Background: an optimization exercise with open tools, aiming at small area. Do not read the settings as production practice. In this exercise RTL edits were held to simulation tests only and were not proved equivalent to the original. The series may have gaps, and a smaller design here may also do less where the tests do not look. The clock port is modelled as an ideal driver; clocking choices that lean on that would not hold on a real chip.

File: flow/design.v
module freq_div #(
parameter FREQUENCY = 50000000 	 
)
(
input clk_in,							 
input rst,								 
output clk_out						 
);
localparam FREQ_DIV = 50000000/FREQUENCY;		 
reg [26:0] counter;					 
wire count_out;										 
always@(posedge clk_in)begin 							 
if (rst) begin counter <= FREQ_DIV*2;			 
end else if (counter > 0) begin counter <= counter - 1;	 
end else begin 											 
counter <= FREQ_DIV*2; 									 
end
end
assign clk_out = (counter>=((FREQ_DIV)))?1:0;	 
assign count_out = counter;							 
endmodule
module Button_DB 
(
input clk_in,				 
input rst,					 
input Button_in,			 
output reg Button_out	 
);
localparam DB_MAX = 32;						 
localparam DB_WIDTH = ( 
 ((DB_MAX) <= 2) ? 1 : 
 ((DB_MAX) <= 4) ? 2 : 
 ((DB_MAX) <= 8) ? 3 : 
 ((DB_MAX) <= 16) ? 4 : 
 ((DB_MAX) <= 32) ? 5 : 
 ((DB_MAX) <= 64) ? 6 : 
 ((DB_MAX) <= 128) ? 7 : 
 ((DB_MAX) <= 256) ? 8 : 
 ((DB_MAX) <= 512) ? 9 : 
 ((DB_MAX) <= 1024) ? 10 : 
 ((DB_MAX) <= 2048) ? 11 : 
 ((DB_MAX) <= 4096) ? 12 : 16);	 
localparam DB_HIGH = ((9*DB_MAX)/10);	 
localparam DB_LOW = ((1*DB_MAX)/10);	 
reg [DB_WIDTH-1:0] counter;				 
reg Button_db;									 
reg Button_check;								 
reg clk_en_q;									 
wire clk_en;									 
wire clk_en_rise = clk_en & ~clk_en_q;	 
freq_div #(6250000) fd1 				 
(.clk_in(clk_in),					 
.rst(rst),							 
.clk_out(clk_en)					 
);
always@(posedge clk_in)			 
begin
if (rst) begin
	counter = 0;
	Button_db = 0;
	Button_check = 0;
	Button_out <= 0;
	clk_en_q = 1;
end else begin
	Button_check = Button_in;	 
	if ((Button_db == 0) && (counter>DB_HIGH)) begin	 
	Button_db = 1;													 
	end		
	if ((Button_db == 1) && (counter<DB_LOW)) begin		 
	Button_db = 0;													 
	end
	Button_out <= Button_db;		 
	if ((Button_check == 1) && (clk_en_rise == 1)) begin		 
	if (counter < (DB_MAX - 1)) begin					 
	counter = counter + 1;									 
	end
	end
	if ((Button_check == 0) && (clk_en_rise == 1)) begin	 
	if (counter > 0) begin									 
	counter = counter - 1;									 
	end
	end
	clk_en_q = clk_en;
end
end
endmodule
module b_test
(
input clock_in,					 
input rst,							 
input Button_input0,				 
input Button_input1,				 
input Button_input2,				 
input Button_input3,				 
output reg [3:0]Button_press,	 
output reg reset					 
);
reg b_flag;    								 
reg c_flag;    								 
reg [3:0] timeout;    						 
wire [3:0] Button_in;						 
wire Button_out0;								 
wire Button_out1;								 
wire Button_out2;								 
wire Button_out3;								 
wire Button_in0, Button_in1, Button_in2, Button_in3;	 
wire clk_en;									 
assign Button_in0 = ~Button_input0;		 
assign Button_in1 = ~Button_input1;		 
assign Button_in2 = ~Button_input2;		 
assign Button_in3 = ~Button_input3;		 
always@(posedge clock_in) begin
if (rst) begin
	b_flag = 0;
	c_flag = 0;
	timeout = 0;
	Button_press <= 4'b0000;
	reset <= 0;
end else begin
Button_press <= 4'b0000; 			 
if ((Button_out0 == 1)&&(Button_out1 == 0)&&(Button_out2 == 0)&&(Button_out3 == 0)) begin  
		if (b_flag == 0) begin		 
		Button_press <= 4'b0001;		 
		b_flag = 1;						 
		timeout = 0;					 
		end
end
else 
if ((Button_out1 == 1)&&(Button_out0 == 0)&&(Button_out2 == 0)&&(Button_out3 == 0)) begin  
		if (b_flag == 0) begin		 
		Button_press <= 4'b0010;		 
		b_flag = 1;						 
		timeout = 0;					 
		end
end
else 
if ((Button_out2 == 1)&&(Button_out0 == 0)&&(Button_out1 == 0)&&(Button_out3 == 0)) begin	 
		if (b_flag == 0) begin		 
		Button_press <= 4'b0100;		 
		b_flag = 1;						 
		timeout = 0;					 
		end
end
else 
if ((Button_out3 == 1)&&(Button_out0 == 0)&&(Button_out1 == 0)&&(Button_out2 == 0)) begin	 
		if (b_flag == 0) begin		 
		Button_press <= 4'b1000;		 
		b_flag = 1;						 
		timeout = 0;					 
		end
end
else 
if ((Button_out3 == 0)&&(Button_out0 == 0)&&(Button_out1 == 0)&&(Button_out2 == 0))begin  
		b_flag = 0;						 
		Button_press <= 4'b0000;		 
end
if (clk_en == 1) begin				 
if (c_flag == 0) begin				 
	timeout = timeout +1;			 
	c_flag = 1;							 
end
end
else 
if (clk_en == 0) begin				 
	c_flag = 0;							 
end
if (timeout >= 5) begin				 
	reset <= 1;							 
	timeout = 0;						 
end 
else begin								 
	reset <= 0;							 
end
end
end
freq_div #(50000) fd1 			 
(.clk_in(clock_in),			 
.rst(rst),						 
.clk_out(clk_en)				 
);
Button_DB Button0 (			 
.clk_in(clock_in),			 
.rst(rst),						 
.Button_in(Button_in0), 	 
.Button_out(Button_out0)	 
);
Button_DB Button1 (			 
.clk_in(clock_in),			 
.rst(rst),						 
.Button_in(Button_in1), 	 
.Button_out(Button_out1)	 
);
Button_DB Button2 (			 
.clk_in(clock_in),			 
.rst(rst),						 
.Button_in(Button_in2), 	 
.Button_out(Button_out2)	 
);
Button_DB Button3 (			 
.clk_in(clock_in),			 
.rst(rst),						 
.Button_in(Button_in3), 	 
.Button_out(Button_out3)	 
);
endmodule
module seg7
(
input [2:0]in_seg,				 
input clock_in,					 
input rst,							 
input error,						 
input [16:0] count_in,			 
output reg [6:0] segm_disp0,	 
output reg [6:0] segm_disp1,	 
output reg [6:0] segm_disp2,	 
output reg [6:0] segm_disp3,	 
output reg [6:0] segm_disp4,	 
output reg [6:0] segm_disp5	 
);
localparam State_0 = 3'b000;
localparam State_1 = 3'b001;
localparam State_2 = 3'b010;
localparam State_3 = 3'b011;
localparam State_4 = 3'b100;
localparam State_5 = 3'b101;
localparam seg_C = 7'b0100111;		 
localparam seg_L = 7'b1000111;		 
localparam seg_O = 7'b1000000;		 
localparam seg_S = 7'b0010010;		 
localparam seg_E = 7'b0000110;		 
localparam seg_D = 7'b0100001;		 
localparam seg_P = 7'b0001100;		 
localparam seg_N = 7'b0101011;		 
localparam seg_R = 7'b0101111;		 
localparam seg_CL = 7'b1111111;		 
localparam seg_0 = 7'b1000000;		 
localparam seg_1 = 7'b1111001;		 
localparam seg_2 = 7'b0100100;		 
localparam seg_3 = 7'b0110000;		 
localparam seg_4 = 7'b0011001;		 
localparam seg_5 = 7'b0010010;		 
localparam seg_6 = 7'b0000010;		 
localparam seg_7 = 7'b1111000;		 
localparam seg_8 = 7'b0000000;		 
localparam seg_9 = 7'b0010000;		 
integer Value_in;    					 
reg [2:0] seg7_state;          		 
reg [4:0] e_count;    					 
wire clk_en;								 
reg c_flag;    							 
reg error_flag;    						 
always@(posedge clock_in) begin		 
if (rst) begin
	seg7_state = State_0;
	e_count = 0;
	c_flag = 0;
	error_flag = 0;
	Value_in = 0;
	segm_disp0 = seg_C;
	segm_disp1 = seg_L;
	segm_disp2 = seg_O;
	segm_disp3 = seg_S;
	segm_disp4 = seg_E;
	segm_disp5 = seg_D;
end else begin
if (error_flag == 1) begin				 
if (clk_en == 1) begin					 
if (c_flag == 0) begin					 
	e_count = e_count+1;					 
	c_flag = 1;								 
end
end
else if (clk_en == 0) begin			 
	c_flag = 0;								 
end
end
if (e_count == 2) begin					 
	e_count = 15;							 
	error_flag = 0;						 
end
if (error_flag == 0) begin				 
seg7_state = in_seg;						 
e_count = 15;								 
end
if (error == 1) begin					 
	seg7_state = State_2;				 
	error_flag = 1;						 
	e_count = 0;							 
end
case(seg7_state)
	State_0: begin  
		segm_disp0 = seg_C;
		segm_disp1 = seg_L;
		segm_disp2 = seg_O;
		segm_disp3 = seg_S;
		segm_disp4 = seg_E;
		segm_disp5 = seg_D;
	end
	State_1: begin  
		segm_disp0 = seg_O;
		segm_disp1 = seg_P;
		segm_disp2 = seg_E;
		segm_disp3 = seg_N;
		segm_disp4 = seg_CL;
		segm_disp5 = seg_CL;
	end
	State_2: begin  
		segm_disp0 = seg_E;
		segm_disp1 = seg_R;
		segm_disp2 = seg_R;
		segm_disp3 = seg_O;
		segm_disp4 = seg_R;
		segm_disp5 = seg_CL;
	end
	State_3: begin	 
		segm_disp0 = seg_CL;
		segm_disp1 = seg_CL;
		segm_disp2 = seg_CL;
		segm_disp3 = seg_CL;
		segm_disp4 = seg_CL;
		segm_disp5 = seg_CL;
	end
	State_4: begin	 
	Value_in = count_in;				 
	if(Value_in >= 900000) begin
	segm_disp0 = seg_9;
	Value_in = Value_in - 900000;
	end else
	if(Value_in >= 800000) begin
	segm_disp0 = seg_8;
	Value_in = Value_in - 800000;
	end else
	if(Value_in >= 700000) begin 
	segm_disp0 = seg_7;
	Value_in = Value_in - 700000;
	end else
	if(Value_in >= 600000) begin 
	segm_disp0 = seg_6;
	Value_in = Value_in - 600000;
	end else
	if(Value_in >= 500000) begin 
	segm_disp0 = seg_5;
	Value_in = Value_in - 500000;
	end else
	if(Value_in >= 400000) begin 
	segm_disp0 = seg_4;
	Value_in = Value_in - 400000;
	end else
	if(Value_in >= 300000) begin 
	segm_disp0 = seg_3;
	Value_in = Value_in - 300000;
	end else
	if(Value_in >= 200000) begin 
	segm_disp0 = seg_2;
	Value_in = Value_in - 200000;
	end else
	if(Value_in >= 100000) begin 
	segm_disp0 = seg_1;
	Value_in = Value_in - 100000;
	end else segm_disp0 = seg_0;
	if(Value_in >= 90000) begin 
	segm_disp1 = seg_9;
	Value_in = Value_in - 90000;
	end else
	if(Value_in >= 80000) begin 
	segm_disp1 = seg_8;
	Value_in = Value_in - 80000;
	end else
	if(Value_in >= 70000) begin 
	segm_disp1 = seg_7;
	Value_in = Value_in - 70000;
	end else
	if(Value_in >= 60000) begin 
	segm_disp1 = seg_6;
	Value_in = Value_in - 60000;
	end else
	if(Value_in >= 50000) begin 
	segm_disp1 = seg_5;
	Value_in = Value_in - 50000;
	end else
	if(Value_in >= 40000) begin 
	segm_disp1 = seg_4;
	Value_in = Value_in - 40000;
	end else
	if(Value_in >= 30000) begin 
	segm_disp1 = seg_3;
	Value_in = Value_in - 30000;
	end else
	if(Value_in >= 20000) begin 
	segm_disp1 = seg_2;
	Value_in = Value_in - 20000;
	end else
	if(Value_in >= 10000) begin 
	segm_disp1 = seg_1;
	Value_in = Value_in - 10000;
	end else segm_disp1 = seg_0;
	if(Value_in >= 9000) begin 
	segm_disp2 = seg_9;
	Value_in = Value_in - 9000;
	end else
	if(Value_in >= 8000) begin 
	segm_disp2 = seg_8;
	Value_in = Value_in - 8000;
	end else
	if(Value_in >= 7000) begin 
	segm_disp2 = seg_7;
	Value_in = Value_in - 7000;
	end else
	if(Value_in >= 6000) begin 
	segm_disp2 = seg_6;
	Value_in = Value_in - 6000;
	end else
	if(Value_in >= 5000) begin 
	segm_disp2 = seg_5;
	Value_in = Value_in - 5000;
	end else
	if(Value_in >= 4000) begin 
	segm_disp2 = seg_4;
	Value_in = Value_in - 4000;
	end else
	if(Value_in >= 3000) begin 
	segm_disp2 = seg_3;
	Value_in = Value_in - 3000;
	end else
	if(Value_in >= 2000) begin 
	segm_disp2 = seg_2;
	Value_in = Value_in - 2000;
	end else
	if(Value_in >= 1000) begin 
	segm_disp2 = seg_1;
	Value_in = Value_in - 1000;
	end else segm_disp2 = seg_0;
	if(Value_in >= 900) begin 
	segm_disp3 = seg_9;
	Value_in = Value_in - 900;
	end else
	if(Value_in >= 800) begin 
	segm_disp3 = seg_8;
	Value_in = Value_in - 800;
	end else
	if(Value_in >= 700) begin 
	segm_disp3 = seg_7;
	Value_in = Value_in - 700;
	end else
	if(Value_in >= 600) begin 
	segm_disp3 = seg_6;
	Value_in = Value_in - 600;
	end else
	if(Value_in >= 500) begin 
	segm_disp3 = seg_5;
	Value_in = Value_in - 500;
	end else
	if(Value_in >= 400) begin 
	segm_disp3 = seg_4;
	Value_in = Value_in - 400;
	end else
	if(Value_in >= 300) begin 
	segm_disp3 = seg_3;
	Value_in = Value_in - 300;
	end else
	if(Value_in >= 200) begin 
	segm_disp3 = seg_2;
	Value_in = Value_in - 200;
	end else
	if(Value_in >= 100) begin 
	segm_disp3 = seg_1;
	Value_in = Value_in - 100;
	end else segm_disp3 = seg_0;
	if(Value_in >= 90) begin 
	segm_disp4 = seg_9;
	Value_in = Value_in - 90;
	end else
	if(Value_in >= 80) begin 
	segm_disp4 = seg_8;
	Value_in = Value_in - 80;
	end else
	if(Value_in >= 70) begin 
	segm_disp4 = seg_7;
	Value_in = Value_in - 70;
	end else
	if(Value_in >= 60) begin 
	segm_disp4 = seg_6;
	Value_in = Value_in - 60;
	end else
	if(Value_in >= 50) begin 
	segm_disp4 = seg_5;
	Value_in = Value_in - 50;
	end else
	if(Value_in >= 40) begin 
	segm_disp4 = seg_4;
	Value_in = Value_in - 40;
	end else
	if(Value_in >= 30) begin 
	segm_disp4 = seg_3;
	Value_in = Value_in - 30;
	end else
	if(Value_in >= 20) begin 
	segm_disp4 = seg_2;
	Value_in = Value_in - 20;
	end else
	if(Value_in >= 10) begin 
	segm_disp4 = seg_1;
	Value_in = Value_in - 10;
	end else segm_disp4 = seg_0;
	if(Value_in >= 9) begin 
	segm_disp5 = seg_9;
	Value_in = Value_in - 9;
	end else
	if(Value_in >= 8) begin 
	segm_disp5 = seg_8;
	Value_in = Value_in - 8;
	end else
	if(Value_in >= 7) begin 
	segm_disp5 = seg_7;
	Value_in = Value_in - 7;
	end else
	if(Value_in >= 6) begin 
	segm_disp5 = seg_6;
	Value_in = Value_in - 6;
	end else
	if(Value_in >= 5) begin 
	segm_disp5 = seg_5;
	Value_in = Value_in - 5;
	end else
	if(Value_in >= 4) begin 
	segm_disp5 = seg_4;
	Value_in = Value_in - 4;
	end else
	if(Value_in >= 3) begin 
	segm_disp5 = seg_3;
	Value_in = Value_in - 3;
	end else
	if(Value_in >= 2) begin 
	segm_disp5 = seg_2;
	Value_in = Value_in - 2;
	end else
	if(Value_in >= 1) begin 
	segm_disp5 = seg_1;
	Value_in = Value_in - 1;
	end else segm_disp5 = seg_0;
	end
endcase
end
end
freq_div #(50000) fd1 			 
(.clk_in(clock_in),			 
.rst(rst),						 
.clk_out(clk_en)				 
);
endmodule
module Pin_Verify
(
input 			clock_in,		 
input 			sys_reset,		 
input  Button_input0,			 
input  Button_input1,			 
input  Button_input2,			 
input  Button_input3,			 
output reg PIN_TRUE,				 
output reg PIN_FALSE,			 
output [6:0] seg0,				 
output [6:0] seg1,				 
output [6:0] seg2,				 
output [6:0] seg3,				 
output [6:0] seg4,				 
output [6:0] seg5,				 
output [6:0] redled_out			 
);
localparam State_0 = 3'b000;
localparam State_1 = 3'b001;
localparam State_2 = 3'b010;
localparam State_3 = 3'b011;
localparam State_4 = 3'b100;
reg [2:0] savestate;					 
reg [4:0]entry_number;			 
reg [4:0]entry_number2;		 
reg [7:0] redled;						 
reg [2:0] state;			 
reg [3:0] PIN_LI [11:0];			 
reg [3:0] PIN [5:0];					 
reg [3:0] PIN_INPUT [5:0];			 
reg [3:0] PIN_STORE;			 
reg [3:0] PIN_STORE2;			 
wire [3:0] PIN_Value;				 
reg pin_test;						 
wire rst;								 
reg reset;							 
reg pin_entry;					 
reg p_press;						 
reg seg_out;				 
reg pin_flag;
reg [4:0] entry_number_q;			 
assign redled_out = redled;		 
always@(posedge clock_in) begin	 
	if (sys_reset) begin			 
		savestate = State_0;
		entry_number = 0;
		entry_number2 = 0;
		redled = 8'b00100000;
		state = State_0;
		PIN_LI[0] = 0; PIN_LI[1] = 0; PIN_LI[2] = 0; PIN_LI[3] = 0;
		PIN_LI[4] = 0; PIN_LI[5] = 0; PIN_LI[6] = 0; PIN_LI[7] = 0;
		PIN_LI[8] = 0; PIN_LI[9] = 0; PIN_LI[10] = 0; PIN_LI[11] = 0;
		PIN[0] = 4'b0001; PIN[1] = 4'b0010; PIN[2] = 4'b0100;
		PIN[3] = 4'b1000; PIN[4] = 4'b0100; PIN[5] = 4'b1000;
		PIN_INPUT[0] = 0; PIN_INPUT[1] = 0; PIN_INPUT[2] = 0;
		PIN_INPUT[3] = 0; PIN_INPUT[4] = 0; PIN_INPUT[5] = 0;
		PIN_STORE = 0;
		PIN_STORE2 = 0;
		pin_test = 0;
		reset = 1;
		pin_entry = 0;
		p_press = 0;
		seg_out <= State_0;
		pin_flag <= 0;
		PIN_TRUE = 0;
		PIN_FALSE = 0;
	end else begin
		if (rst == 1) begin			 
		reset = 1;						 
		end
		if (reset == 1) begin				 
			PIN_INPUT[0] = 0;
			PIN_INPUT[1] = 0;
			PIN_INPUT[2] = 0;
			PIN_INPUT[3] = 0;
			PIN_INPUT[4] = 0;
			PIN_INPUT[5] = 0;
			PIN_LI[0] = 0;
			PIN_LI[1] = 0;
			PIN_LI[2] = 0;
			PIN_LI[3] = 0;
			PIN_LI[4] = 0;
			PIN_LI[5] = 0;
			PIN_LI[6] = 0;
			PIN_LI[7] = 0;
			PIN_LI[8] = 0;
			PIN_LI[9] = 0;
			PIN_LI[10] = 0;
			PIN_LI[11] = 0;
			entry_number = 0;
			PIN_STORE = 0;
			reset = 0;
		end
		pin_flag <= 0;					 
		if (PIN_FALSE == 1) begin	 
		if (p_press == 0) begin		 
		pin_flag <= 1;					 
		p_press = 1;					 
		end
		end
		else begin						 
		pin_flag <= 0;					 
		p_press = 0;					 
		end
		if (pin_entry != 1) begin	 
		PIN[0] = 4'b0001;				 
		PIN[1] =	4'b0010;				 
		PIN[2] =	4'b0100;				 
		PIN[3] = 4'b1000;				 
		PIN[4] =	4'b0100;				 
		PIN[5] = 4'b1000;				 
		PIN_TRUE = 0;					 
		PIN_FALSE = 0;					 
		pin_entry = 1;					 
		end
		if(pin_test == 1) begin					 
		entry_number2 = entry_number - 6;	 
		end else begin								 
		entry_number2 = entry_number;			 
		end
		if(entry_number2 == 0)  begin			 
		redled = 6'b100000;						 
		end
		if(entry_number2 == 1)  begin			 
		redled = 6'b110000;						 
		end
		if(entry_number2 == 2)  begin			 
		redled = 6'b111000;						 
		end
		if(entry_number2 == 3)  begin			 
		redled = 6'b111100;						 
		end
		if(entry_number2 == 4) begin			 
		redled = 6'b111110;						 
		end
		if(entry_number2 == 5) begin			 
		redled = 6'b111111;						 
		end
case(state)						 
	State_0: begin				 
		seg_out <= State_0;	 
		PIN_STORE = PIN_Value;	 
		if ((PIN_STORE != 4'b0000)&&(PIN_STORE != 0)&&(PIN_STORE2 == 4'b0000)) begin	 
		PIN_INPUT[entry_number] = PIN_STORE;		 
		entry_number = entry_number+1;				 
		end		
		PIN_STORE2 = PIN_Value;							 
		if (entry_number >= 6) begin			 
		entry_number = 0;							 
		PIN_TRUE = 0;								 
		PIN_FALSE = 0;								 
			if (PIN_INPUT[0] == PIN[0]) begin	
				if (PIN_INPUT[1] == PIN[1]) begin
					if (PIN_INPUT[2] == PIN[2]) begin
						if (PIN_INPUT[3] == PIN[3]) begin
							if (PIN_INPUT[4] == PIN[4]) begin
								if (PIN_INPUT[5] == PIN[5]) begin  
						PIN_TRUE = 1;			 
						state = State_1;		 
						reset = 1;				 
								end 
							end
						end
					end
				end
			end
			if ((PIN_TRUE == 0) && (PIN_FALSE == 0)) begin  
			PIN_FALSE = 1;				 
			p_press = 0;				 
			savestate = state;		 
			state = State_4;			 
			reset = 1;					 
			end
end
end  
State_1: begin  
		seg_out <= State_1;	 
		if (((PIN_TRUE == 1) || (PIN_FALSE == 1))) begin	 
		reset = 1;				 
		state = State_3;		 
		end
end  
State_2: begin	 
		seg_out <= State_0;	 
		if (((PIN_TRUE == 1) || (PIN_FALSE == 1))) begin	 
		reset = 1;				 
		state = State_0;		 
		end
end  
State_3: begin	 
		seg_out <= State_1;	 
		PIN_STORE = PIN_Value;					 
		if ((PIN_STORE != 4'b0000)&&(PIN_STORE != 0)&&(PIN_STORE2 == 4'b0000)) begin	 
		PIN_LI[entry_number] = PIN_STORE;	 
		entry_number = entry_number+1;		 
		end
		PIN_STORE2 = PIN_Value;					 
		if (entry_number >= 6) begin			 
		pin_test = 1;								 
		end else begin								 
		pin_test = 0;								 
		end
		if (entry_number >= 12) begin			 
		entry_number = 0;							 
		pin_test = 0;								 
		PIN_TRUE = 0;								 
		PIN_FALSE = 0;								 
			if (PIN_LI[0] == PIN[0]) begin
				if (PIN_LI[1] == PIN[1]) begin
					if (PIN_LI[2] == PIN[2]) begin
						if (PIN_LI[3] == PIN[3]) begin
							if (PIN_LI[4] == PIN[4]) begin
								if (PIN_LI[5] == PIN[5]) begin
									if (PIN_LI[6] == PIN[0]) begin
										if (PIN_LI[7] == PIN[1]) begin
											if (PIN_LI[8] == PIN[2]) begin
												if (PIN_LI[9] == PIN[3]) begin
													if (PIN_LI[10] == PIN[4]) begin
														if (PIN_LI[11] == PIN[5]) begin	 
														PIN_TRUE = 1;			 
														state = State_2;		 
														reset = 1;				 
														end
													end
												end
											end
										end
									end
								end
							end
						end
					end
				end
			end	
			if ((PIN_TRUE == 0) && (PIN_FALSE == 0)) begin	 
			PIN_FALSE = 1;			 
			p_press = 0;			 
			savestate = state;	 
			state = State_4;		 
			reset = 1;				 
			end
end						
end  
State_4: begin	 
		seg_out <= State_2;		 
		if (((PIN_TRUE == 1) || (PIN_FALSE == 1))) begin	 
		reset = 1;				 
		state = savestate;	 
		end
end  
default: begin
end
endcase
	end
	entry_number_q <= entry_number;	 
end
b_test Button_Check(	
.clock_in(clock_in),							 
.rst(sys_reset),							 
.Button_input0(Button_input0), 			 
.Button_input1(Button_input1), 			 
.Button_input2(Button_input2), 			 
.Button_input3(Button_input3),  			 
.Button_press(PIN_Value),					 
.reset(rst)										 
);
seg7 Segment_Display(
.in_seg(seg_out),								 
.clock_in(clock_in),							 
.rst(sys_reset),							 
.error(pin_flag),								 
.count_in(entry_number_q),					 
.segm_disp0(seg5),							 
.segm_disp1(seg4),							 
.segm_disp2(seg3),							 
.segm_disp3(seg2),							 
.segm_disp4(seg1),							 
.segm_disp5(seg0)								 
);
endmodule 
File: flow/run.sh
#!/bin/bash
# synth_recipe.tcl (not shown) runs the flow's synth.tcl, then flattens the netlist and writes it again
# the make line also repeats each setting of config.mk as NAME=value (left out here)
make -C /OpenROAD-flow-scripts/flow DESIGN_CONFIG=/design/flow/config.mk WORK_HOME=/design/flow/orfs CLKGATE_MAP_FILE= SYNTH_SCRIPT=/design/flow/synth_recipe.tcl finish
File: flow/config.mk
export PLATFORM = sky130hd
export DESIGN_NAME = Pin_Verify
export DESIGN_NICKNAME = Pin_Verify
export VERILOG_FILES = /design/flow/design.v
export SDC_FILE = /design/flow/constraint.sdc
export NUM_CORES = 4
export LEC_CHECK = 0
export CAP_MARGIN = 20
export CORE_MARGIN = 2
export CORE_UTILIZATION = 40
export SLEW_MARGIN = 20
File: flow/constraint.sdc
create_clock -name core_clock -period 10.0 [get_ports {clock_in}]
set_input_delay 2.0000 -clock core_clock [delete_from_list [all_inputs] [get_ports {clock_in}]]
set_output_delay 2.0000 -clock core_clock [all_outputs]
set_load 0.01 [all_outputs]
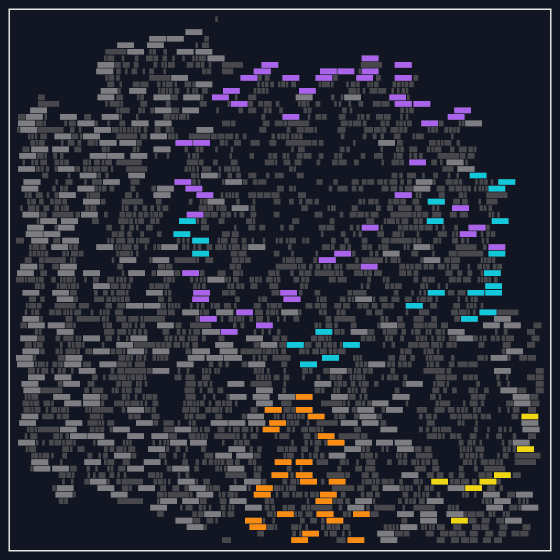
run_1/ff_map.png
Other sequential cells in the stronger gray, the rest of the logic in the fainter gray.
`PIN_INPUT` -> cyan  # sequential cells 24
`PIN_LI` -> purple  # sequential cells 48
`Segment_Display.fd1.counter` -> orange  # sequential cells 27, where bottom middle
`Segment_Display.segm_disp5` -> yellow  # sequential cells 7, where bottom right
Finished Core Util: 0.4522
total area of sequential cells: 7293 sq um
fraction of area in registers: 0.3316

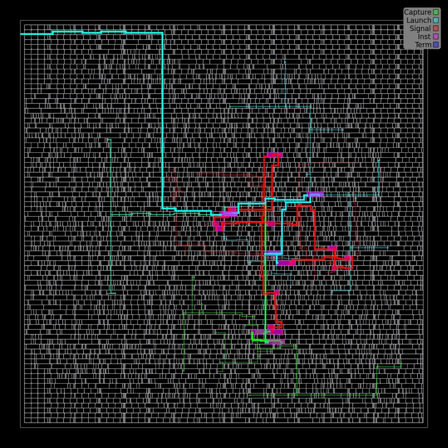
run_1/critical_path.png
post-layout min period: 4.840 ns
non-filler instance count after layout: 3,073
setup TNS: 0 ns

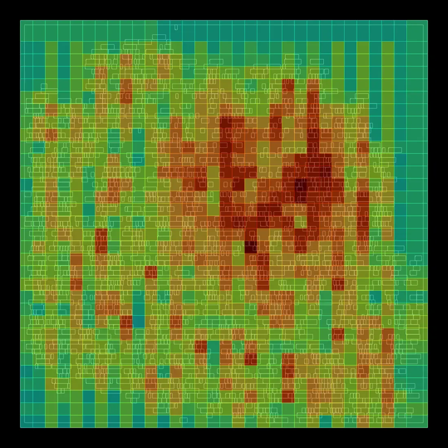
run_1/congestion_map.png
layer with the highest usage: met2
Routed WL per cell: 17.48 microns
grt met2 use: 0.3428

==> run_results.csv, run 1 <==
group,metric,value,unit
status,outcome,"timing/DRC/antenna clean",
yosys,yosysSeqAreaShare,0.3712,
final_layout,clk_share,0.06849,
global_route,track_usage,0.2100,
final_layout,nets,2470,
routing,highest_layer,"met4",
placement,post_dp_cell_area,20480,sq um
hold_path,hold_end,"pin_flag",
routing,dr.pass1.iters,8,
yosys,muxShareOfSynthArea,0.03213,
yosys,synth_compound_area_frac,0.1677,
routing,wl_met3,2.971,mm
hold_path,hp-start,"p_press",
sta,slew_headroom,0.2594,
setup_path,arrival,5.34,ns
floorplanning,fp.dieH,225.5,microns
setup_path,path_buf_inv,2,
yosys,synth_area_leaders,"dfxtp_1 (37%), nor2_1 (6.4%), xnor2_1 (4.9%)",
setup_path,reg2reg_from,"reset",
setup_path,startpoint_type,"flip-flop",
yosys,synth_top_family_by_area,"simple AND/OR/NAND/NOR gates",
final_layout,non_clock_inverter_count,56,
yosys,synth_seq_cells,364,
setup_path,cp_slowest_cell,"or3b_2",
routing,drc,0,
setup_path,critPathLaunch,"reset",
placement,dp_slack,5.313,ns
final_layout,seq_cells,364,
final_layout,layout-drive-gt1-share,0.06487,
yosys,netlist.area_leader.share,0.3712,
final_layout,finalInstanceArea,22000,sq um
final_layout,final_common_cell,"dfxtp_1",
routing,wl,53.71,mm
yosys,yosys-top-cells-count,"dfxtp_1 (364), nor2_1 (336), nand2_1 (248), a21oi_1 (172), clkbuf_1 (113)",
flow_run,max_cap_violations,0,
sta,worst_pin_slew,1.099,ns
clocking,cts-htree-levels,2,
sta,min_period_over_period,0.4840,
final_layout,insertedDiodeCount,0,
global_route,grt_pass1_wl,87.42,mm
global_route,grt_max_degree,101,
sta,worst_slack,5.160,ns
final_layout,multi_input_comb_cells,1877,
yosys,synthAdderAreaFrac,0.02932,
clocking,clock-sinks,364,
yosys,yosys.area.top_type,"dfxtp_1",
sta,whs,0.3862,ns
yosys,synthFlopType,"dfxtp_1",
routing,route.met2.wl,24.27,mm
routing,ant_nets,0,
final_layout,fillCellCount,4808,
setup_path,ff2ff_path_depth,13,
sta,report.final.slew_viol_count,0,
sta,setup_viol,0,
setup_path,cp.required,10.50,ns
yosys,synth_edf_count,0,
global_route,grt_overflow,0,
setup_path,slowest_delay,0.58,ns
routing,via_per_inst,5.714,
floorplanning,initial_core_util,0.4035,
routing,drt_iter0_markers,1487,
setup_path,reg2reg_slack,5.16,ns
yosys,yosysMostFrequentCell,"dfxtp_1",
floorplanning,dieArea,50860,sq um
routing,vias,17560,
setup_path,crit_family,"simple AND/OR/NAND/NOR gates",
clocking,cts_buffers,43,
placement,gp_congestion,0.9254,
clocking,hold_buffers,0,
setup_path,worstSetupPathDepth,13,
final_layout,area_growth,12.06,%
final_layout,buffers,76,
yosys,postSynthCellCount,2454,
yosys,netlist_area,19630,sq um
clocking,clock_latency,0.58,ns
clocking,cts_setup_buffers,0,
yosys,synthArstFlopShare,0,
sta,fmax,0.2066,GHz
hold_path,whs_path_depth,1,
yosys,yosysWarnings,11,
placement,port_buffers,54,
setup_path,critical_path_class,"flip-flop to flip-flop",
setup_path,worstSetupEndpoint,"savestate[2]",
floorplanning,dieWidth,225.5,microns
global_route,use_met3,0.03377,
floorplanning,fp-row-count,81,
sta,hold_viol,0,
clocking,tritoncts,"done",
floorplanning,taps,622,
setup_path,cp_max_fo,28,
--- run 2 (changed files replaced; the others as in run 1) ---
==> flow/design.v <==
module Pin_Verify
(
input        clock_in,
input        sys_reset,
input        Button_input0,
input        Button_input1,
input        Button_input2,
input        Button_input3,
output reg   PIN_TRUE,
output reg   PIN_FALSE,
output [6:0] seg0,
output [6:0] seg1,
output [6:0] seg2,
output [6:0] seg3,
output [6:0] seg4,
output [6:0] seg5,
output [6:0] redled_out
);
reg [4:0] dc;
wire rise = (dc == 5'd16);
always @(posedge clock_in)
	if (sys_reset)       dc <= 5'd17;
	else if (dc == 5'd0) dc <= 5'd16;
	else if (dc == 5'd17) dc <= 5'd15;
	else                 dc <= dc - 5'd1;
reg [10:0] c1;
wire tick   = (c1 == 11'd2000);
wire clk_en = (c1 >= 11'd1000);
always @(posedge clock_in)
	if (sys_reset || c1 == 11'd0) c1 <= 11'd2000;
	else                          c1 <= c1 - 11'd1;
wire [3:0] bin = ~{Button_input3, Button_input2, Button_input1, Button_input0};
reg  [4:0] cnt [3:0];
reg  [3:0] db;
genvar i;
generate for (i = 0; i < 4; i = i + 1) begin : g_db
	always @(posedge clock_in)
		if (sys_reset) begin
			cnt[i] <= 5'd0;
			db[i]  <= 1'b0;
		end else begin
			db[i] <= db[i] ? (cnt[i] >= 5'd3) : (cnt[i] > 5'd28);
			if (rise) begin
				if (bin[i]) begin
					if (cnt[i] != 5'd31) cnt[i] <= cnt[i] + 5'd1;
				end else begin
					if (cnt[i] != 5'd0)  cnt[i] <= cnt[i] - 5'd1;
				end
			end
		end
end endgenerate
wire db_zero   = (db == 4'b0000);
wire db_onehot = (db == 4'b0001) | (db == 4'b0010) | (db == 4'b0100) | (db == 4'b1000);
reg  bflag;      
reg  rep;        
reg  [2:0] tmo;  
reg  tpulse;     
wire report = db_onehot & ~bflag;
wire [2:0] tmo_a = report ? 3'd0 : tmo;
wire [2:0] tmo_b = tick ? tmo_a + 3'd1 : tmo_a;
always @(posedge clock_in)
	if (sys_reset) begin
		bflag  <= 1'b0;
		rep    <= 1'b0;
		tmo    <= 3'd0;
		tpulse <= 1'b0;
	end else begin
		if (db_zero)     bflag <= 1'b0;
		else if (report) bflag <= 1'b1;
		rep    <= report;
		tpulse <= (tmo_b == 3'd5);
		tmo    <= (tmo_b == 3'd5) ? 3'd0 : tmo_b;
	end
localparam S0 = 3'd0, S1 = 3'd1, S2 = 3'd2, S3 = 3'd3, S4A = 3'd4, S4B = 3'd5;
reg [2:0] state;
reg [2:0] k;       
reg       g;       
reg       mf;      
reg [2:0] r;       
reg       seg_out;
reg       s;       
reg       pin_flag;
wire [3:0] exp_key = (k == 3'd0) ? 4'b0001 :
                     (k == 3'd1) ? 4'b0010 :
                     (k == 3'd2 || k == 3'd4) ? 4'b0100 : 4'b1000;
wire hit   = |(db & exp_key);
wire clr   = tpulse;
wire [2:0] k_e  = clr ? 3'd0 : k;
wire       g_e  = clr ? 1'b0 : g;
wire       mf_e = clr ? 1'b1 : mf;
wire collect = (state == S0) | (state == S3);
wire entry   = collect & rep;
wire last    = (k_e == 3'd5) & ((state == S0) | g_e);
wire ok      = mf_e & hit;
always @(posedge clock_in)
	if (sys_reset) begin
		state <= S0; k <= 3'd0; g <= 1'b0; mf <= 1'b1; r <= 3'd0;
		PIN_TRUE <= 1'b0; PIN_FALSE <= 1'b0;
		seg_out <= 1'b0; s <= 1'b0; pin_flag <= 1'b0;
	end else begin
		r        <= (clr & g) ? r : k_e;
		seg_out  <= (state == S1) | (state == S3);
		s        <= seg_out;
		pin_flag <= (state == S4A) | (state == S4B);
		k  <= k_e;
		g  <= g_e;
		mf <= mf_e;
		case (state)
		S1:  state <= S3;
		S2:  state <= S0;
		S4A: state <= S0;
		S4B: state <= S3;
		default: ;
		endcase
		if (entry) begin
			if (last) begin
				k  <= 3'd0;
				g  <= 1'b0;
				mf <= 1'b1;
				PIN_TRUE  <= ok;
				PIN_FALSE <= ~ok;
				if (state == S0) state <= ok ? S1 : S4A;
				else             state <= ok ? S2 : S4B;
			end else begin
				mf <= ok;
				if (k_e == 3'd5) begin k <= 3'd0; g <= 1'b1; end
				else k <= k_e + 3'd1;
			end
		end
	end
wire [6:0] led_th = {1'b0, 1'b1, (r >= 3'd1), (r >= 3'd2), (r >= 3'd3), (r >= 3'd4), (r >= 3'd5)};
assign redled_out = led_th;
reg ef;    
reg ec;    
reg cf;    
wire inc = ef & clk_en & ~cf;
always @(posedge clock_in)
	if (sys_reset) begin
		ef <= 1'b0; ec <= 1'b0; cf <= 1'b0;
	end else begin
		if (ef) cf <= clk_en;
		if (pin_flag) begin
			ef <= 1'b1; ec <= 1'b0;
		end else if (inc) begin
			if (ec) ef <= 1'b0;
			ec <= 1'b1;
		end
	end
localparam seg_C = 7'b0100111, seg_L = 7'b1000111, seg_O = 7'b1000000,
           seg_S = 7'b0010010, seg_E = 7'b0000110, seg_D = 7'b0100001,
           seg_P = 7'b0001100, seg_N = 7'b0101011, seg_R = 7'b0101111,
           seg_CL = 7'b1111111;
assign seg5 = ef ? seg_E  : s ? seg_O  : seg_C;
assign seg4 = ef ? seg_R  : s ? seg_P  : seg_L;
assign seg3 = ef ? seg_R  : s ? seg_E  : seg_O;
assign seg2 = ef ? seg_O  : s ? seg_N  : seg_S;
assign seg1 = ef ? seg_R  : s ? seg_CL : seg_E;
assign seg0 = ef ? seg_CL : s ? seg_CL : seg_D;
endmodule
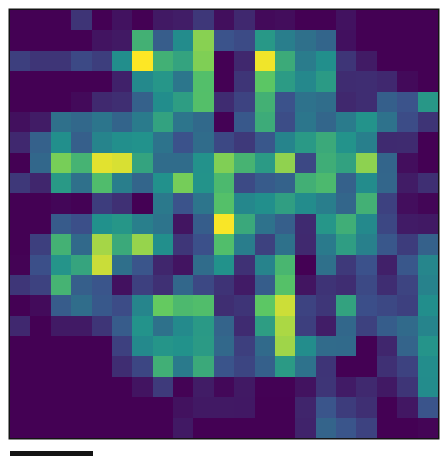
run_2/route_heat.png
The bar under the picture is 20 microns long. The die is cut into 21 by 21 equal tiles; dark purple is low, yellow is high, scaled to the fullest tile. Values are wire area over tile area, all layers added.
nearly empty tiles = 22%
emptiest ninth of the die = bottom left
tiles over half the peak = 19%
densest ninth of the die = middle
fullest tile = 0.38

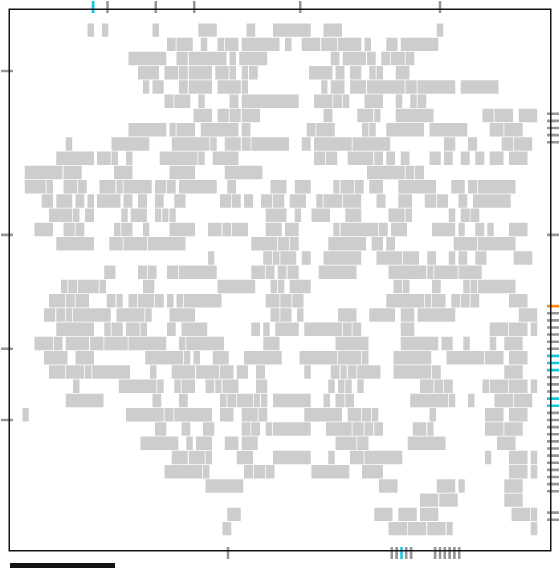
run_2/pinout.png
The bar under the picture is 20 microns long. Pins as bars across the die edge, other pins in gray.
`PIN_FALSE` -> orange  # pins 1, direction output, edge right
`seg2` -> cyan  # pins 7, direction output, edge 5 right, 1 top, 1 bottom
all pins by edge = 35 right, 12 bottom, 6 top, 4 left

==> run_results.csv, run 2 <==
group,metric,value,unit
status,outcome,"timing/DRC/antenna clean",
routing,drt_iter0_markers,97,
sta,worst_pin_slew,0.5939,ns
sta,whs,0.4264,ns
final_layout,nets,513,
setup_path,ff2ff_path_depth,7,
placement,gp_congestion,0.7833,
clocking,clock_latency,0.33,ns
setup_path,crit_family,"simple AND/OR/NAND/NOR gates",
yosys,synthAdderAreaFrac,0.08405,
yosys,yosysMostFrequentCell,"dfxtp_1",
setup_path,startpoint_type,"primary input",
placement,dp_slack,5.802,ns
clocking,cts_setup_buffers,0,
setup_path,critPathLaunch,"Button_input3",
routing,ant_nets,0,
routing,wl,6.961,mm
sta,worst_slack,6.159,ns
global_route,met2_usage,0.2153,
floorplanning,fp.dieH,103.1,microns
final_layout,seq_share,0.2950,
floorplanning,dieArea,10630,sq um
final_layout,multi_input_comb_cells,333,
final_layout,seq_cells,65,
yosys,synth_seq_cells,65,
setup_path,worstSetupEndpoint,"cnt[3][4]",
routing,vias,3069,
setup_path,slowest_delay,0.58,ns
setup_path,critical_path_class,"primary input to flip-flop",
yosys,yosysSeqAreaShare,0.3311,
sta,report.final.slew_viol_count,0,
yosys,yosys-top-cells-count,"dfxtp_1 (65), nor2_1 (45), a21oi_1 (39), buf_4 (38), inv_1 (29)",
sta,slew_headroom,0.6041,
global_route,top_usage_layer,"met2",
yosys,synth_compound_area_frac,0.1490,
yosys,synth_top_family_by_area,"simple AND/OR/NAND/NOR gates",
floorplanning,dieWidth,103.1,microns
routing,via_per_inst,4.942,
global_route,grt_overflow,0,
global_route,use_met3,0.02983,
yosys,synthArstFlopShare,0,
clocking,cts-htree-levels,3,
clocking,clock-sinks,65,
routing,route.met2.wl,3.104,mm
routing,drc,0,
setup_path,reg2reg_slack,7.52,ns
clocking,hold_buffers,0,
flow_run,max_cap_violations,0,
global_route,track_usage,0.1368,
setup_path,cp_slowest_cell,"clkdlybuf4s50_1",
yosys,synth_area_leaders,"dfxtp_1 (33%), buf_4 (7.3%), ha_1 (6.4%)",
final_layout,layout.area.seq,1301,sq um
sta,min_period_over_period,0.3841,
yosys,muxShareOfSynthArea,0.03980,
yosys,synthFlopType,"dfxtp_1",
hold_path,hold_end,"ec",
final_layout,finalInstanceArea,4412,sq um
sta,fin_crit,3.841,ns
setup_path,reg2reg_from,"db[2]",
clocking,cts_buffers,9,
routing,wl_per_cell,11.21,microns
final_layout,final_common_cell,"dfxtp_1",
sta,fmax,0.2603,GHz
final_layout,clk_share,0.04282,
yosys,postSynthCellCount,471,
placement,port_buffers,44,
final_layout,layout-drive-gt1-share,0.06557,
yosys,netlist.area_leader.share,0.3311,
final_layout,insertedDiodeCount,0,
setup_path,path_buf_inv,2,
final_layout,buffers,45,
global_route,grt_max_degree,56,
yosys,netlist_area,3930,sq um
setup_path,cp_max_fo,6,
sta,hold_viol,0,
hold_path,hp-start,"pin_flag",
final_layout,fillCellCount,949,
routing,wl_met3,282,microns
sta,setup_viol,0,
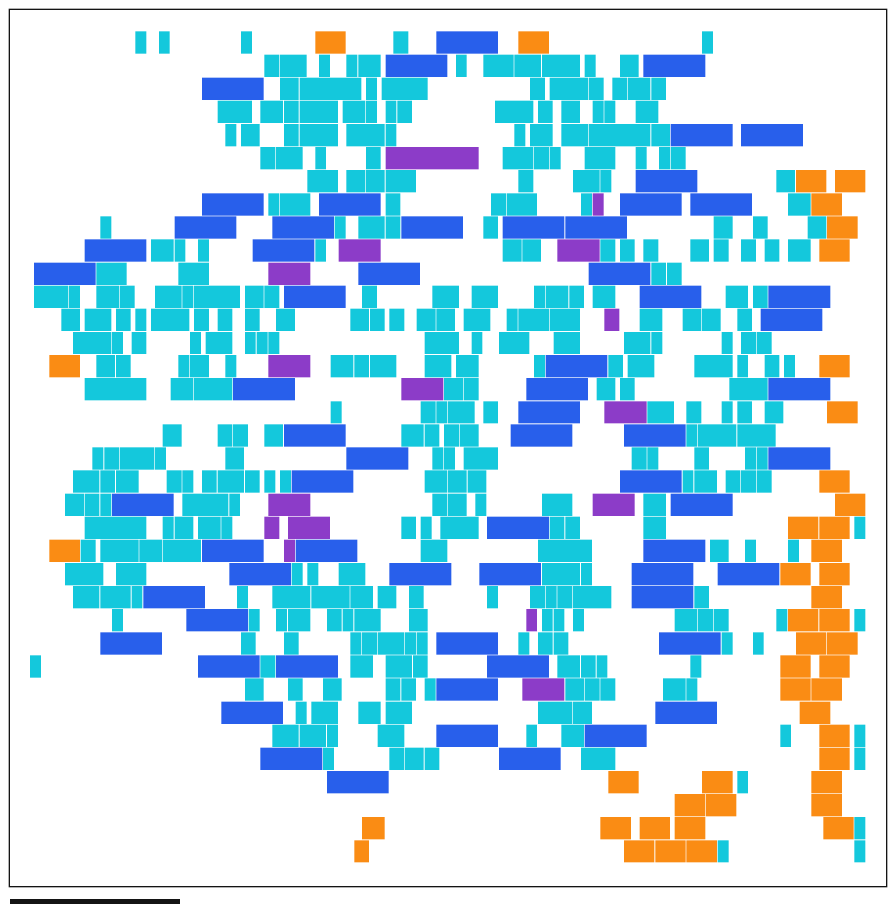
run_2/class_map.png
The bar under the picture is 20 microns long.
remaining buffers and delay cells -> orange  # cells 45
sequential cells -> blue  # cells 65
remaining logic cells -> cyan  # cells 362
clock drivers and dummy loads -> purple  # cells 16

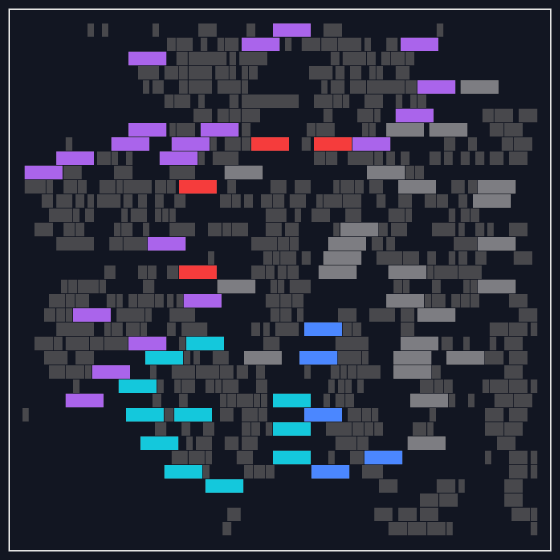
run_2/ff_map.png
Other sequential cells in the stronger gray, the rest of the logic in the fainter gray.
`cnt` -> purple  # sequential cells 20
`c1` -> cyan  # sequential cells 11
`db` -> red  # sequential cells 4
`dc` -> blue  # sequential cells 5, where bottom middle

## Run 3: what changed since run 2
--- a/flow/design.v
+++ b/flow/design.v
@@ -17,36 +17,43 @@
 output [6:0] redled_out
 );
 reg [4:0] dc;
-wire rise = (dc == 5'd16);
+reg       rise;
+wire dc_term = ~dc[1] & ~dc[3] & ~dc[4];
+always @(posedge clock_in) begin
+	if (sys_reset | dc_term) dc <= 5'h1c;
+	else                     dc <= {dc[3:0], dc[4] ^ dc[2]};
+	rise <= ~sys_reset & dc_term;
+end
+reg        h;
+reg  [9:0] c1;
+wire c1_term = (c1 == 10'h29b);
+wire tick    = &c1[8:0];
+wire clk_en  = h;
 always @(posedge clock_in)
-	if (sys_reset)       dc <= 5'd17;
-	else if (dc == 5'd0) dc <= 5'd16;
-	else if (dc == 5'd17) dc <= 5'd15;
-	else                 dc <= dc - 5'd1;
-reg [10:0] c1;
-wire tick   = (c1 == 11'd2000);
-wire clk_en = (c1 >= 11'd1000);
-always @(posedge clock_in)
-	if (sys_reset || c1 == 11'd0) c1 <= 11'd2000;
-	else                          c1 <= c1 - 11'd1;
+	if (sys_reset | (c1_term & ~h)) begin h <= 1'b1; c1 <= 10'h3ff; end
+	else if (c1_term)               begin h <= 1'b0; c1 <= 10'h3fe; end
+	else                            c1 <= {c1[8:0], c1[9] ^ c1[6]};
 wire [3:0] bin = ~{Button_input3, Button_input2, Button_input1, Button_input0};
 reg  [4:0] cnt [3:0];
 reg  [3:0] db;
 genvar i;
 generate for (i = 0; i < 4; i = i + 1) begin : g_db
+	wire [4:0] x = cnt[i] ~^ {5{bin[i]}};
+	wire a1 = x[0];
+	wire a2 = a1 & x[1];
+	wire a3 = a2 & x[2];
+	wire a4 = a3 & x[3];
+	wire e  = rise & ~(a4 & x[4]);
+	wire [4:0] t = {e & a4, e & a3, e & a2, e & a1, e};
+	wire [4:0] c = cnt[i];
 	always @(posedge clock_in)
 		if (sys_reset) begin
 			cnt[i] <= 5'd0;
 			db[i]  <= 1'b0;
 		end else begin
-			db[i] <= db[i] ? (cnt[i] >= 5'd3) : (cnt[i] > 5'd28);
-			if (rise) begin
-				if (bin[i]) begin
-					if (cnt[i] != 5'd31) cnt[i] <= cnt[i] + 5'd1;
-				end else begin
-					if (cnt[i] != 5'd0)  cnt[i] <= cnt[i] - 5'd1;
-				end
-			end
+			db[i]  <= db[i] ? (c[4] | c[3] | c[2] | (c[1] & c[0]))
+			                : (c[4] & c[3] & c[2] & (c[1] | c[0]));
+			cnt[i] <= c ^ t;
 		end
 end endgenerate
 wire db_zero   = (db == 4'b0000);
--- a/flow/config.mk
+++ b/flow/config.mk
@@ -8,4 +8,6 @@
 export CAP_MARGIN = 20
 export CORE_MARGIN = 2
 export CORE_UTILIZATION = 40
+export CTS_CLUSTER_DIAMETER = 500
+export CTS_CLUSTER_SIZE = 100
 export SLEW_MARGIN = 20
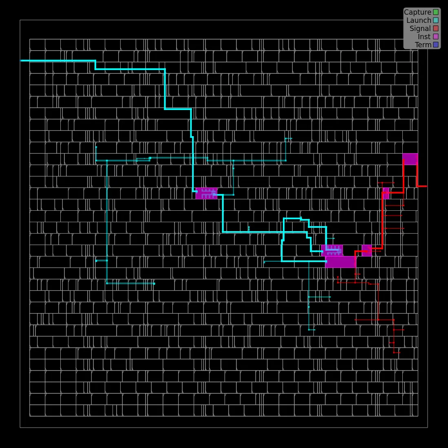
run_3/critical_path.png
post-layout min period: 3.807 ns
PnR worst setup slack: 6.193 ns
Finished Core Util: 0.4666
non-filler instance count after layout: 506

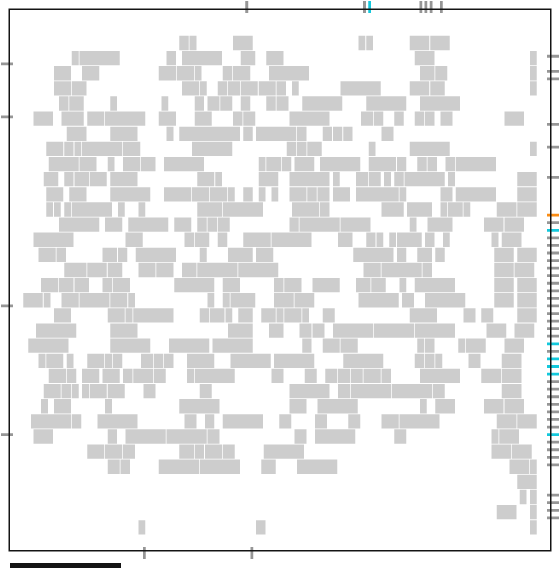
run_3/pinout.png
The bar under the picture is 20 microns long. Pins as bars across the die edge, other pins in gray.
`PIN_FALSE` -> orange  # pins 1, direction output, edge right
`seg2` -> cyan  # pins 7, direction output, edge 6 right, 1 top
all pins by edge = 44 right, 7 top, 4 left, 2 bottom

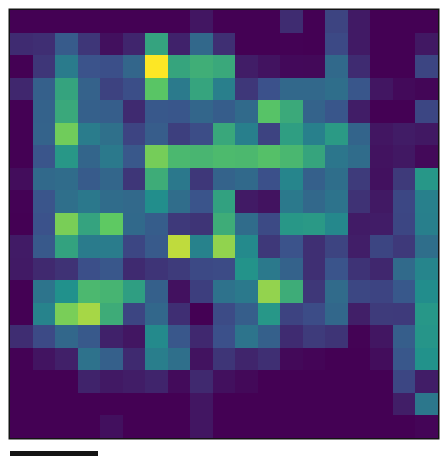
run_3/route_heat.png
The bar under the picture is 20 microns long. The die is cut into 19 by 19 equal tiles; dark purple is low, yellow is high, scaled to the fullest tile. Values are wire area over tile area, all layers added.
fullest tile = 0.42
nearly empty tiles = 23%
densest ninth of the die = middle
mean over tiles = 0.099

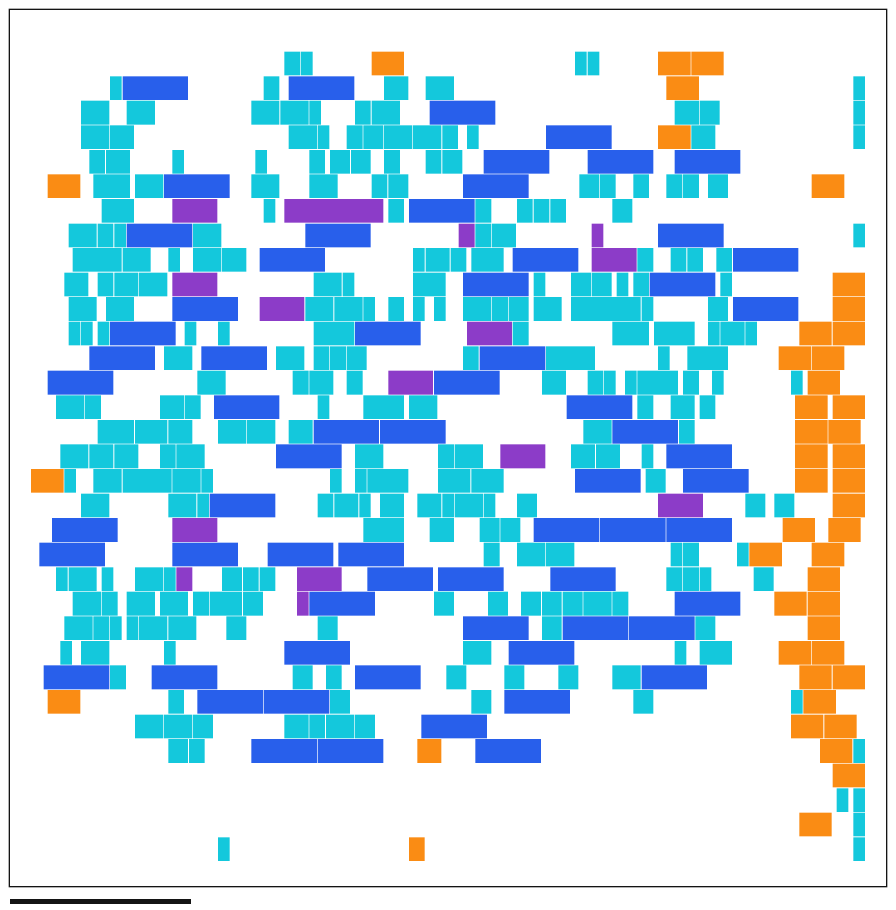
run_3/class_map.png
The bar under the picture is 20 microns long.
sequential cells -> blue  # cells 66
clock drivers and dummy loads -> purple  # cells 15
remaining buffers and delay cells -> orange  # cells 45
remaining logic cells -> cyan  # cells 275

==> run_results.csv, run 3 <==
group,metric,value,unit
final_layout,non_clock_inverter_count,8,
yosys,synthArstFlopShare,0,
setup_path,path_buf_inv,2,
setup_path,cp_max_fo,12,
final_layout,buffers,45,
global_route,met2_usage,0.2030,
routing,ant_nets,0,
yosys,synth_top_family_by_area,"simple AND/OR/NAND/NOR gates",
final_layout,insertedDiodeCount,0,
final_layout,seq_cells,66,
setup_path,ff2ff_path_depth,9,
routing,route.met2.wl,2.596,mm
hold_path,whs_path_depth,1,
setup_path,cp_slowest_cell,"clkdlybuf4s50_1",
placement,post_dp_cell_area,3687,sq um
global_route,track_usage,0.1257,
sta,fmax,0.2627,GHz
routing,vias,2566,
yosys,synth_area_leaders,"dfxtp_1 (38%), buf_4 (8.9%), xor2_1 (5.3%)",
floorplanning,dieWidth,97.05,microns
yosys,yosys-top-cells-count,"dfxtp_1 (66), buf_4 (41), nor2_1 (33), xor2_1 (21), a21oi_1 (19)",
floorplanning,initial_core_util,0.4173,
setup_path,critical_path_class,"flip-flop to output port",
sta,worst_pin_slew,0.6537,ns
floorplanning,fp-row-count,33,
floorplanning,taps,105,
global_route,grt_max_degree,67,
placement,gp_congestion,0.7903,
routing,via_per_inst,5.071,
yosys,postSynthCellCount,392,
clocking,clock-sinks,66,
setup_path,slowest_delay,0.55,ns
final_layout,clk_share,0.04782,
routing,drt_iter0_markers,199,
yosys,synthAdderAreaFrac,0.01445,
clocking,cts_setup_buffers,0,
routing,wl_per_cell,11.51,microns
setup_path,worstSetupPathDepth,3,
global_route,grt_overflow,0,
floorplanning,fp.dieH,97.05,microns
yosys,yosys.area.top_type,"dfxtp_1",
clocking,clock_latency,0.34,ns
final_layout,final_common_cell,"dfxtp_1",
setup_path,crit_family,"buffers and inverters",
clocking,cts_buffers,9,
global_route,grt_pass1_wl,9.915,mm
final_layout,layout-drive-gt1-share,0.09476,
yosys,yosysWarnings,2,
yosys,synth_seq_cells,66,
yosys,synth_compound_area_frac,0.1358,
final_layout,multi_input_comb_cells,267,
yosys,yosysSeqAreaShare,0.3815,
placement,dp_hpwl,3.915,mm
yosys,synthFlopType,"dfxtp_1",
setup_path,worstSetupEndpoint,"seg2[4]",
sta,setup_viol,0,
clocking,tritoncts,"done",
placement,dp_slack,6.106,ns
final_layout,layout.area.seq,1321,sq um
final_layout,area_growth,11.81,%
status,outcome,"timing/DRC/antenna clean",
sta,hold_viol,0,
final_layout,bufAreaShareNonClock,0.1144,
hold_path,hold_end,"ec",
yosys,muxShareOfSynthArea,0.02095,
clocking,cts-htree-levels,3,
sta,finalSetupTns,0,ns
sta,min_period_over_period,0.3807,
routing,wl_met1,2.793,mm
routing,highest_layer,"met4",
hold_path,hp-start,"pin_flag",
yosys,netlist.area_leader.share,0.3815,
setup_path,arrival,1.81,ns
setup_path,startpoint_type,"flip-flop",
routing,drc,0,
yosys,yosysMostFrequentCell,"dfxtp_1",
sta,slew_headroom,0.5642,
routing,wl,5.825,mm
placement,port_buffers,44,
final_layout,fillCellCount,822,
sta,whs,0.4236,ns
yosys,synth_edf_count,0,
yosys,synthXorXnorAreaFrac,0.08851,
sta,report.final.slew_viol_count,0,
routing,dr.pass1.iters,4,
routing,wl_met3,387,microns
flow_run,max_cap_violations,0,
global_route,top_usage_layer,"met2",
setup_path,reg2reg_from,"db[2]",
setup_path,reg2reg_slack,7.69,ns
setup_path,cp.required,8.00,ns
floorplanning,dieArea,9419,sq um
global_route,use_met3,0.04388,
## Run 4: what changed since run 3
--- a/flow/config.mk
+++ b/flow/config.mk
@@ -7,7 +7,8 @@
 export LEC_CHECK = 0
 export CAP_MARGIN = 20
 export CORE_MARGIN = 2
-export CORE_UTILIZATION = 40
+export CORE_UTILIZATION = 70
 export CTS_CLUSTER_DIAMETER = 500
 export CTS_CLUSTER_SIZE = 100
+export PLACE_DENSITY = 0.8
 export SLEW_MARGIN = 20
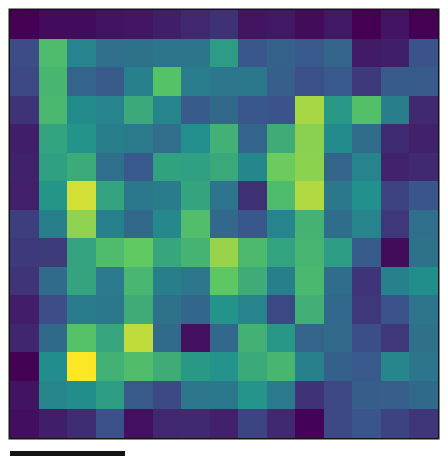
run_4/route_heat.png
The bar under the picture is 20 microns long. The die is cut into 15 by 15 equal tiles; dark purple is low, yellow is high, scaled to the fullest tile. Values are wire area over tile area, all layers added.
nearly empty tiles = 2.2%
fullest tile = 0.48
tiles over half the peak = 28%
densest ninth of the die = middle

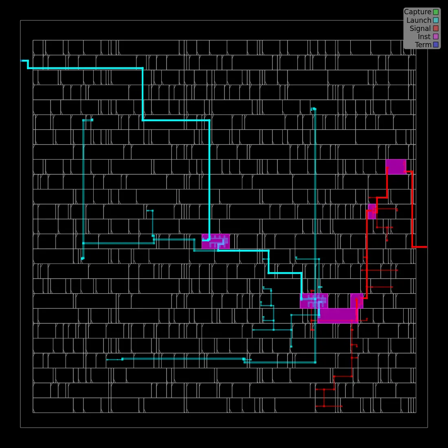
run_4/critical_path.png
non-filler instance count after layout: 468
PnR worst setup slack: 6.171 ns
Finished Core Util: 0.8187
post-layout min period: 3.829 ns

==> run_results.csv, run 4 <==
group,metric,value,unit
yosys,synthFlopType,"dfxtp_1",
final_layout,top_area_cell_class,"multi-input gates",
final_layout,nets,407,
final_layout,layout-drive-gt1-share,0.09975,
yosys,ys_types,52,
clocking,cts_resized,0,
hold_path,hold_end,"ec",
routing,drc,0,
clocking,clock_latency,0.34,ns
setup_path,startpoint_type,"flip-flop",
yosys,synthArstFlopShare,0,
final_layout,multi_input_comb_area,1762,sq um
yosys,synth_compound_area_frac,0.1358,
final_layout,area_growth,12.39,%
final_layout,bufAreaShareNonClock,0.1170,
yosys,yosysSeqAreaShare,0.3815,
yosys,yosys.area_share.simple,0.2359,
yosys,netlist_area,3463,sq um
setup_path,reg2reg_from,"db[2]",
yosys,yosys-top-cells-count,"dfxtp_1 (66), buf_4 (41), nor2_1 (33), xor2_1 (21), a21oi_1 (19)",
hold_path,whs_path_depth,1,
clocking,cts.clk_slew.worst_paths,0.06,ns
setup_path,cp.required,8.00,ns
setup_path,cp_max_fo,12,
setup_path,arrival,1.83,ns
setup_path,endpoint_kind,"output port",
global_route,grt_pass1_vias,2320,
clocking,tritoncts,"done",
final_layout,multi_input_comb_cells,267,
yosys,avgSynthCellArea,8.835,sq um
sta,report.final.slew_viol_count,0,
routing,wl,6.205,mm
yosys,synth_edf_count,0,
yosys,synthXorXnorAreaFrac,0.08851,
setup_path,reg2reg_slack,7.66,ns
setup_path,crit_chain,"or2_2 -> inv_1 -> clkdlybuf4s50_1",
final_layout,reg_top3,"cnt x20, c1 x10, dc x5",
global_route,grt_pass1_wl,10.07,mm
clocking,clockRootBuffer,"clkbuf_8",
routing,wl_per_cell,13.26,microns
sta,rsz0062_at_grt,"no",
setup_path,worstSetupPathDepth,3,
final_layout,multi_input_area_share,0.4526,
routing,wl_met1,2.801,mm
placement,post_dp_cell_area,3632,sq um
routing,ant_nets,0,
sta,finalSetupTns,0,ns
global_route,track_usage,0.2394,
final_layout,finalInstanceArea,3892,sq um
global_route,grt_overflow,0,
routing,drt_iter0_markers,116,
yosys,synth_seq_cells,66,
floorplanning,fp-row-count,25,
setup_path,timing.rr.end,"tpulse",
setup_path,critical_path_class,"flip-flop to output port",
floorplanning,taps,67,
yosys,netlist.area_leader.share,0.3815,
floorplanning,initial_core_util,0.7284,
global_route,top_usage_layer,"met2",
sta,min_period_over_period,0.3829,
sta,clock_skew,0.006715,ns
flow_run,max_cap_violations,0,
routing,via_per_inst,5.590,
yosys,synth_top_family_by_area,"simple AND/OR/NAND/NOR gates",
sta,worst_pin_slew,0.5369,ns
placement,dp_slack,6.092,ns
final_layout,final_common_cell,"dfxtp_1",
clocking,hold_buffers,0,
status,outcome,"timing/DRC/antenna clean",
final_layout,seq_cells,66,
yosys,yosys.area.top_type,"dfxtp_1",
floorplanning,dieArea,5526,sq um
final_layout,fillCellCount,334,
final_layout,final_cell_mix,"dfxtp_1 (66), clkdlybuf4s50_1 (43), nor2_1 (33)",
floorplanning,core,4755,sq um
setup_path,critPathLaunch,"ef",
final_layout,seq_share,0.3394,
placement,dp.cells,452,
global_route,grt_max_degree,67,
sta,hold_viol,0,
routing,wl_met3,326,microns
yosys,yosysWarnings,2,
sta,setup_viol,0,
yosys,synthAdderAreaFrac,0.01445,
clocking,clk_path_buf_depth,2,
global_route,met1_usage,0.2945,
global_route,grt_antenna_before_repair,0,
setup_path,cp_slowest_cell,"clkdlybuf4s50_1",
sta,whs,0.4352,ns
setup_path,worstSetupEndpoint,"seg5[5]",
final_layout,non_clock_inverter_count,8,
routing,route.met2.wl,2.980,mm
routing,highest_layer,"met4",
yosys,synth_area_leaders,"dfxtp_1 (38%), buf_4 (8.9%), xor2_1 (5.3%)",
final_layout,largest_reg_flops,20,
final_layout,insertedDiodeCount,0,
placement,gp_congestion,0.7689,
setup_path,slowest_delay,0.56,ns
yosys,postSynthCellCount,392,
yosys,yosysMostFrequentCell,"dfxtp_1",
final_layout,nClkBuffers,10,
clocking,cts-htree-levels,3,
final_layout,clk_share,0.06172,
floorplanning,io_pins,57,
hold_path,hold_class,"flip-flop to flip-flop",
placement,dp_hpwl,4.083,mm
sta,slew_headroom,0.6416,
clocking,clock-sinks,66,
sta,fmax,0.2612,GHz
routing,vias,2616,
yosys,muxShareOfSynthArea,0.02095,
setup_path,ff2ff_path_depth,8,
routing,dr.pass1.iters,5,
setup_path,path_buf_inv,2,
global_route,use_met3,0.06233,
global_route,met2_usage,0.3938,
hold_path,hp-start,"pin_flag",
final_layout,buffers,45,
final_layout,layout.area.seq,1321,sq um
clocking,cts_setup_buffers,0,
clocking,cts_buffers,9,
setup_path,crit_family,"buffers and inverters",
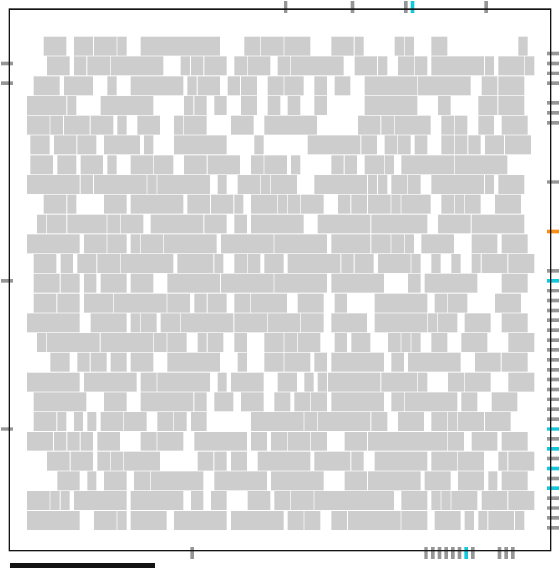
run_4/pinout.png
The bar under the picture is 20 microns long. Pins as bars across the die edge, other pins in gray.
`seg2` -> cyan  # pins 7, direction output, edge 5 right, 1 top, 1 bottom
`PIN_FALSE` -> orange  # pins 1, direction output, edge right
die width: 74.34 microns
port bufs: 44

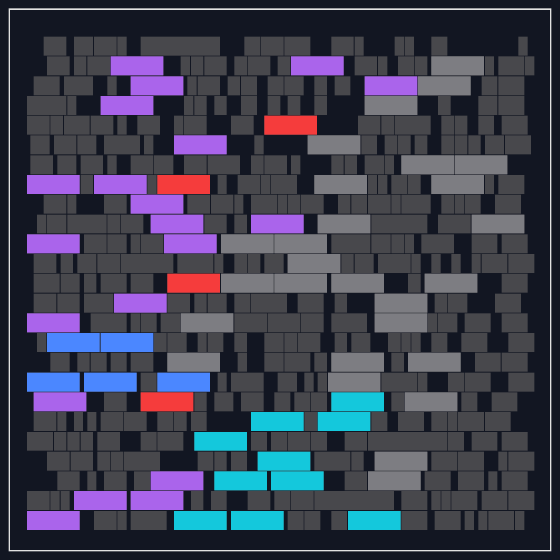
run_4/ff_map.png
Other sequential cells in the stronger gray, the rest of the logic in the fainter gray.
`c1` -> cyan  # sequential cells 10, where bottom middle
`cnt` -> purple  # sequential cells 20
`dc` -> blue  # sequential cells 5
`db` -> red  # sequential cells 4
not colored = 27

run_4/congestion_map.png
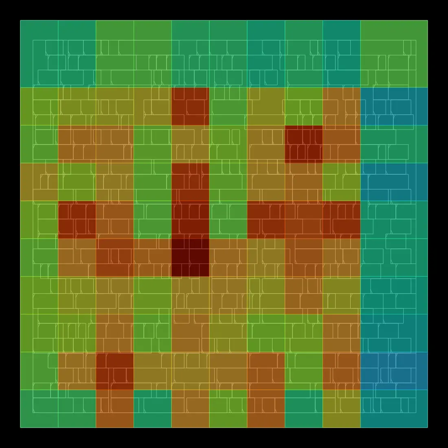

## Run 5: what changed since run 4
--- a/flow/config.mk
+++ b/flow/config.mk
@@ -7,8 +7,5 @@
 export LEC_CHECK = 0
 export CAP_MARGIN = 20
 export CORE_MARGIN = 2
-export CORE_UTILIZATION = 70
-export CTS_CLUSTER_DIAMETER = 500
-export CTS_CLUSTER_SIZE = 100
-export PLACE_DENSITY = 0.8
+export CORE_UTILIZATION = 40
 export SLEW_MARGIN = 20
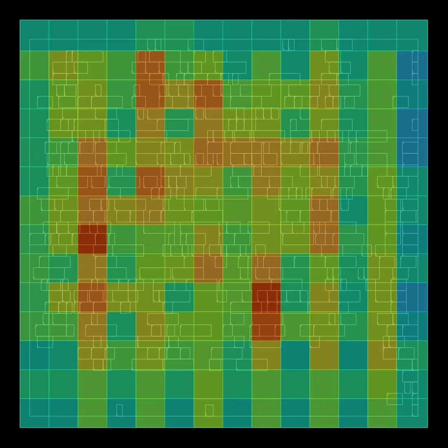
run_5/congestion_map.png
met3 Use GR: 0.04388
grt met2 use: 0.2030
Total Routing Usage GR: 0.1257
routing usage on met1: 0.1579
Finished Core Util: 0.4666

==> run_results.csv, run 5 <==
group,metric,value,unit
status,outcome,"timing/DRC/antenna clean",
setup_path,cp_max_fo,12,
yosys,netlist.area_leader.share,0.3815,
floorplanning,fp-row-count,33,
setup_path,worstSetupPathDepth,3,
yosys,synthArstFlopShare,0,
global_route,grt_pass1_wl,9.915,mm
yosys,ys_types,52,
final_layout,final_common_cell,"dfxtp_1",
yosys,avgSynthCellArea,8.835,sq um
final_layout,buffers,45,
yosys,muxShareOfSynthArea,0.02095,
sta,fmax,0.2627,GHz
hold_path,hold_end,"ec",
setup_path,startpoint_type,"flip-flop",
yosys,yosysMostFrequentCell,"dfxtp_1",
clocking,cts.clk_slew.worst_paths,0.06,ns
clocking,clockRootBuffer,"clkbuf_8",
clocking,clock-sinks,66,
clocking,cts_setup_buffers,0,
setup_path,critical_path_class,"flip-flop to output port",
routing,ant_nets,0,
yosys,synth_area_leaders,"dfxtp_1 (38%), buf_4 (8.9%), xor2_1 (5.3%)",
routing,drt_iter0_markers,199,
final_layout,clk_share,0.04782,
yosys,synthXorXnorAreaFrac,0.08851,
yosys,netlist_area,3463,sq um
clocking,clk_path_buf_depth,2,
final_layout,top_area_cell_class,"multi-input gates",
yosys,postSynthCellCount,392,
setup_path,critPathLaunch,"ef",
floorplanning,dieArea,9419,sq um
sta,hold_viol,0,
setup_path,endpoint_kind,"output port",
yosys,yosysWarnings,2,
final_layout,insertedDiodeCount,0,
final_layout,multi_input_comb_cells,267,
yosys,synthFlopType,"dfxtp_1",
setup_path,cp_slowest_cell,"clkdlybuf4s50_1",
flow_run,max_cap_violations,0,
final_layout,fillCellCount,822,
clocking,cts-htree-levels,3,
routing,vias,2566,
final_layout,largest_reg_flops,20,
final_layout,multi_input_comb_area,1762,sq um
placement,dp_hpwl,3.915,mm
routing,wl_met1,2.793,mm
global_route,grt_overflow,0,
clocking,cts_buffers,9,
sta,worst_pin_slew,0.6537,ns
routing,wl_met3,387,microns
final_layout,reg_top3,"cnt x20, c1 x10, dc x5",
clocking,clock_latency,0.34,ns
clocking,hold_buffers,0,
routing,highest_layer,"met4",
floorplanning,fp.dieH,97.05,microns
setup_path,worstSetupEndpoint,"seg2[4]",
sta,worst_slack,6.193,ns
floorplanning,core,8299,sq um
sta,min_period_over_period,0.3807,
global_route,grt_pass1_vias,2251,
final_layout,seq_cells,66,
final_layout,finalInstanceArea,3872,sq um
sta,setup_viol,0,
final_layout,layout-drive-gt1-share,0.09476,
setup_path,arrival,1.81,ns
clocking,cts_resized,0,
global_route,top_usage_layer,"met2",
setup_path,cp.required,8.00,ns
final_layout,non_clock_inverter_count,8,
routing,via_per_inst,5.071,
placement,post_dp_cell_area,3687,sq um
setup_path,slowest_delay,0.55,ns
yosys,yosys.area_share.simple,0.2359,
final_layout,nets,407,
yosys,synth_seq_cells,66,
global_route,grt_max_degree,67,
floorplanning,dieWidth,97.05,microns
setup_path,timing.rr.end,"tpulse",
placement,port_buffers,44,
setup_path,reg2reg_from,"db[2]",
sta,clock_skew,0.008917,ns
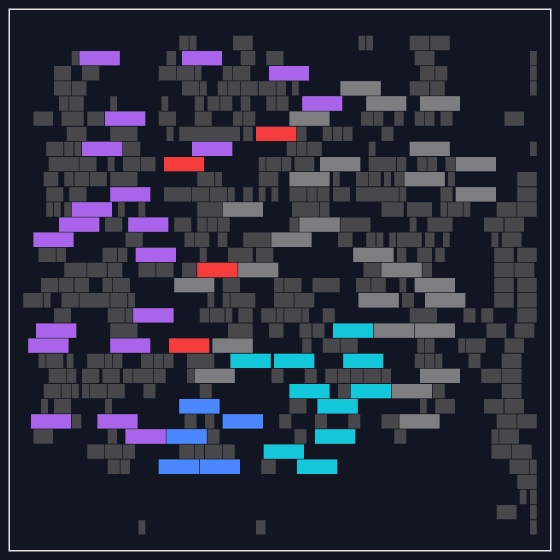
run_5/ff_map.png
Other sequential cells in the stronger gray, the rest of the logic in the fainter gray.
`cnt` -> purple  # sequential cells 20
`dc` -> blue  # sequential cells 5
`c1` -> cyan  # sequential cells 10
`db` -> red  # sequential cells 4
not colored = 27
fraction of area in registers: 0.3412
total area of sequential cells: 1321 sq um

## Run 6: what changed since run 5
--- a/flow/design.v
+++ b/flow/design.v
@@ -78,65 +78,57 @@
 		tpulse <= (tmo_b == 3'd5);
 		tmo    <= (tmo_b == 3'd5) ? 3'd0 : tmo_b;
 	end
-localparam S0 = 3'd0, S1 = 3'd1, S2 = 3'd2, S3 = 3'd3, S4A = 3'd4, S4B = 3'd5;
-reg [2:0] state;
-reg [2:0] k;       
-reg       g;       
-reg       mf;      
+reg       L, b;
+reg [2:0] k;
+reg       g;
+reg       mf;
 reg [2:0] r;       
 reg       seg_out;
 reg       s;       
 reg       pin_flag;
-wire [3:0] exp_key = (k == 3'd0) ? 4'b0001 :
-                     (k == 3'd1) ? 4'b0010 :
-                     (k == 3'd2 || k == 3'd4) ? 4'b0100 : 4'b1000;
-wire hit   = |(db & exp_key);
+wire key0 = ~k[2] & ~k[0];
+wire key1 = ~k[1] &  k[0];
+wire key2 =  k[1] & (k[2] ^ k[0]);
+wire key3 =  k[2] & (k[1] ~^ k[0]);
+wire hit  = (db[0] & key0) | (db[1] & key1) | (db[2] & key2) | (db[3] & key3);
 wire clr   = tpulse;
-wire [2:0] k_e  = clr ? 3'd0 : k;
-wire       g_e  = clr ? 1'b0 : g;
-wire       mf_e = clr ? 1'b1 : mf;
-wire collect = (state == S0) | (state == S3);
-wire entry   = collect & rep;
-wire last    = (k_e == 3'd5) & ((state == S0) | g_e);
-wire ok      = mf_e & hit;
+wire k5    = k[2] & ~k[1];
+wire judge = rep & k5 & (~L | g);
+wire ok    = mf & hit;
 always @(posedge clock_in)
 	if (sys_reset) begin
-		state <= S0; k <= 3'd0; g <= 1'b0; mf <= 1'b1; r <= 3'd0;
+		L <= 1'b0; b <= 1'b0; k <= 3'b000; g <= 1'b0; mf <= 1'b1; r <= 3'b000;
 		PIN_TRUE <= 1'b0; PIN_FALSE <= 1'b0;
 		seg_out <= 1'b0; s <= 1'b0; pin_flag <= 1'b0;
 	end else begin
-		r        <= (clr & g) ? r : k_e;
-		seg_out  <= (state == S1) | (state == S3);
+		seg_out  <= L & ~b;
 		s        <= seg_out;
-		pin_flag <= (state == S4A) | (state == S4B);
-		k  <= k_e;
-		g  <= g_e;
-		mf <= mf_e;
-		case (state)
-		S1:  state <= S3;
-		S2:  state <= S0;
-		S4A: state <= S0;
-		S4B: state <= S3;
-		default: ;
-		endcase
-		if (entry) begin
-			if (last) begin
-				k  <= 3'd0;
+		pin_flag <= b;
+		b        <= judge & ~ok;
+		if (judge & ok) L <= ~L;
+		if (judge) begin
+			PIN_TRUE  <= ok;
+			PIN_FALSE <= ~ok;
+		end
+		if (clr) begin
+			if (~g) r <= 3'b000;
+			k  <= 3'b000;
+			g  <= 1'b0;
+			mf <= 1'b1;
+		end else begin
+			r <= k;
+			if (judge) begin
+				k  <= 3'b000;
 				g  <= 1'b0;
 				mf <= 1'b1;
-				PIN_TRUE  <= ok;
-				PIN_FALSE <= ~ok;
-				if (state == S0) state <= ok ? S1 : S4A;
-				else             state <= ok ? S2 : S4B;
-			end else begin
+			end else if (rep) begin
+				k  <= {k[1:0], ~k[2]};
+				if (k5) g <= 1'b1;
 				mf <= ok;
-				if (k_e == 3'd5) begin k <= 3'd0; g <= 1'b1; end
-				else k <= k_e + 3'd1;
 			end
 		end
 	end
-wire [6:0] led_th = {1'b0, 1'b1, (r >= 3'd1), (r >= 3'd2), (r >= 3'd3), (r >= 3'd4), (r >= 3'd5)};
-assign redled_out = led_th;
+assign redled_out = {1'b0, 1'b1, r[0] | r[2], r[1] | r[2], r[2], r[2] & ~r[0], r[2] & ~r[1]};
 reg ef;    
 reg ec;    
 reg cf;    
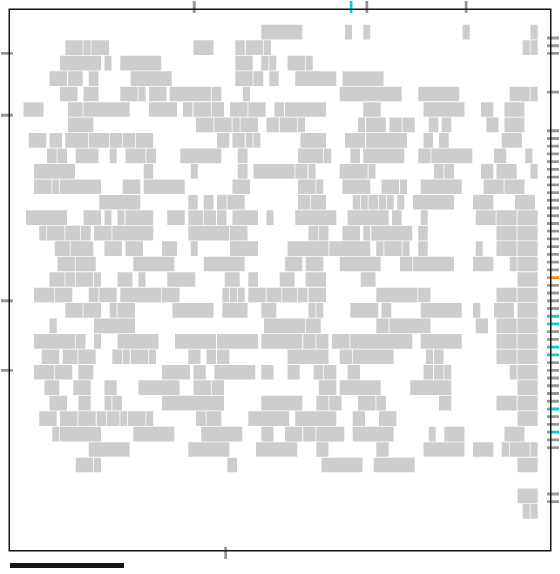
run_6/pinout.png
The bar under the picture is 20 microns long. Pins as bars across the die edge, other pins in gray.
`seg2` -> cyan  # pins 7, direction output, edge 6 right, 1 top
`PIN_FALSE` -> orange  # pins 1, direction output, edge right
all pins by edge = 48 right, 4 left, 4 top, 1 bottom
die width: 95.03 microns
Die Y: 95.03 microns

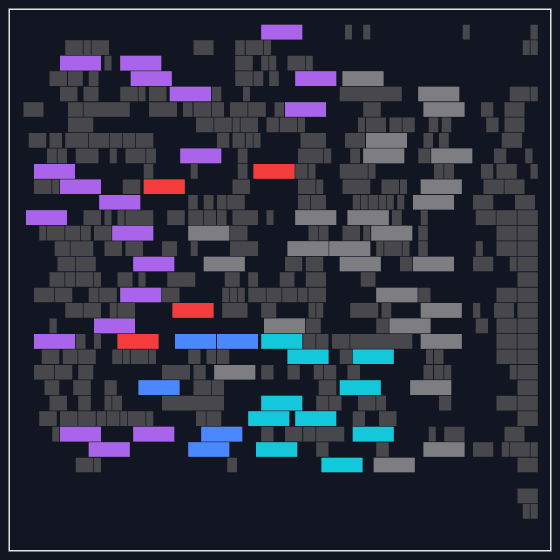
run_6/ff_map.png
Other sequential cells in the stronger gray, the rest of the logic in the fainter gray.
`db` -> red  # sequential cells 4
`c1` -> cyan  # sequential cells 10, where bottom middle
`dc` -> blue  # sequential cells 5
`cnt` -> purple  # sequential cells 20
not colored = 26

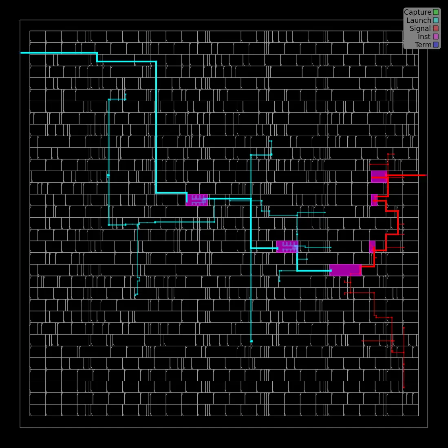
run_6/critical_path.png
PnR worst setup slack: 6.232 ns
post-layout min period: 3.768 ns
non-filler instance count after layout: 489
Finished Core Util: 0.4627

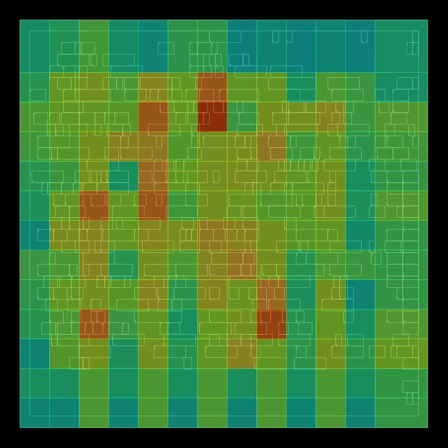
run_6/congestion_map.png
grt met2 use: 0.2051
Total Routing Usage GR: 0.1274
routing usage on met1: 0.1573
Routed WL per cell: 10.96 microns

==> run_results.csv, run 6 <==
group,metric,value,unit
global_route,grt_overflow,0,
final_layout,final_cell_mix,"dfxtp_1 (65), clkdlybuf4s50_1 (43), nor2_1 (36)",
final_layout,nClkBuffers,9,
final_layout,multi_input_comb_cells,247,
setup_path,critical_path_class,"flip-flop to output port",
yosys,yosysSeqAreaShare,0.3926,
setup_path,cp_slowest_cell,"clkdlybuf4s50_1",
setup_path,cp.required,8.00,ns
routing,drc,0,
yosys,yosys.area_share.simple,0.2163,
routing,drt_iter0_markers,74,
global_route,grt_pass1_vias,2044,
final_layout,clk_share,0.06616,
yosys,yosys.area.top_type,"dfxtp_1",
final_layout,multi_input_area_share,0.4255,
clocking,tritoncts,"done",
final_layout,area_growth,13.55,%
setup_path,critPathLaunch,"ef",
final_layout,layout.area.seq,1301,sq um
final_layout,top_area_cell_class,"multi-input gates",
floorplanning,io_pins,57,
final_layout,seq_share,0.3457,
setup_path,startpoint_type,"flip-flop",
setup_path,cp_max_fo,11,
final_layout,largest_reg_flops,20,
clocking,hold_buffers,0,
yosys,yosysWarnings,2,
routing,route.met2.wl,2.342,mm
floorplanning,initial_core_util,0.4075,
setup_path,ff2ff_path_depth,9,
clocking,clock-sinks,65,
setup_path,path_buf_inv,2,
sta,report.final.slew_viol_count,0,
yosys,yosys-top-cells-count,"dfxtp_1 (65), buf_4 (39), nor2_1 (36), xor2_1 (22)",
routing,via_per_inst,4.875,
setup_path,crit_chain,"nor2_1 -> inv_1 -> clkdlybuf4s50_1",
floorplanning,core,8134,sq um
yosys,synth_area_leaders,"dfxtp_1 (39%), buf_4 (8.8%), xor2_1 (5.8%)",
setup_path,worstSetupPathDepth,3,
setup_path,reg2reg_slack,7.61,ns
final_layout,reg_top3,"cnt x20, c1 x10, dc x5",
yosys,avgSynthCellArea,8.910,sq um
yosys,ys_types,56,
clocking,cts_buffers,9,
final_layout,buffers,44,
yosys,synthFlopType,"dfxtp_1",
yosys,yosysMostFrequentCell,"dfxtp_1",
routing,wl,5.361,mm
clocking,cts.clk_slew.worst_paths,0.07,ns
placement,post_dp_cell_area,3515,sq um
placement,dp_slack,6.102,ns
floorplanning,taps,105,
sta,whs,0.4127,ns
clocking,clk_path_buf_depth,2,
sta,finalSetupTns,0,ns
yosys,synthXorXnorAreaFrac,0.09513,
setup_path,reg2reg_from,"db[1]",
flow_run,max_cap_violations,0,
sta,slew_headroom,0.2992,
routing,highest_layer,"met4",
final_layout,fillCellCount,774,
status,outcome,"timing/DRC/antenna clean",
yosys,synth_compound_area_frac,0.1246,
final_layout,bufAreaShareNonClock,0.1157,
yosys,synthArstFlopShare,0,
sta,setup_viol,0,
floorplanning,fp-row-count,33,
floorplanning,dieArea,9030,sq um
sta,fmax,0.2654,GHz
setup_path,timing.rr.end,"tmo[2]",
yosys,muxShareOfSynthArea,0.02227,
final_layout,seq_cells,65,
global_route,grt_max_degree,64,
clocking,clock_latency,0.34,ns
setup_path,arrival,1.77,ns
clocking,cts-htree-levels,3,
clocking,cts_resized,0,
yosys,synth_edf_count,0,
final_layout,layout-drive-gt1-share,0.09375,
routing,wl_met3,247,microns
--- run 7 (changed files replaced; the others as in run 6) ---
removed: flow/run.sh
==> flow/design.v <==
module Pin_Verify
(
input        clock_in,
input        sys_reset,
input        Button_input0,
input        Button_input1,
input        Button_input2,
input        Button_input3,
output reg   PIN_TRUE,
output reg   PIN_FALSE,
output [6:0] seg0,
output [6:0] seg1,
output [6:0] seg2,
output [6:0] seg3,
output [6:0] seg4,
output [6:0] seg5,
output [6:0] redled_out
);
reg  [4:0] dc;
wire rise = ~dc[0] & ~dc[1] & ~dc[3];
always @(posedge clock_in)
	if (sys_reset) dc <= 5'b00111;
	else if (rise) dc <= 5'b01111;
	else           dc <= {dc[3:0], dc[4] ^ dc[2]};
reg        h;
reg  [9:0] c1;
wire c1_term = (c1 == 10'h29b);
wire c1_top  = &c1[8:1];
wire tick    = c1_top & c1[0];
wire tick_d  = c1_top & ~c1[0] & c1[9] & h;
wire clk_en  = h;
always @(posedge clock_in)
	if (sys_reset | (c1_term & ~h)) begin h <= 1'b1; c1 <= 10'h3ff; end
	else if (c1_term)               begin h <= 1'b0; c1 <= 10'h3fe; end
	else                            c1 <= {c1[8:0], c1[9] ^ c1[6]};
wire [3:0] bin = ~{Button_input3, Button_input2, Button_input1, Button_input0};
reg  [4:0] cnt [3:0];
reg  [3:0] db;
genvar i;
generate for (i = 0; i < 4; i = i + 1) begin : g_db
	wire [4:0] x = cnt[i] ~^ {5{bin[i]}};
	wire a1 = x[0];
	wire a2 = a1 & x[1];
	wire a3 = a2 & x[2];
	wire a4 = a3 & x[3];
	wire e  = rise & ~(a4 & x[4]);
	wire [4:0] t = {e & a4, e & a3, e & a2, e & a1, e};
	wire [4:0] c = cnt[i];
	always @(posedge clock_in)
		if (sys_reset) begin
			cnt[i] <= 5'd0;
			db[i]  <= 1'b0;
		end else begin
			db[i]  <= db[i] ? (c[4] | c[3] | c[2] | (c[1] & c[0]))
			                : (c[4] & c[3] & c[2] & (c[1] | c[0]));
			cnt[i] <= c ^ t;
		end
end endgenerate
wire db_zero   = (db == 4'b0000);
wire db_onehot = (db == 4'b0001) | (db == 4'b0010) | (db == 4'b0100) | (db == 4'b1000);
reg  bflag;      
reg  rep;        
reg  [2:0] tmo;  
wire report = db_onehot & ~bflag;
wire [2:0] tmo_a = report ? 3'd0 : tmo;
wire [2:0] tmo_b = tick ? tmo_a + 3'd1 : tmo_a;
wire clr = tick_d & (tmo == 3'd0);
always @(posedge clock_in)
	if (sys_reset) begin
		bflag <= 1'b0;
		rep   <= 1'b0;
		tmo   <= 3'd0;
	end else begin
		if (db_zero)     bflag <= 1'b0;
		else if (report) bflag <= 1'b1;
		rep <= report;
		tmo <= (tmo_b == 3'd5) ? 3'd0 : tmo_b;
	end
reg       L, j1, j2;
reg [2:0] k;
reg       g;
reg       mf;
reg [2:0] r;       
wire key0 = ~k[2] & ~k[0];
wire key1 = ~k[1] &  k[0];
wire key2 =  k[1] & (k[2] ^ k[0]);
wire key3 =  k[2] & (k[1] ~^ k[0]);
wire hit  = (db[0] & key0) | (db[1] & key1) | (db[2] & key2) | (db[3] & key3);
wire k5    = k[2] & ~k[1];
wire judge = rep & k5 & (~L | g);
wire ok    = mf & hit;
always @(posedge clock_in)
	if (sys_reset) begin
		L <= 1'b0; j1 <= 1'b0; j2 <= 1'b0;
		k <= 3'b000; g <= 1'b0; mf <= 1'b1; r <= 3'b000;
		PIN_TRUE <= 1'b0; PIN_FALSE <= 1'b0;
	end else begin
		j1 <= judge;
		j2 <= j1;
		if (judge & ok) L <= ~L;
		if (judge) begin
			PIN_TRUE  <= ok;
			PIN_FALSE <= ~ok;
		end
		if (clr) begin
			if (~g) r <= 3'b000;
			k  <= 3'b000;
			g  <= 1'b0;
			mf <= 1'b1;
		end else begin
			r <= k;
			if (judge) begin
				k  <= 3'b000;
				g  <= 1'b0;
				mf <= 1'b1;
			end else if (rep) begin
				k  <= {k[1:0], ~k[2]};
				if (k5) g <= 1'b1;
				mf <= ok;
			end
		end
	end
wire pin_flag = j2 & PIN_FALSE;
wire s = L ^ ((j1 | j2) & PIN_TRUE);
assign redled_out = {1'b0, 1'b1, r[0] | r[2], r[1] | r[2], r[2], r[2] & ~r[0], r[2] & ~r[1]};
reg ef;    
reg ec;    
reg cf;    
wire inc = ef & clk_en & ~cf;
always @(posedge clock_in)
	if (sys_reset) begin
		ef <= 1'b0; ec <= 1'b0; cf <= 1'b0;
	end else begin
		if (ef) cf <= clk_en;
		if (pin_flag) begin
			ef <= 1'b1; ec <= 1'b0;
		end else if (inc) begin
			if (ec) ef <= 1'b0;
			ec <= 1'b1;
		end
	end
localparam seg_C = 7'b0100111, seg_L = 7'b1000111, seg_O = 7'b1000000,
           seg_S = 7'b0010010, seg_E = 7'b0000110, seg_D = 7'b0100001,
           seg_P = 7'b0001100, seg_N = 7'b0101011, seg_R = 7'b0101111,
           seg_CL = 7'b1111111;
assign seg5 = ef ? seg_E  : s ? seg_O  : seg_C;
assign seg4 = ef ? seg_R  : s ? seg_P  : seg_L;
assign seg3 = ef ? seg_R  : s ? seg_E  : seg_O;
assign seg2 = ef ? seg_O  : s ? seg_N  : seg_S;
assign seg1 = ef ? seg_R  : s ? seg_CL : seg_E;
assign seg0 = ef ? seg_CL : s ? seg_CL : seg_D;
endmodule
==> flow/flow/run.sh <==
#!/bin/bash
# Own layout flow: ORFS with three changes.
#  1. Synthesis is synth_recipe.tcl (the standard synthesis) with ORFS's ABC
#     script replaced by flow/abc.script (area-oriented mapping).
#  2. Ports are buffered with sky130_fd_sc_hd__buf_1.
#  3. Before CTS the registers are split by position into two groups, each
#     driven by its own clkbuf_16 on the clock port (flow/prects.tcl); CTS
#     then finds the clock already buffered and leaves it alone.
set -euo pipefail
W=$(pwd)
F=$W/flow
sed "s#^source \$::env(SCRIPTS_DIR)/synth_preamble.tcl#&\nset abc_args [lreplace \$abc_args 1 1 $F/abc.script]#" \
  "$FLOW_HOME/scripts/synth.tcl" > "$W/synth_orfs_area.tcl"
grep -q "abc.script" "$W/synth_orfs_area.tcl"
sed "s#source \$::env(SCRIPTS_DIR)/synth.tcl#source $W/synth_orfs_area.tcl#" \
  "$W/synth_recipe.tcl" > "$W/synth_area.tcl"
grep -q "synth_orfs_area.tcl" "$W/synth_area.tcl"
make -C "$FLOW_HOME" DESIGN_CONFIG="$W/config.mk" WORK_HOME="$W/orfs" CLKGATE_MAP_FILE= \
  SYNTH_SCRIPT="$W/synth_area.tcl" \
  "BUFFER_PORTS_ARGS=-buffer_cell sky130_fd_sc_hd__buf_1" \
  "CTS_ARGS=-sink_clustering_enable -repair_clock_nets -dont_use_dummy_load" \
  PRE_CTS_TCL="$F/prects.tcl" NCLK=2 CLKBUF=sky130_fd_sc_hd__clkbuf_16 \
  finish > "$W/make.log" 2>&1
R=$W/orfs/results/sky130hd/Pin_Verify/base
: # left out here: write the final layout as DEF
==> flow/flow/abc.script <==
strash; &get -n; &deepsyn -T 20; &put; strash; &get -n; &dch -f; &nf -a -R 1000; &put
==> flow/flow/prects.tcl <==
# Clock buffering before CTS: split the registers into NCLK groups by
# position (k-means) and drive each group from its own clock buffer on the
# clock port; CTS then finds the clock net already buffered and skips it.
set ncl [expr {[info exists ::env(NCLK)] ? $::env(NCLK) : 3}]
set bcell [expr {[info exists ::env(CLKBUF)] ? $::env(CLKBUF) : "sky130_fd_sc_hd__clkbuf_8"}]
set blk [ord::get_db_block]
set dbu [$blk getDbUnitsPerMicron]
set pins {}
foreach it [[$blk findNet clock_in] getITerms] {
  set inst [$it getInst]
  set bb [$inst getBBox]
  lappend pins [list [$inst getName] [$it getMTerm] [expr {([$bb xMin]+[$bb xMax])/2.0/$dbu}] [expr {([$bb yMin]+[$bb yMax])/2.0/$dbu}]]
}
set n [llength $pins]
# initial centres: spread along x order
set sorted [lsort -real -index 2 $pins]
set cent {}
for {set c 0} {$c < $ncl} {incr c} {
  set p [lindex $sorted [expr {int(($c + 0.5) * $n / $ncl)}]]
  lappend cent [list [lindex $p 2] [lindex $p 3]]
}
for {set iter 0} {$iter < 20} {incr iter} {
  set sx {}; set sy {}; set sn {}
  for {set c 0} {$c < $ncl} {incr c} { lappend sx 0.0; lappend sy 0.0; lappend sn 0 }
  set asg {}
  foreach p $pins {
    set best 0; set bd 1e30
    for {set c 0} {$c < $ncl} {incr c} {
      set dx [expr {[lindex $p 2] - [lindex $cent $c 0]}]
      set dy [expr {[lindex $p 3] - [lindex $cent $c 1]}]
      set d [expr {$dx*$dx + $dy*$dy}]
      if {$d < $bd} { set bd $d; set best $c }
    }
    lappend asg $best
    lset sx $best [expr {[lindex $sx $best] + [lindex $p 2]}]
    lset sy $best [expr {[lindex $sy $best] + [lindex $p 3]}]
    lset sn $best [expr {[lindex $sn $best] + 1}]
  }
  for {set c 0} {$c < $ncl} {incr c} {
    if {[lindex $sn $c] > 0} {
      lset cent $c [list [expr {[lindex $sx $c] / [lindex $sn $c]}] [expr {[lindex $sy $c] / [lindex $sn $c]}]]
    }
  }
}
for {set c 0} {$c < $ncl} {incr c} {
  set loads {}
  foreach p $pins a $asg {
    if {$a == $c} { lappend loads [get_pins "[lindex $p 0]/[[lindex $p 1] getName]"] }
  }
  if {[llength $loads] == 0} continue
  puts "clock group $c: [llength $loads] sinks at [lindex $cent $c]"
  insert_buffer -buffer_cell $bcell -net clock_in -load_pins $loads \
    -location [lindex $cent $c] -buffer_name clkbuf_g$c
}
==> flow/standard.sh <==
#!/bin/bash
# synth_recipe.tcl (not shown) runs the flow's synth.tcl, then flattens the netlist and writes it again
# the make line also repeats each setting of config.mk as NAME=value (left out here)
make -C /OpenROAD-flow-scripts/flow DESIGN_CONFIG=/design/flow/config.mk WORK_HOME=/design/flow/orfs CLKGATE_MAP_FILE= SYNTH_SCRIPT=/design/flow/synth_recipe.tcl "${@:-finish}"
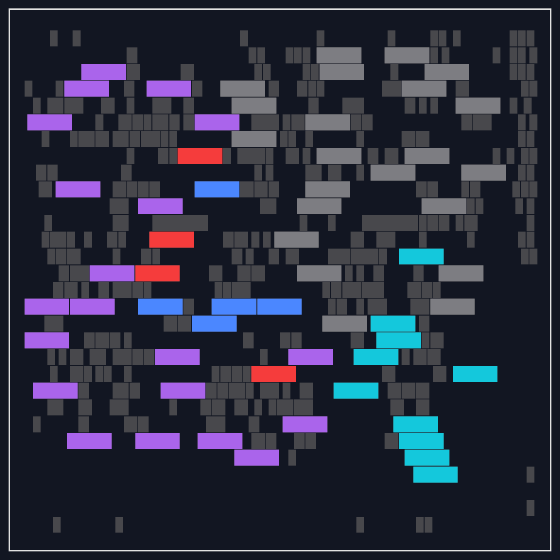
run_7/ff_map.png
Other sequential cells in the stronger gray, the rest of the logic in the fainter gray.
`db` -> red  # sequential cells 4
`dc` -> blue  # sequential cells 5
`c1` -> cyan  # sequential cells 10
`cnt` -> purple  # sequential cells 20
fraction of area in registers: 0.4238
Finished Core Util: 0.4241
total area of sequential cells: 1221 sq um

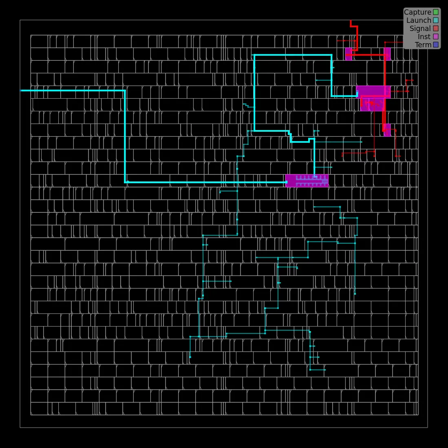
run_7/critical_path.png
PnR worst setup slack: 6.483 ns
non-filler instance count after layout: 451
post-layout min period: 3.517 ns

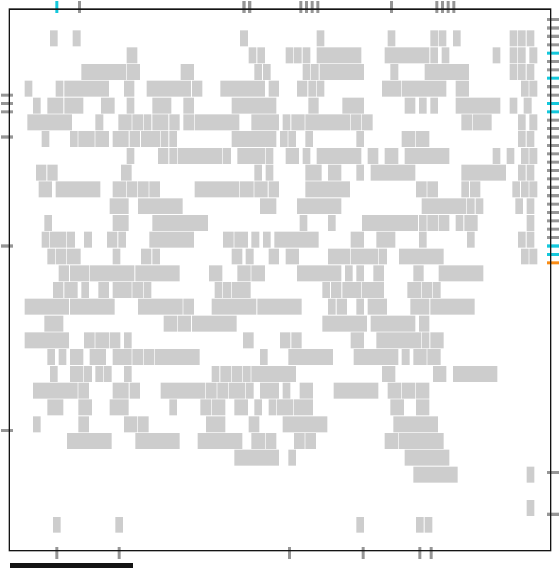
run_7/pinout.png
The bar under the picture is 20 microns long. Pins as bars across the die edge, other pins in gray.
`seg2` -> cyan  # pins 7, direction output, edge 6 right, 1 top
`PIN_FALSE` -> orange  # pins 1, direction output, edge right
all pins by edge = 32 right, 13 top, 6 left, 6 bottom
Die Y: 87.58 microns
die width: 87.58 microns

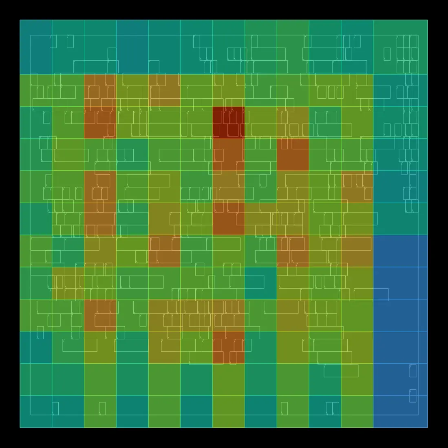
run_7/congestion_map.png
grt met2 use: 0.2266
Total Routing Usage GR: 0.1224
met3 Use GR: 0.008483
Routed WL per cell: 10.53 microns
routing usage on met1: 0.1639

==> run_results.csv, run 7 <==
group,metric,value,unit
status,outcome,"timing/DRC/antenna clean",
floorplanning,fp-row-count,30,
final_layout,largest_reg_flops,20,
final_layout,top_area_cell_class,"multi-input gates",
setup_path,critical_path_class,"flip-flop to output port",
final_layout,nets,366,
placement,port_buffers,44,
global_route,grt_max_degree,43,
routing,highest_layer,"met4",
yosys,synthFlopType,"dfxtp_1",
routing,dr.pass1.iters,4,
routing,ant_nets,0,
yosys,synth_seq_cells,61,
setup_path,crit_family,"flip-flops",
clocking,cts_setup_buffers,0,
setup_path,arrival,1.52,ns
final_layout,multi_input_area_share,0.4351,
sta,setup_viol,0,
sta,clock_skew,0.02337,ns
routing,drt_iter0_markers,61,
routing,wl,4.750,mm
yosys,synth_top_family_by_area,"simple AND/OR/NAND/NOR gates",
sta,report.final.slew_viol_count,0,
final_layout,seq_cells,61,
yosys,synth_compound_area_frac,0.1348,
final_layout,insertedDiodeCount,0,
yosys,muxShareOfSynthArea,0.003583,
floorplanning,initial_core_util,0.4112,
routing,route.met2.wl,2.255,mm
final_layout,multi_input_comb_area,1254,sq um
sta,min_period_over_period,0.3517,
sta,fmax,0.2843,GHz
final_layout,layout-drive-gt1-share,0.008451,
setup_path,cp_slowest_cell,"dfxtp_1",
setup_path,ff2ff_path_depth,8,
yosys,netlist.area_leader.share,0.4371,
flow_run,max_cap_violations,0,
global_route,grt_pass1_vias,1924,
global_route,grt_overflow,0,
setup_path,endpoint_kind,"output port",
floorplanning,taps,96,
sta,hold_viol,0,
floorplanning,io_pins,57,
setup_path,reg2reg_slack,7.87,ns
yosys,yosys-top-cells-count,"dfxtp_1 (61), buf_4 (39), nor2_1 (38), nand2_1 (28), a21oi_1 (22)",
yosys,yosys.area_share.simple,0.2369,
routing,wl_met3,163,microns
placement,dp.cells,449,
yosys,synth_area_leaders,"dfxtp_1 (44%), buf_4 (10%), nor2_1 (5.1%)",
yosys,synthArstFlopShare,0,
floorplanning,core,6794,sq um
placement,dp_hpwl,3.516,mm
routing,drc,0,
routing,vias,2217,
final_layout,multi_input_comb_cells,230,
sta,worst_pin_slew,0.7686,ns
clocking,hold_buffers,0,
final_layout,finalInstanceArea,2882,sq um
setup_path,worstSetupEndpoint,"seg5[2]",
sta,finalSetupTns,0,ns
final_layout,final_cell_mix,"dfxtp_1 (61), buf_1 (44), nor2_1 (38)",
floorplanning,dieArea,7669,sq um
setup_path,slowest_delay,0.35,ns
yosys,yosysWarnings,2,
hold_path,whs_path_depth,1,
yosys,ys_types,31,
setup_path,critPathLaunch,"j2",
yosys,synthAdderAreaFrac,0.01343,
setup_path,reg2reg_from,"db[1]",
yosys,synth_edf_count,0,
yosys,yosysMostFrequentCell,"dfxtp_1",
yosys,avgSynthCellArea,8.291,sq um
routing,via_per_inst,4.916,
setup_path,cp.required,8.00,ns
global_route,grt_pass1_wl,8.114,mm
yosys,netlist_area,2794,sq um
hold_path,hold_end,"dc[2]",
setup_path,path_buf_inv,2,
yosys,yosysSeqAreaShare,0.4371,
routing,wl_met1,2.312,mm
yosys,yosys.area.top_type,"dfxtp_1",
clocking,clock_latency,0.18,ns
placement,dp_slack,6.439,ns
placement,gp_congestion,0.7609,
final_layout,area_growth,3.135,%
placement,post_dp_cell_area,2831,sq um
setup_path,crit_chain,"o21ai_0 -> xnor2_1 -> nor2_1 -> clkinv_1 -> buf_1",
hold_path,hold_class,"flip-flop to flip-flop",
sta,rsz0062_at_grt,"no",
yosys,postSynthCellCount,337,
setup_path,startpoint_type,"flip-flop",
setup_path,cp_max_fo,7,
setup_path,timing.rr.end,"tmo[0]",
global_route,top_usage_layer,"met2",
final_layout,reg_top3,"cnt x20, c1 x10, dc x5",
setup_path,worstSetupPathDepth,5,
final_layout,fillCellCount,684,
sta,slew_headroom,0.4837,
final_layout,final_common_cell,"dfxtp_1",
hold_path,hp-start,"dc[1]",
clocking,cts.clk_slew.worst_paths,0.12,ns
final_layout,non_clock_inverter_count,17,
global_route,grt_antenna_before_repair,0,
clocking,cts_resized,0,
yosys,synthXorXnorAreaFrac,0.04389,
sta,whs,0.4459,ns
## Run 8: what changed since run 7
--- a/flow/flow/run.sh
+++ b/flow/flow/run.sh
@@ -1,11 +1,12 @@
 #!/bin/bash
-# Own layout flow: ORFS with three changes.
+# Own layout flow: ORFS with four changes.
 #  1. Synthesis is synth_recipe.tcl (the standard synthesis) with ORFS's ABC
 #     script replaced by flow/abc.script (area-oriented mapping).
 #  2. Ports are buffered with sky130_fd_sc_hd__buf_1.
 #  3. Before CTS the registers are split by position into two groups, each
 #     driven by its own clkbuf_16 on the clock port (flow/prects.tcl); CTS
 #     then finds the clock already buffered and leaves it alone.
+#  4. Constant outputs share the tie cells Yosys made (no tie cell per port).
 set -euo pipefail
 W=$(pwd)
 F=$W/flow
@@ -20,6 +21,7 @@
   "BUFFER_PORTS_ARGS=-buffer_cell sky130_fd_sc_hd__buf_1" \
   "CTS_ARGS=-sink_clustering_enable -repair_clock_nets -dont_use_dummy_load" \
   PRE_CTS_TCL="$F/prects.tcl" NCLK=2 CLKBUF=sky130_fd_sc_hd__clkbuf_16 \
+  SKIP_REPAIR_TIE_FANOUT=1 \
   finish > "$W/make.log" 2>&1
 R=$W/orfs/results/sky130hd/Pin_Verify/base
 : # left out here: write the final layout as DEF
==> flow/flow/abc.script (replaced) <==
strash; &get -n; &deepsyn -T 20; &put; strash; &get -n; &dch -f; &nf -a -p -R 1000 -F 8 -A 8 -C 32; &put
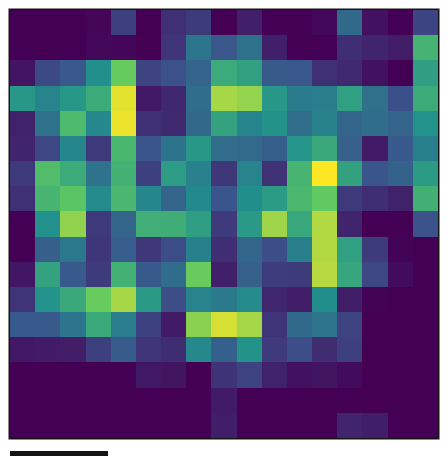
run_8/route_heat.png
The bar under the picture is 20 microns long. The die is cut into 17 by 17 equal tiles; dark purple is low, yellow is high, scaled to the fullest tile. Values are wire area over tile area, all layers added.
fullest tile = 0.35
emptiest ninth of the die = bottom right
nearly empty tiles = 25%
tiles over half the peak = 22%
mean over tiles = 0.095

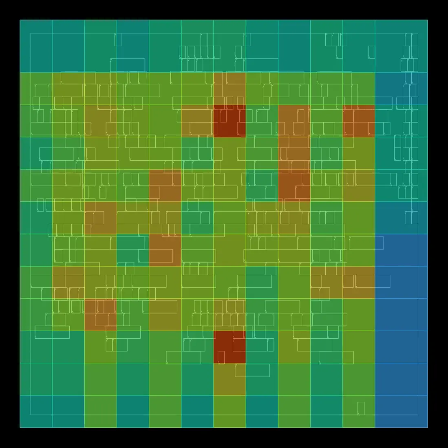
run_8/congestion_map.png
met3 Use GR: 0.01137
routing usage on met1: 0.1619
grt met2 use: 0.2207

==> run_results.csv, run 8 <==
group,metric,value,unit
status,outcome,"timing/DRC/antenna clean",
global_route,grt_antenna_before_repair,0,
routing,ant_nets,0,
yosys,synthFlopType,"dfxtp_1",
clocking,cts_setup_buffers,0,
sta,finalSetupTns,0,ns
setup_path,reg2reg_slack,7.83,ns
routing,wl,4.640,mm
yosys,yosysMostFrequentCell,"dfxtp_1",
yosys,synthArstFlopShare,0,
sta,rsz0062_at_grt,"no",
sta,hold_viol,0,
sta,worst_pin_slew,0.8119,ns
global_route,grt_pass1_wl,7.879,mm
routing,highest_layer,"met4",
global_route,grt_overflow,0,
final_layout,instances_no_fill,419,
final_layout,reg_top3,"cnt x20, c1 x10, dc x5",
setup_path,startpoint_type,"flip-flop",
yosys,synthAdderAreaFrac,0.01357,
routing,drc,0,
floorplanning,fp-row-count,30,
floorplanning,io_pins,57,
final_layout,area_growth,1.086,%
yosys,yosys.area_share.simple,0.2072,
yosys,yosysSeqAreaShare,0.4416,
yosys,synth_seq_cells,61,
setup_path,slowest_delay,0.35,ns
setup_path,path_buf_inv,2,
setup_path,cp_max_fo,7,
routing,drt_iter0_markers,68,
setup_path,cp.required,8.00,ns
routing,dr.pass1.iters,4,
final_layout,seq_cells,61,
final_layout,multi_input_comb_cells,213,
setup_path,cp_slowest_cell,"dfxtp_1",
sta,whs,0.4510,ns
setup_path,critPathLaunch,"j2",
yosys,yosys.area.top_type,"dfxtp_1",
final_layout,layout.area.seq,1221,sq um
routing,wl_met3,163,microns
yosys,netlist_area,2765,sq um
placement,gp_congestion,0.8015,
setup_path,crit_family,"buffers and inverters",
global_route,top_usage_layer,"met2",
final_layout,insertedDiodeCount,0,
hold_path,hold_end,"dc[2]",
hold_path,hold_class,"flip-flop to flip-flop",
setup_path,timing.rr.end,"cnt[0][4]",
clocking,clock_latency,0.17,ns
yosys,netlist.area_leader.share,0.4416,
final_layout,finalInstanceArea,2795,sq um
final_layout,layout-drive-gt1-share,0.008850,
sta,clock_skew,0.01251,ns
final_layout,final_cell_mix,"dfxtp_1 (61), buf_1 (44), nor2_1 (37)",
hold_path,hp-start,"dc[1]",
yosys,synth_edf_count,0,
sta,fmax,0.2832,GHz
final_layout,multi_input_area_share,0.4235,
yosys,yosys-top-cells-count,"dfxtp_1 (61), buf_4 (39), nor2_1 (37), a21oi_1 (28), nand2_1 (25)",
yosys,synth_compound_area_frac,0.1502,
yosys,muxShareOfSynthArea,0.003620,
yosys,yosysWarnings,2,
routing,wl_per_cell,11.07,microns
sta,min_period_over_period,0.3531,
placement,dp_slack,6.263,ns
clocking,hold_buffers,0,
routing,wl_met1,2.411,mm
final_layout,multi_input_comb_area,1184,sq um
sta,worst_slack,6.469,ns
final_layout,nets,350,
floorplanning,fp.dieH,87.15,microns
floorplanning,dieWidth,87.15,microns
sta,fin_crit,3.531,ns
sta,setup_viol,0,
yosys,ys_types,35,
floorplanning,taps,80,
floorplanning,dieArea,7594,sq um
clocking,cts_resized,0,
routing,vias,2056,
setup_path,reg2reg_from,"dc[3]",
clocking,cts.clk_slew.worst_paths,0.11,ns
global_route,grt_max_degree,37,
setup_path,worstSetupEndpoint,"seg5[2]",
setup_path,critical_path_class,"flip-flop to output port",
yosys,synth_area_leaders,"dfxtp_1 (44%), buf_4 (11%), a21oi_1 (5.1%)",
sta,slew_headroom,0.4546,
floorplanning,core,6756,sq um
routing,route.met2.wl,2.042,mm
yosys,avgSynthCellArea,8.354,sq um
yosys,postSynthCellCount,331,
setup_path,worstSetupPathDepth,5,
yosys,synthXorXnorAreaFrac,0.05068,
placement,dp.cells,417,
sta,report.final.slew_viol_count,0,
global_route,track_usage,0.1207,
hold_path,whs_path_depth,1,
floorplanning,initial_core_util,0.4093,
final_layout,non_clock_inverter_count,18,
setup_path,endpoint_kind,"output port",
routing,via_per_inst,4.907,
yosys,synth_top_family_by_area,"simple AND/OR/NAND/NOR gates",
final_layout,final_common_cell,"dfxtp_1",
setup_path,ff2ff_path_depth,6,
setup_path,crit_chain,"o21ai_0 -> xnor2_1 -> nor2_1 -> clkinv_1 -> buf_1",
final_layout,fillCellCount,688,
global_route,grt_pass1_vias,1844,
final_layout,top_area_cell_class,"sequential cells",
flow_run,max_cap_violations,0,
placement,dp_hpwl,3.280,mm
placement,post_dp_cell_area,2745,sq um
setup_path,arrival,1.53,ns
final_layout,largest_reg_flops,20,
placement,port_buffers,44,
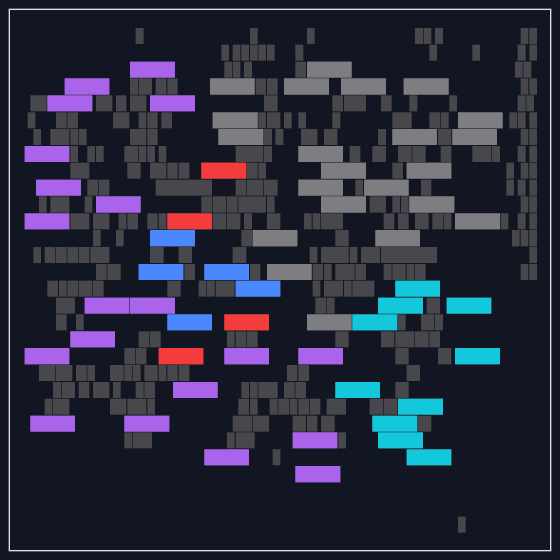
run_8/ff_map.png
Other sequential cells in the stronger gray, the rest of the logic in the fainter gray.
`dc` -> blue  # sequential cells 5
`db` -> red  # sequential cells 4
`cnt` -> purple  # sequential cells 20
`c1` -> cyan  # sequential cells 10
Finished Core Util: 0.4137
fraction of area in registers: 0.4369

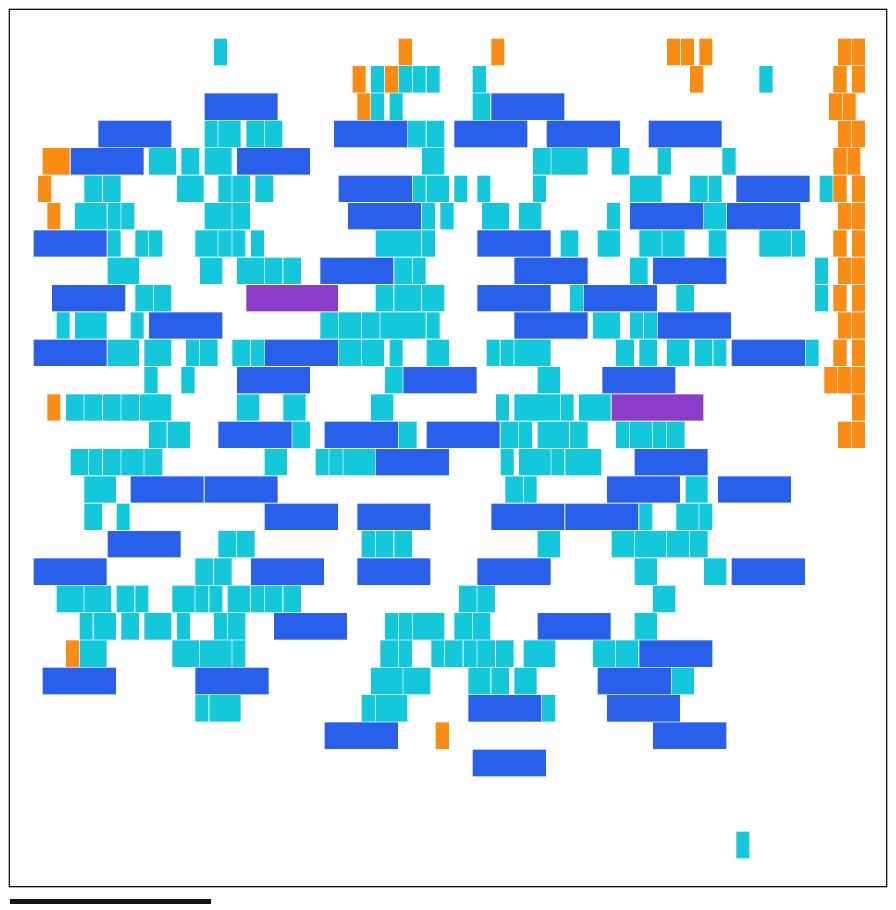
run_8/class_map.png
The bar under the picture is 20 microns long.
clock-net drivers -> purple  # cells 2
remaining logic cells -> cyan  # cells 231
remaining buffers and delay cells -> orange  # cells 45
sequential cells -> blue  # cells 61

## Run 9: what changed since run 8
--- a/flow/design.v
+++ b/flow/design.v
@@ -63,8 +63,8 @@
 reg  [2:0] tmo;  
 wire report = db_onehot & ~bflag;
 wire [2:0] tmo_a = report ? 3'd0 : tmo;
-wire [2:0] tmo_b = tick ? tmo_a + 3'd1 : tmo_a;
-wire clr = tick_d & (tmo == 3'd0);
+wire [2:0] tmo_b = tick ? {tmo_a[1:0], ~tmo_a[2]} : tmo_a;
+wire clr = tick_d & ~tmo[2] & ~tmo[0];
 always @(posedge clock_in)
 	if (sys_reset) begin
 		bflag <= 1'b0;
@@ -74,19 +74,15 @@
 		if (db_zero)     bflag <= 1'b0;
 		else if (report) bflag <= 1'b1;
 		rep <= report;
-		tmo <= (tmo_b == 3'd5) ? 3'd0 : tmo_b;
+		tmo <= (tmo_b == 3'b100) ? 3'd0 : tmo_b;
 	end
 reg       L, j1, j2;
 reg [2:0] k;
 reg       g;
 reg       mf;
 reg [2:0] r;       
-wire key0 = ~k[2] & ~k[0];
-wire key1 = ~k[1] &  k[0];
-wire key2 =  k[1] & (k[2] ^ k[0]);
-wire key3 =  k[2] & (k[1] ~^ k[0]);
-wire hit  = (db[0] & key0) | (db[1] & key1) | (db[2] & key2) | (db[3] & key3);
-wire k5    = k[2] & ~k[1];
+wire hit  = k[1] ? (k[0] ? db[3] : db[2]) : (k[0] ? db[1] : db[0]);
+wire k5    = k[2] & k[0];
 wire judge = rep & k5 & (~L | g);
 wire ok    = mf & hit;
 always @(posedge clock_in)
@@ -114,7 +110,7 @@
 				g  <= 1'b0;
 				mf <= 1'b1;
 			end else if (rep) begin
-				k  <= {k[1:0], ~k[2]};
+				k  <= {k[0] ? (k[1] & ~k[2]) : k[2], k[0] ? ~k[2] : k[1], ~k[0]};
 				if (k5) g <= 1'b1;
 				mf <= ok;
 			end
@@ -122,7 +118,7 @@
 	end
 wire pin_flag = j2 & PIN_FALSE;
 wire s = L ^ ((j1 | j2) & PIN_TRUE);
-assign redled_out = {1'b0, 1'b1, r[0] | r[2], r[1] | r[2], r[2], r[2] & ~r[0], r[2] & ~r[1]};
+assign redled_out = {1'b0, 1'b1, r[0] | r[1] | r[2], r[1] | r[2], r[2] | (r[1] & r[0]), r[2], r[2] & r[0]};
 reg ef;    
 reg ec;    
 reg cf;    
==> flow/flow/run.sh (replaced) <==
#!/bin/bash
# Own layout flow: ORFS with four changes.
#  1. Synthesis is synth_recipe.tcl (the standard synthesis) except for the
#     ABC step: ABC runs once per flow/abc*.script (area-oriented mapping,
#     different random seeds) on the same design and the smallest result is
#     kept (flow/best_abc.tcl). Registers are mapped before ABC, as in the
#     standard synthesis, so they come out the same.
#  2. Ports are buffered with sky130_fd_sc_hd__buf_1.
#  3. Before CTS the registers are split by position into two groups, each
#     driven by its own clkbuf_16 on the clock port (flow/prects.tcl); CTS
#     then finds the clock already buffered and leaves it alone.
#  4. Constant outputs share the tie cells Yosys made (no tie cell per port).
# Each tool's output goes to a log file in this folder (make.log, with the
# per-step ORFS logs under orfs/logs/) and write_def.log.
set -euo pipefail
W=$(pwd)
F=$W/flow
sed 's#^  log_cmd abc {\*}\$abc_args#  best_abc $abc_args#' \
  "$FLOW_HOME/scripts/synth.tcl" > "$W/synth_orfs_best.tcl"
grep -q "best_abc \$abc_args" "$W/synth_orfs_best.tcl"
{
  echo "source $F/best_abc.tcl"
  sed "s#source \$::env(SCRIPTS_DIR)/synth.tcl#source $W/synth_orfs_best.tcl#" "$W/synth_recipe.tcl"
} > "$W/synth_best.tcl"
grep -q "synth_orfs_best.tcl" "$W/synth_best.tcl"
export BEST_ABC_SCRIPTS="$(ls "$F"/abc*.script | tr '\n' ' ')"
make -C "$FLOW_HOME" DESIGN_CONFIG="$W/config.mk" WORK_HOME="$W/orfs" CLKGATE_MAP_FILE= \
  SYNTH_SCRIPT="$W/synth_best.tcl" \
  "BUFFER_PORTS_ARGS=-buffer_cell sky130_fd_sc_hd__buf_1" \
  "CTS_ARGS=-sink_clustering_enable -repair_clock_nets -dont_use_dummy_load" \
  PRE_CTS_TCL="$F/prects.tcl" NCLK=2 CLKBUF=sky130_fd_sc_hd__clkbuf_16 \
  SKIP_REPAIR_TIE_FANOUT=1 \
  finish > "$W/make.log" 2>&1
R=$W/orfs/results/sky130hd/Pin_Verify/base
: # left out here: write the final layout as DEF
==> flow/flow/abc0.script (new file) <==
strash; &get -n; &deepsyn -T 20 -S 0; &put; strash; &get -n; &dch -f; &nf -a -p -R 1000 -F 8 -A 8 -C 32; &put
==> flow/flow/abc1.script (new file) <==
strash; &get -n; &deepsyn -T 20 -S 1; &put; strash; &get -n; &dch -f; &nf -a -p -R 1000 -F 8 -A 8 -C 32; &put
==> flow/flow/abc2.script (new file) <==
strash; &get -n; &deepsyn -T 20 -S 2; &put; strash; &get -n; &dch -f; &nf -a -p -R 1000 -F 8 -A 8 -C 32; &put
==> flow/flow/abc3.script (new file) <==
strash; &get -n; &deepsyn -T 20 -S 3; &put; strash; &get -n; &dch -f; &nf -a -p -R 1000 -F 8 -A 8 -C 32; &put
==> flow/flow/abc4.script (new file) <==
strash; &get -n; &deepsyn -T 20 -S 4; &put; strash; &get -n; &dch -f; &nf -a -p -R 1000 -F 8 -A 8 -C 32; &put
==> flow/flow/abc5.script (new file) <==
strash; &get -n; &deepsyn -T 20 -S 5; &put; strash; &get -n; &dch -f; &nf -a -p -R 1000 -F 8 -A 8 -C 32; &put
==> flow/flow/best_abc.tcl (new file) <==
# Run ABC once per script listed in $::env(BEST_ABC_SCRIPTS) on the same
# pre-ABC design and keep the result with the smallest cell area.
proc best_abc { abc_args } {
  set scripts $::env(BEST_ABC_SCRIPTS)
  set lib [lindex $::env(LIB_FILES) 0]
  yosys design -save pre_best_abc
  set best_area 1e30
  set best_i -1
  set i 0
  foreach sc $scripts {
    yosys design -load pre_best_abc
    set a [lreplace $abc_args 1 1 $sc]
    yosys abc {*}$a
    yosys opt_clean
    set st [yosys tee -q -s result.string stat -liberty $lib]
    set area 1e30
    regexp {Chip area for module [^:]*: ([0-9.]+)} $st -> area
    puts "best_abc: script $sc area $area"
    if {$area < $best_area} {
      set best_area $area
      set best_i $i
      yosys design -save best_abc_result
    }
    incr i
  }
  puts "best_abc: chose [lindex $scripts $best_i] area $best_area"
  yosys design -load best_abc_result
}
removed: flow/flow/abc.script
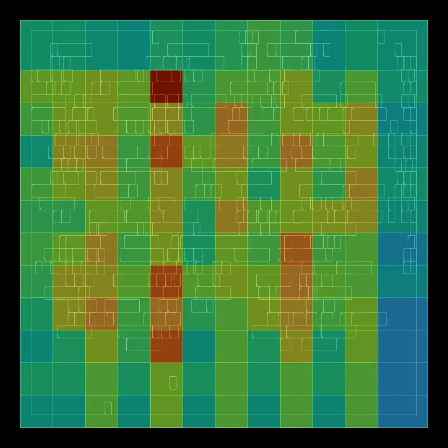
run_9/congestion_map.png
Finished Core Util: 0.4122
routing usage on met1: 0.1510

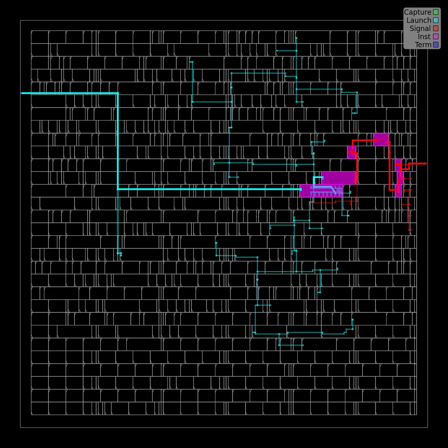
run_9/critical_path.png
non-filler instance count after layout: 413
PnR worst setup slack: 6.517 ns
post-layout min period: 3.483 ns

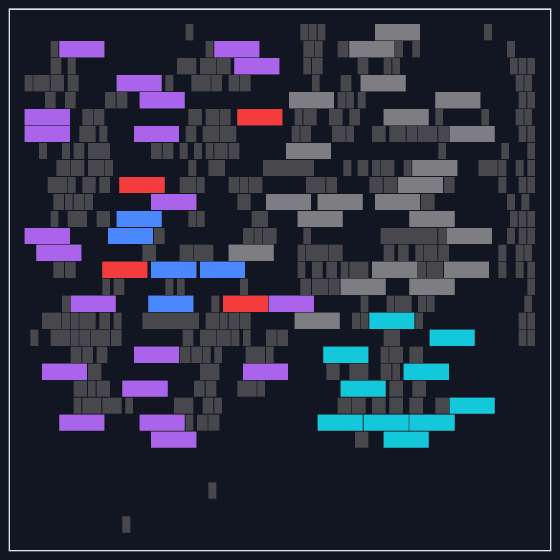
run_9/ff_map.png
Other sequential cells in the stronger gray, the rest of the logic in the fainter gray.
`cnt` -> purple  # sequential cells 20
`dc` -> blue  # sequential cells 5
`c1` -> cyan  # sequential cells 10, where bottom right
`db` -> red  # sequential cells 4
fraction of area in registers: 0.4434

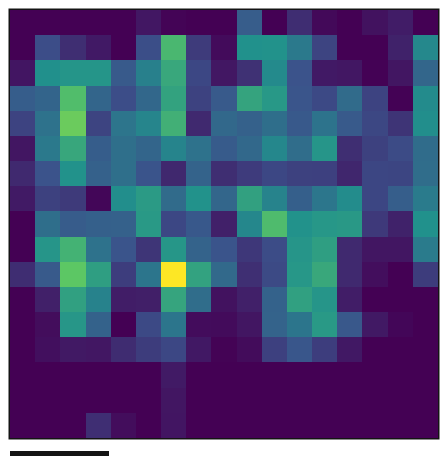
run_9/route_heat.png
The bar under the picture is 20 microns long. The die is cut into 17 by 17 equal tiles; dark purple is low, yellow is high, scaled to the fullest tile. Values are wire area over tile area, all layers added.
nearly empty tiles = 28%
tiles over half the peak = 14%
fullest tile = 0.42
mean over tiles = 0.091
densest ninth of the die = middle

==> run_results.csv, run 9 <==
group,metric,value,unit
status,outcome,"timing/DRC/antenna clean",
final_layout,seq_cells,61,
final_layout,multi_input_comb_cells,213,
yosys,synthFlopType,"dfxtp_1",
final_layout,fillCellCount,687,
yosys,netlist_area,2724,sq um
placement,dp_slack,6.438,ns
yosys,synth_edf_count,0,
global_route,grt_overflow,0,
setup_path,cp_max_fo,7,
hold_path,hp-start,"dc[1]",
global_route,grt_antenna_before_repair,0,
yosys,yosys-top-cells-count,"dfxtp_1 (61), nor2_1 (42), buf_4 (39), a21oi_1 (27), nand2_1 (27)",
final_layout,multi_input_area_share,0.4230,
final_layout,reg_top3,"cnt x20, c1 x10, dc x5",
global_route,met2_usage,0.2035,
sta,finalSetupTns,0,ns
routing,wl_met3,152,microns
placement,dp_hpwl,3.088,mm
routing,wl_met1,2.175,mm
routing,via_per_inst,4.952,
routing,vias,2045,
final_layout,largest_reg_flops,20,
global_route,grt_pass1_vias,1726,
clocking,cts.clk_slew.worst_paths,0.12,ns
yosys,synth_compound_area_frac,0.1566,
floorplanning,initial_core_util,0.4077,
yosys,muxShareOfSynthArea,0.01194,
global_route,grt_max_degree,42,
final_layout,insertedDiodeCount,0,
yosys,synth_area_leaders,"dfxtp_1 (45%), buf_4 (11%), nor2_1 (5.8%)",
yosys,netlist.area_leader.share,0.4483,
sta,whs,0.4466,ns
setup_path,crit_chain,"o21ai_0 -> xnor2_1 -> nor2_1 -> clkinv_1 -> buf_1",
setup_path,reg2reg_slack,7.55,ns
setup_path,endpoint_kind,"output port",
final_layout,finalInstanceArea,2754,sq um
yosys,yosysSeqAreaShare,0.4483,
setup_path,worstSetupPathDepth,5,
clocking,cts_setup_buffers,0,
global_route,top_usage_layer,"met2",
yosys,synth_top_family_by_area,"simple AND/OR/NAND/NOR gates",
yosys,synthXorXnorAreaFrac,0.04823,
sta,fmax,0.2871,GHz
yosys,avgSynthCellArea,8.381,sq um
yosys,yosysMostFrequentCell,"dfxtp_1",
global_route,track_usage,0.1126,
setup_path,slowest_delay,0.35,ns
clocking,hold_buffers,0,
final_layout,non_clock_inverter_count,12,
yosys,synth_seq_cells,61,
final_layout,nets,341,
hold_path,hold_class,"flip-flop to flip-flop",
sta,setup_viol,0,

==> afterwards: timing with drivers on the ports <==
In the flow no input, the clock included, has a driving cell. The finished layouts below were timed again as built, in two steps.
Step 1 (the two cells are an assumption about what drives the block):
set clk [get_ports {clock_in}]
set_driving_cell -lib_cell sky130_fd_sc_hd__clkbuf_16 $clk
set_driving_cell -lib_cell sky130_fd_sc_hd__buf_2 [delete_from_list [all_inputs] $clk]
Step 2 adds t to the input delays and takes it off the output delays; t is the mean of the earliest and latest rising clock arrival at the registers after step 1. Input paths then give back, and output paths get back, about the clock's delay inside the block.
Slacks: ideal ports / drivers / drivers and shift; pairs: ideal ports / drivers.
run	shift t [ns]	slack for setup (ns)	hold slack, ns	worst slew at a driven data input, ns
run 1	0.623	5.160 / 5.160 / 5.160	0.386 / 0.386 / 0.386	0.06
run 2	0.355	6.159 / 6.164 / 5.809	0.426 / 0.426 / 0.426	0.03
run 3	0.358	6.193 / 6.164 / 6.109	0.424 / 0.424 / 0.424	0.03
run 4	0.368	6.171 / 6.142 / 6.105	0.435 / 0.435 / 0.435	0.03
run 5	0.358	6.193 / 6.164 / 6.109	0.424 / 0.424 / 0.424	0.03
run 6	0.365	6.232 / 6.203 / 6.103	0.413 / 0.413 / 0.413	0.03
run 7	0.214	6.483 / 6.438 / 6.524	0.446 / 0.446 / 0.446	0.03
run 8	0.211	6.469 / 6.423 / 6.312	0.451 / 0.451 / 0.451	0.03
run 9	0.213	6.517 / 6.470 / 6.442	0.447 / 0.447 / 0.447	0.03
After both steps every run listed still meets setup and hold. For run 2, which loses most, drivers alone change the setup slack by +0.005 ns; drivers and shift together by -0.350 ns.
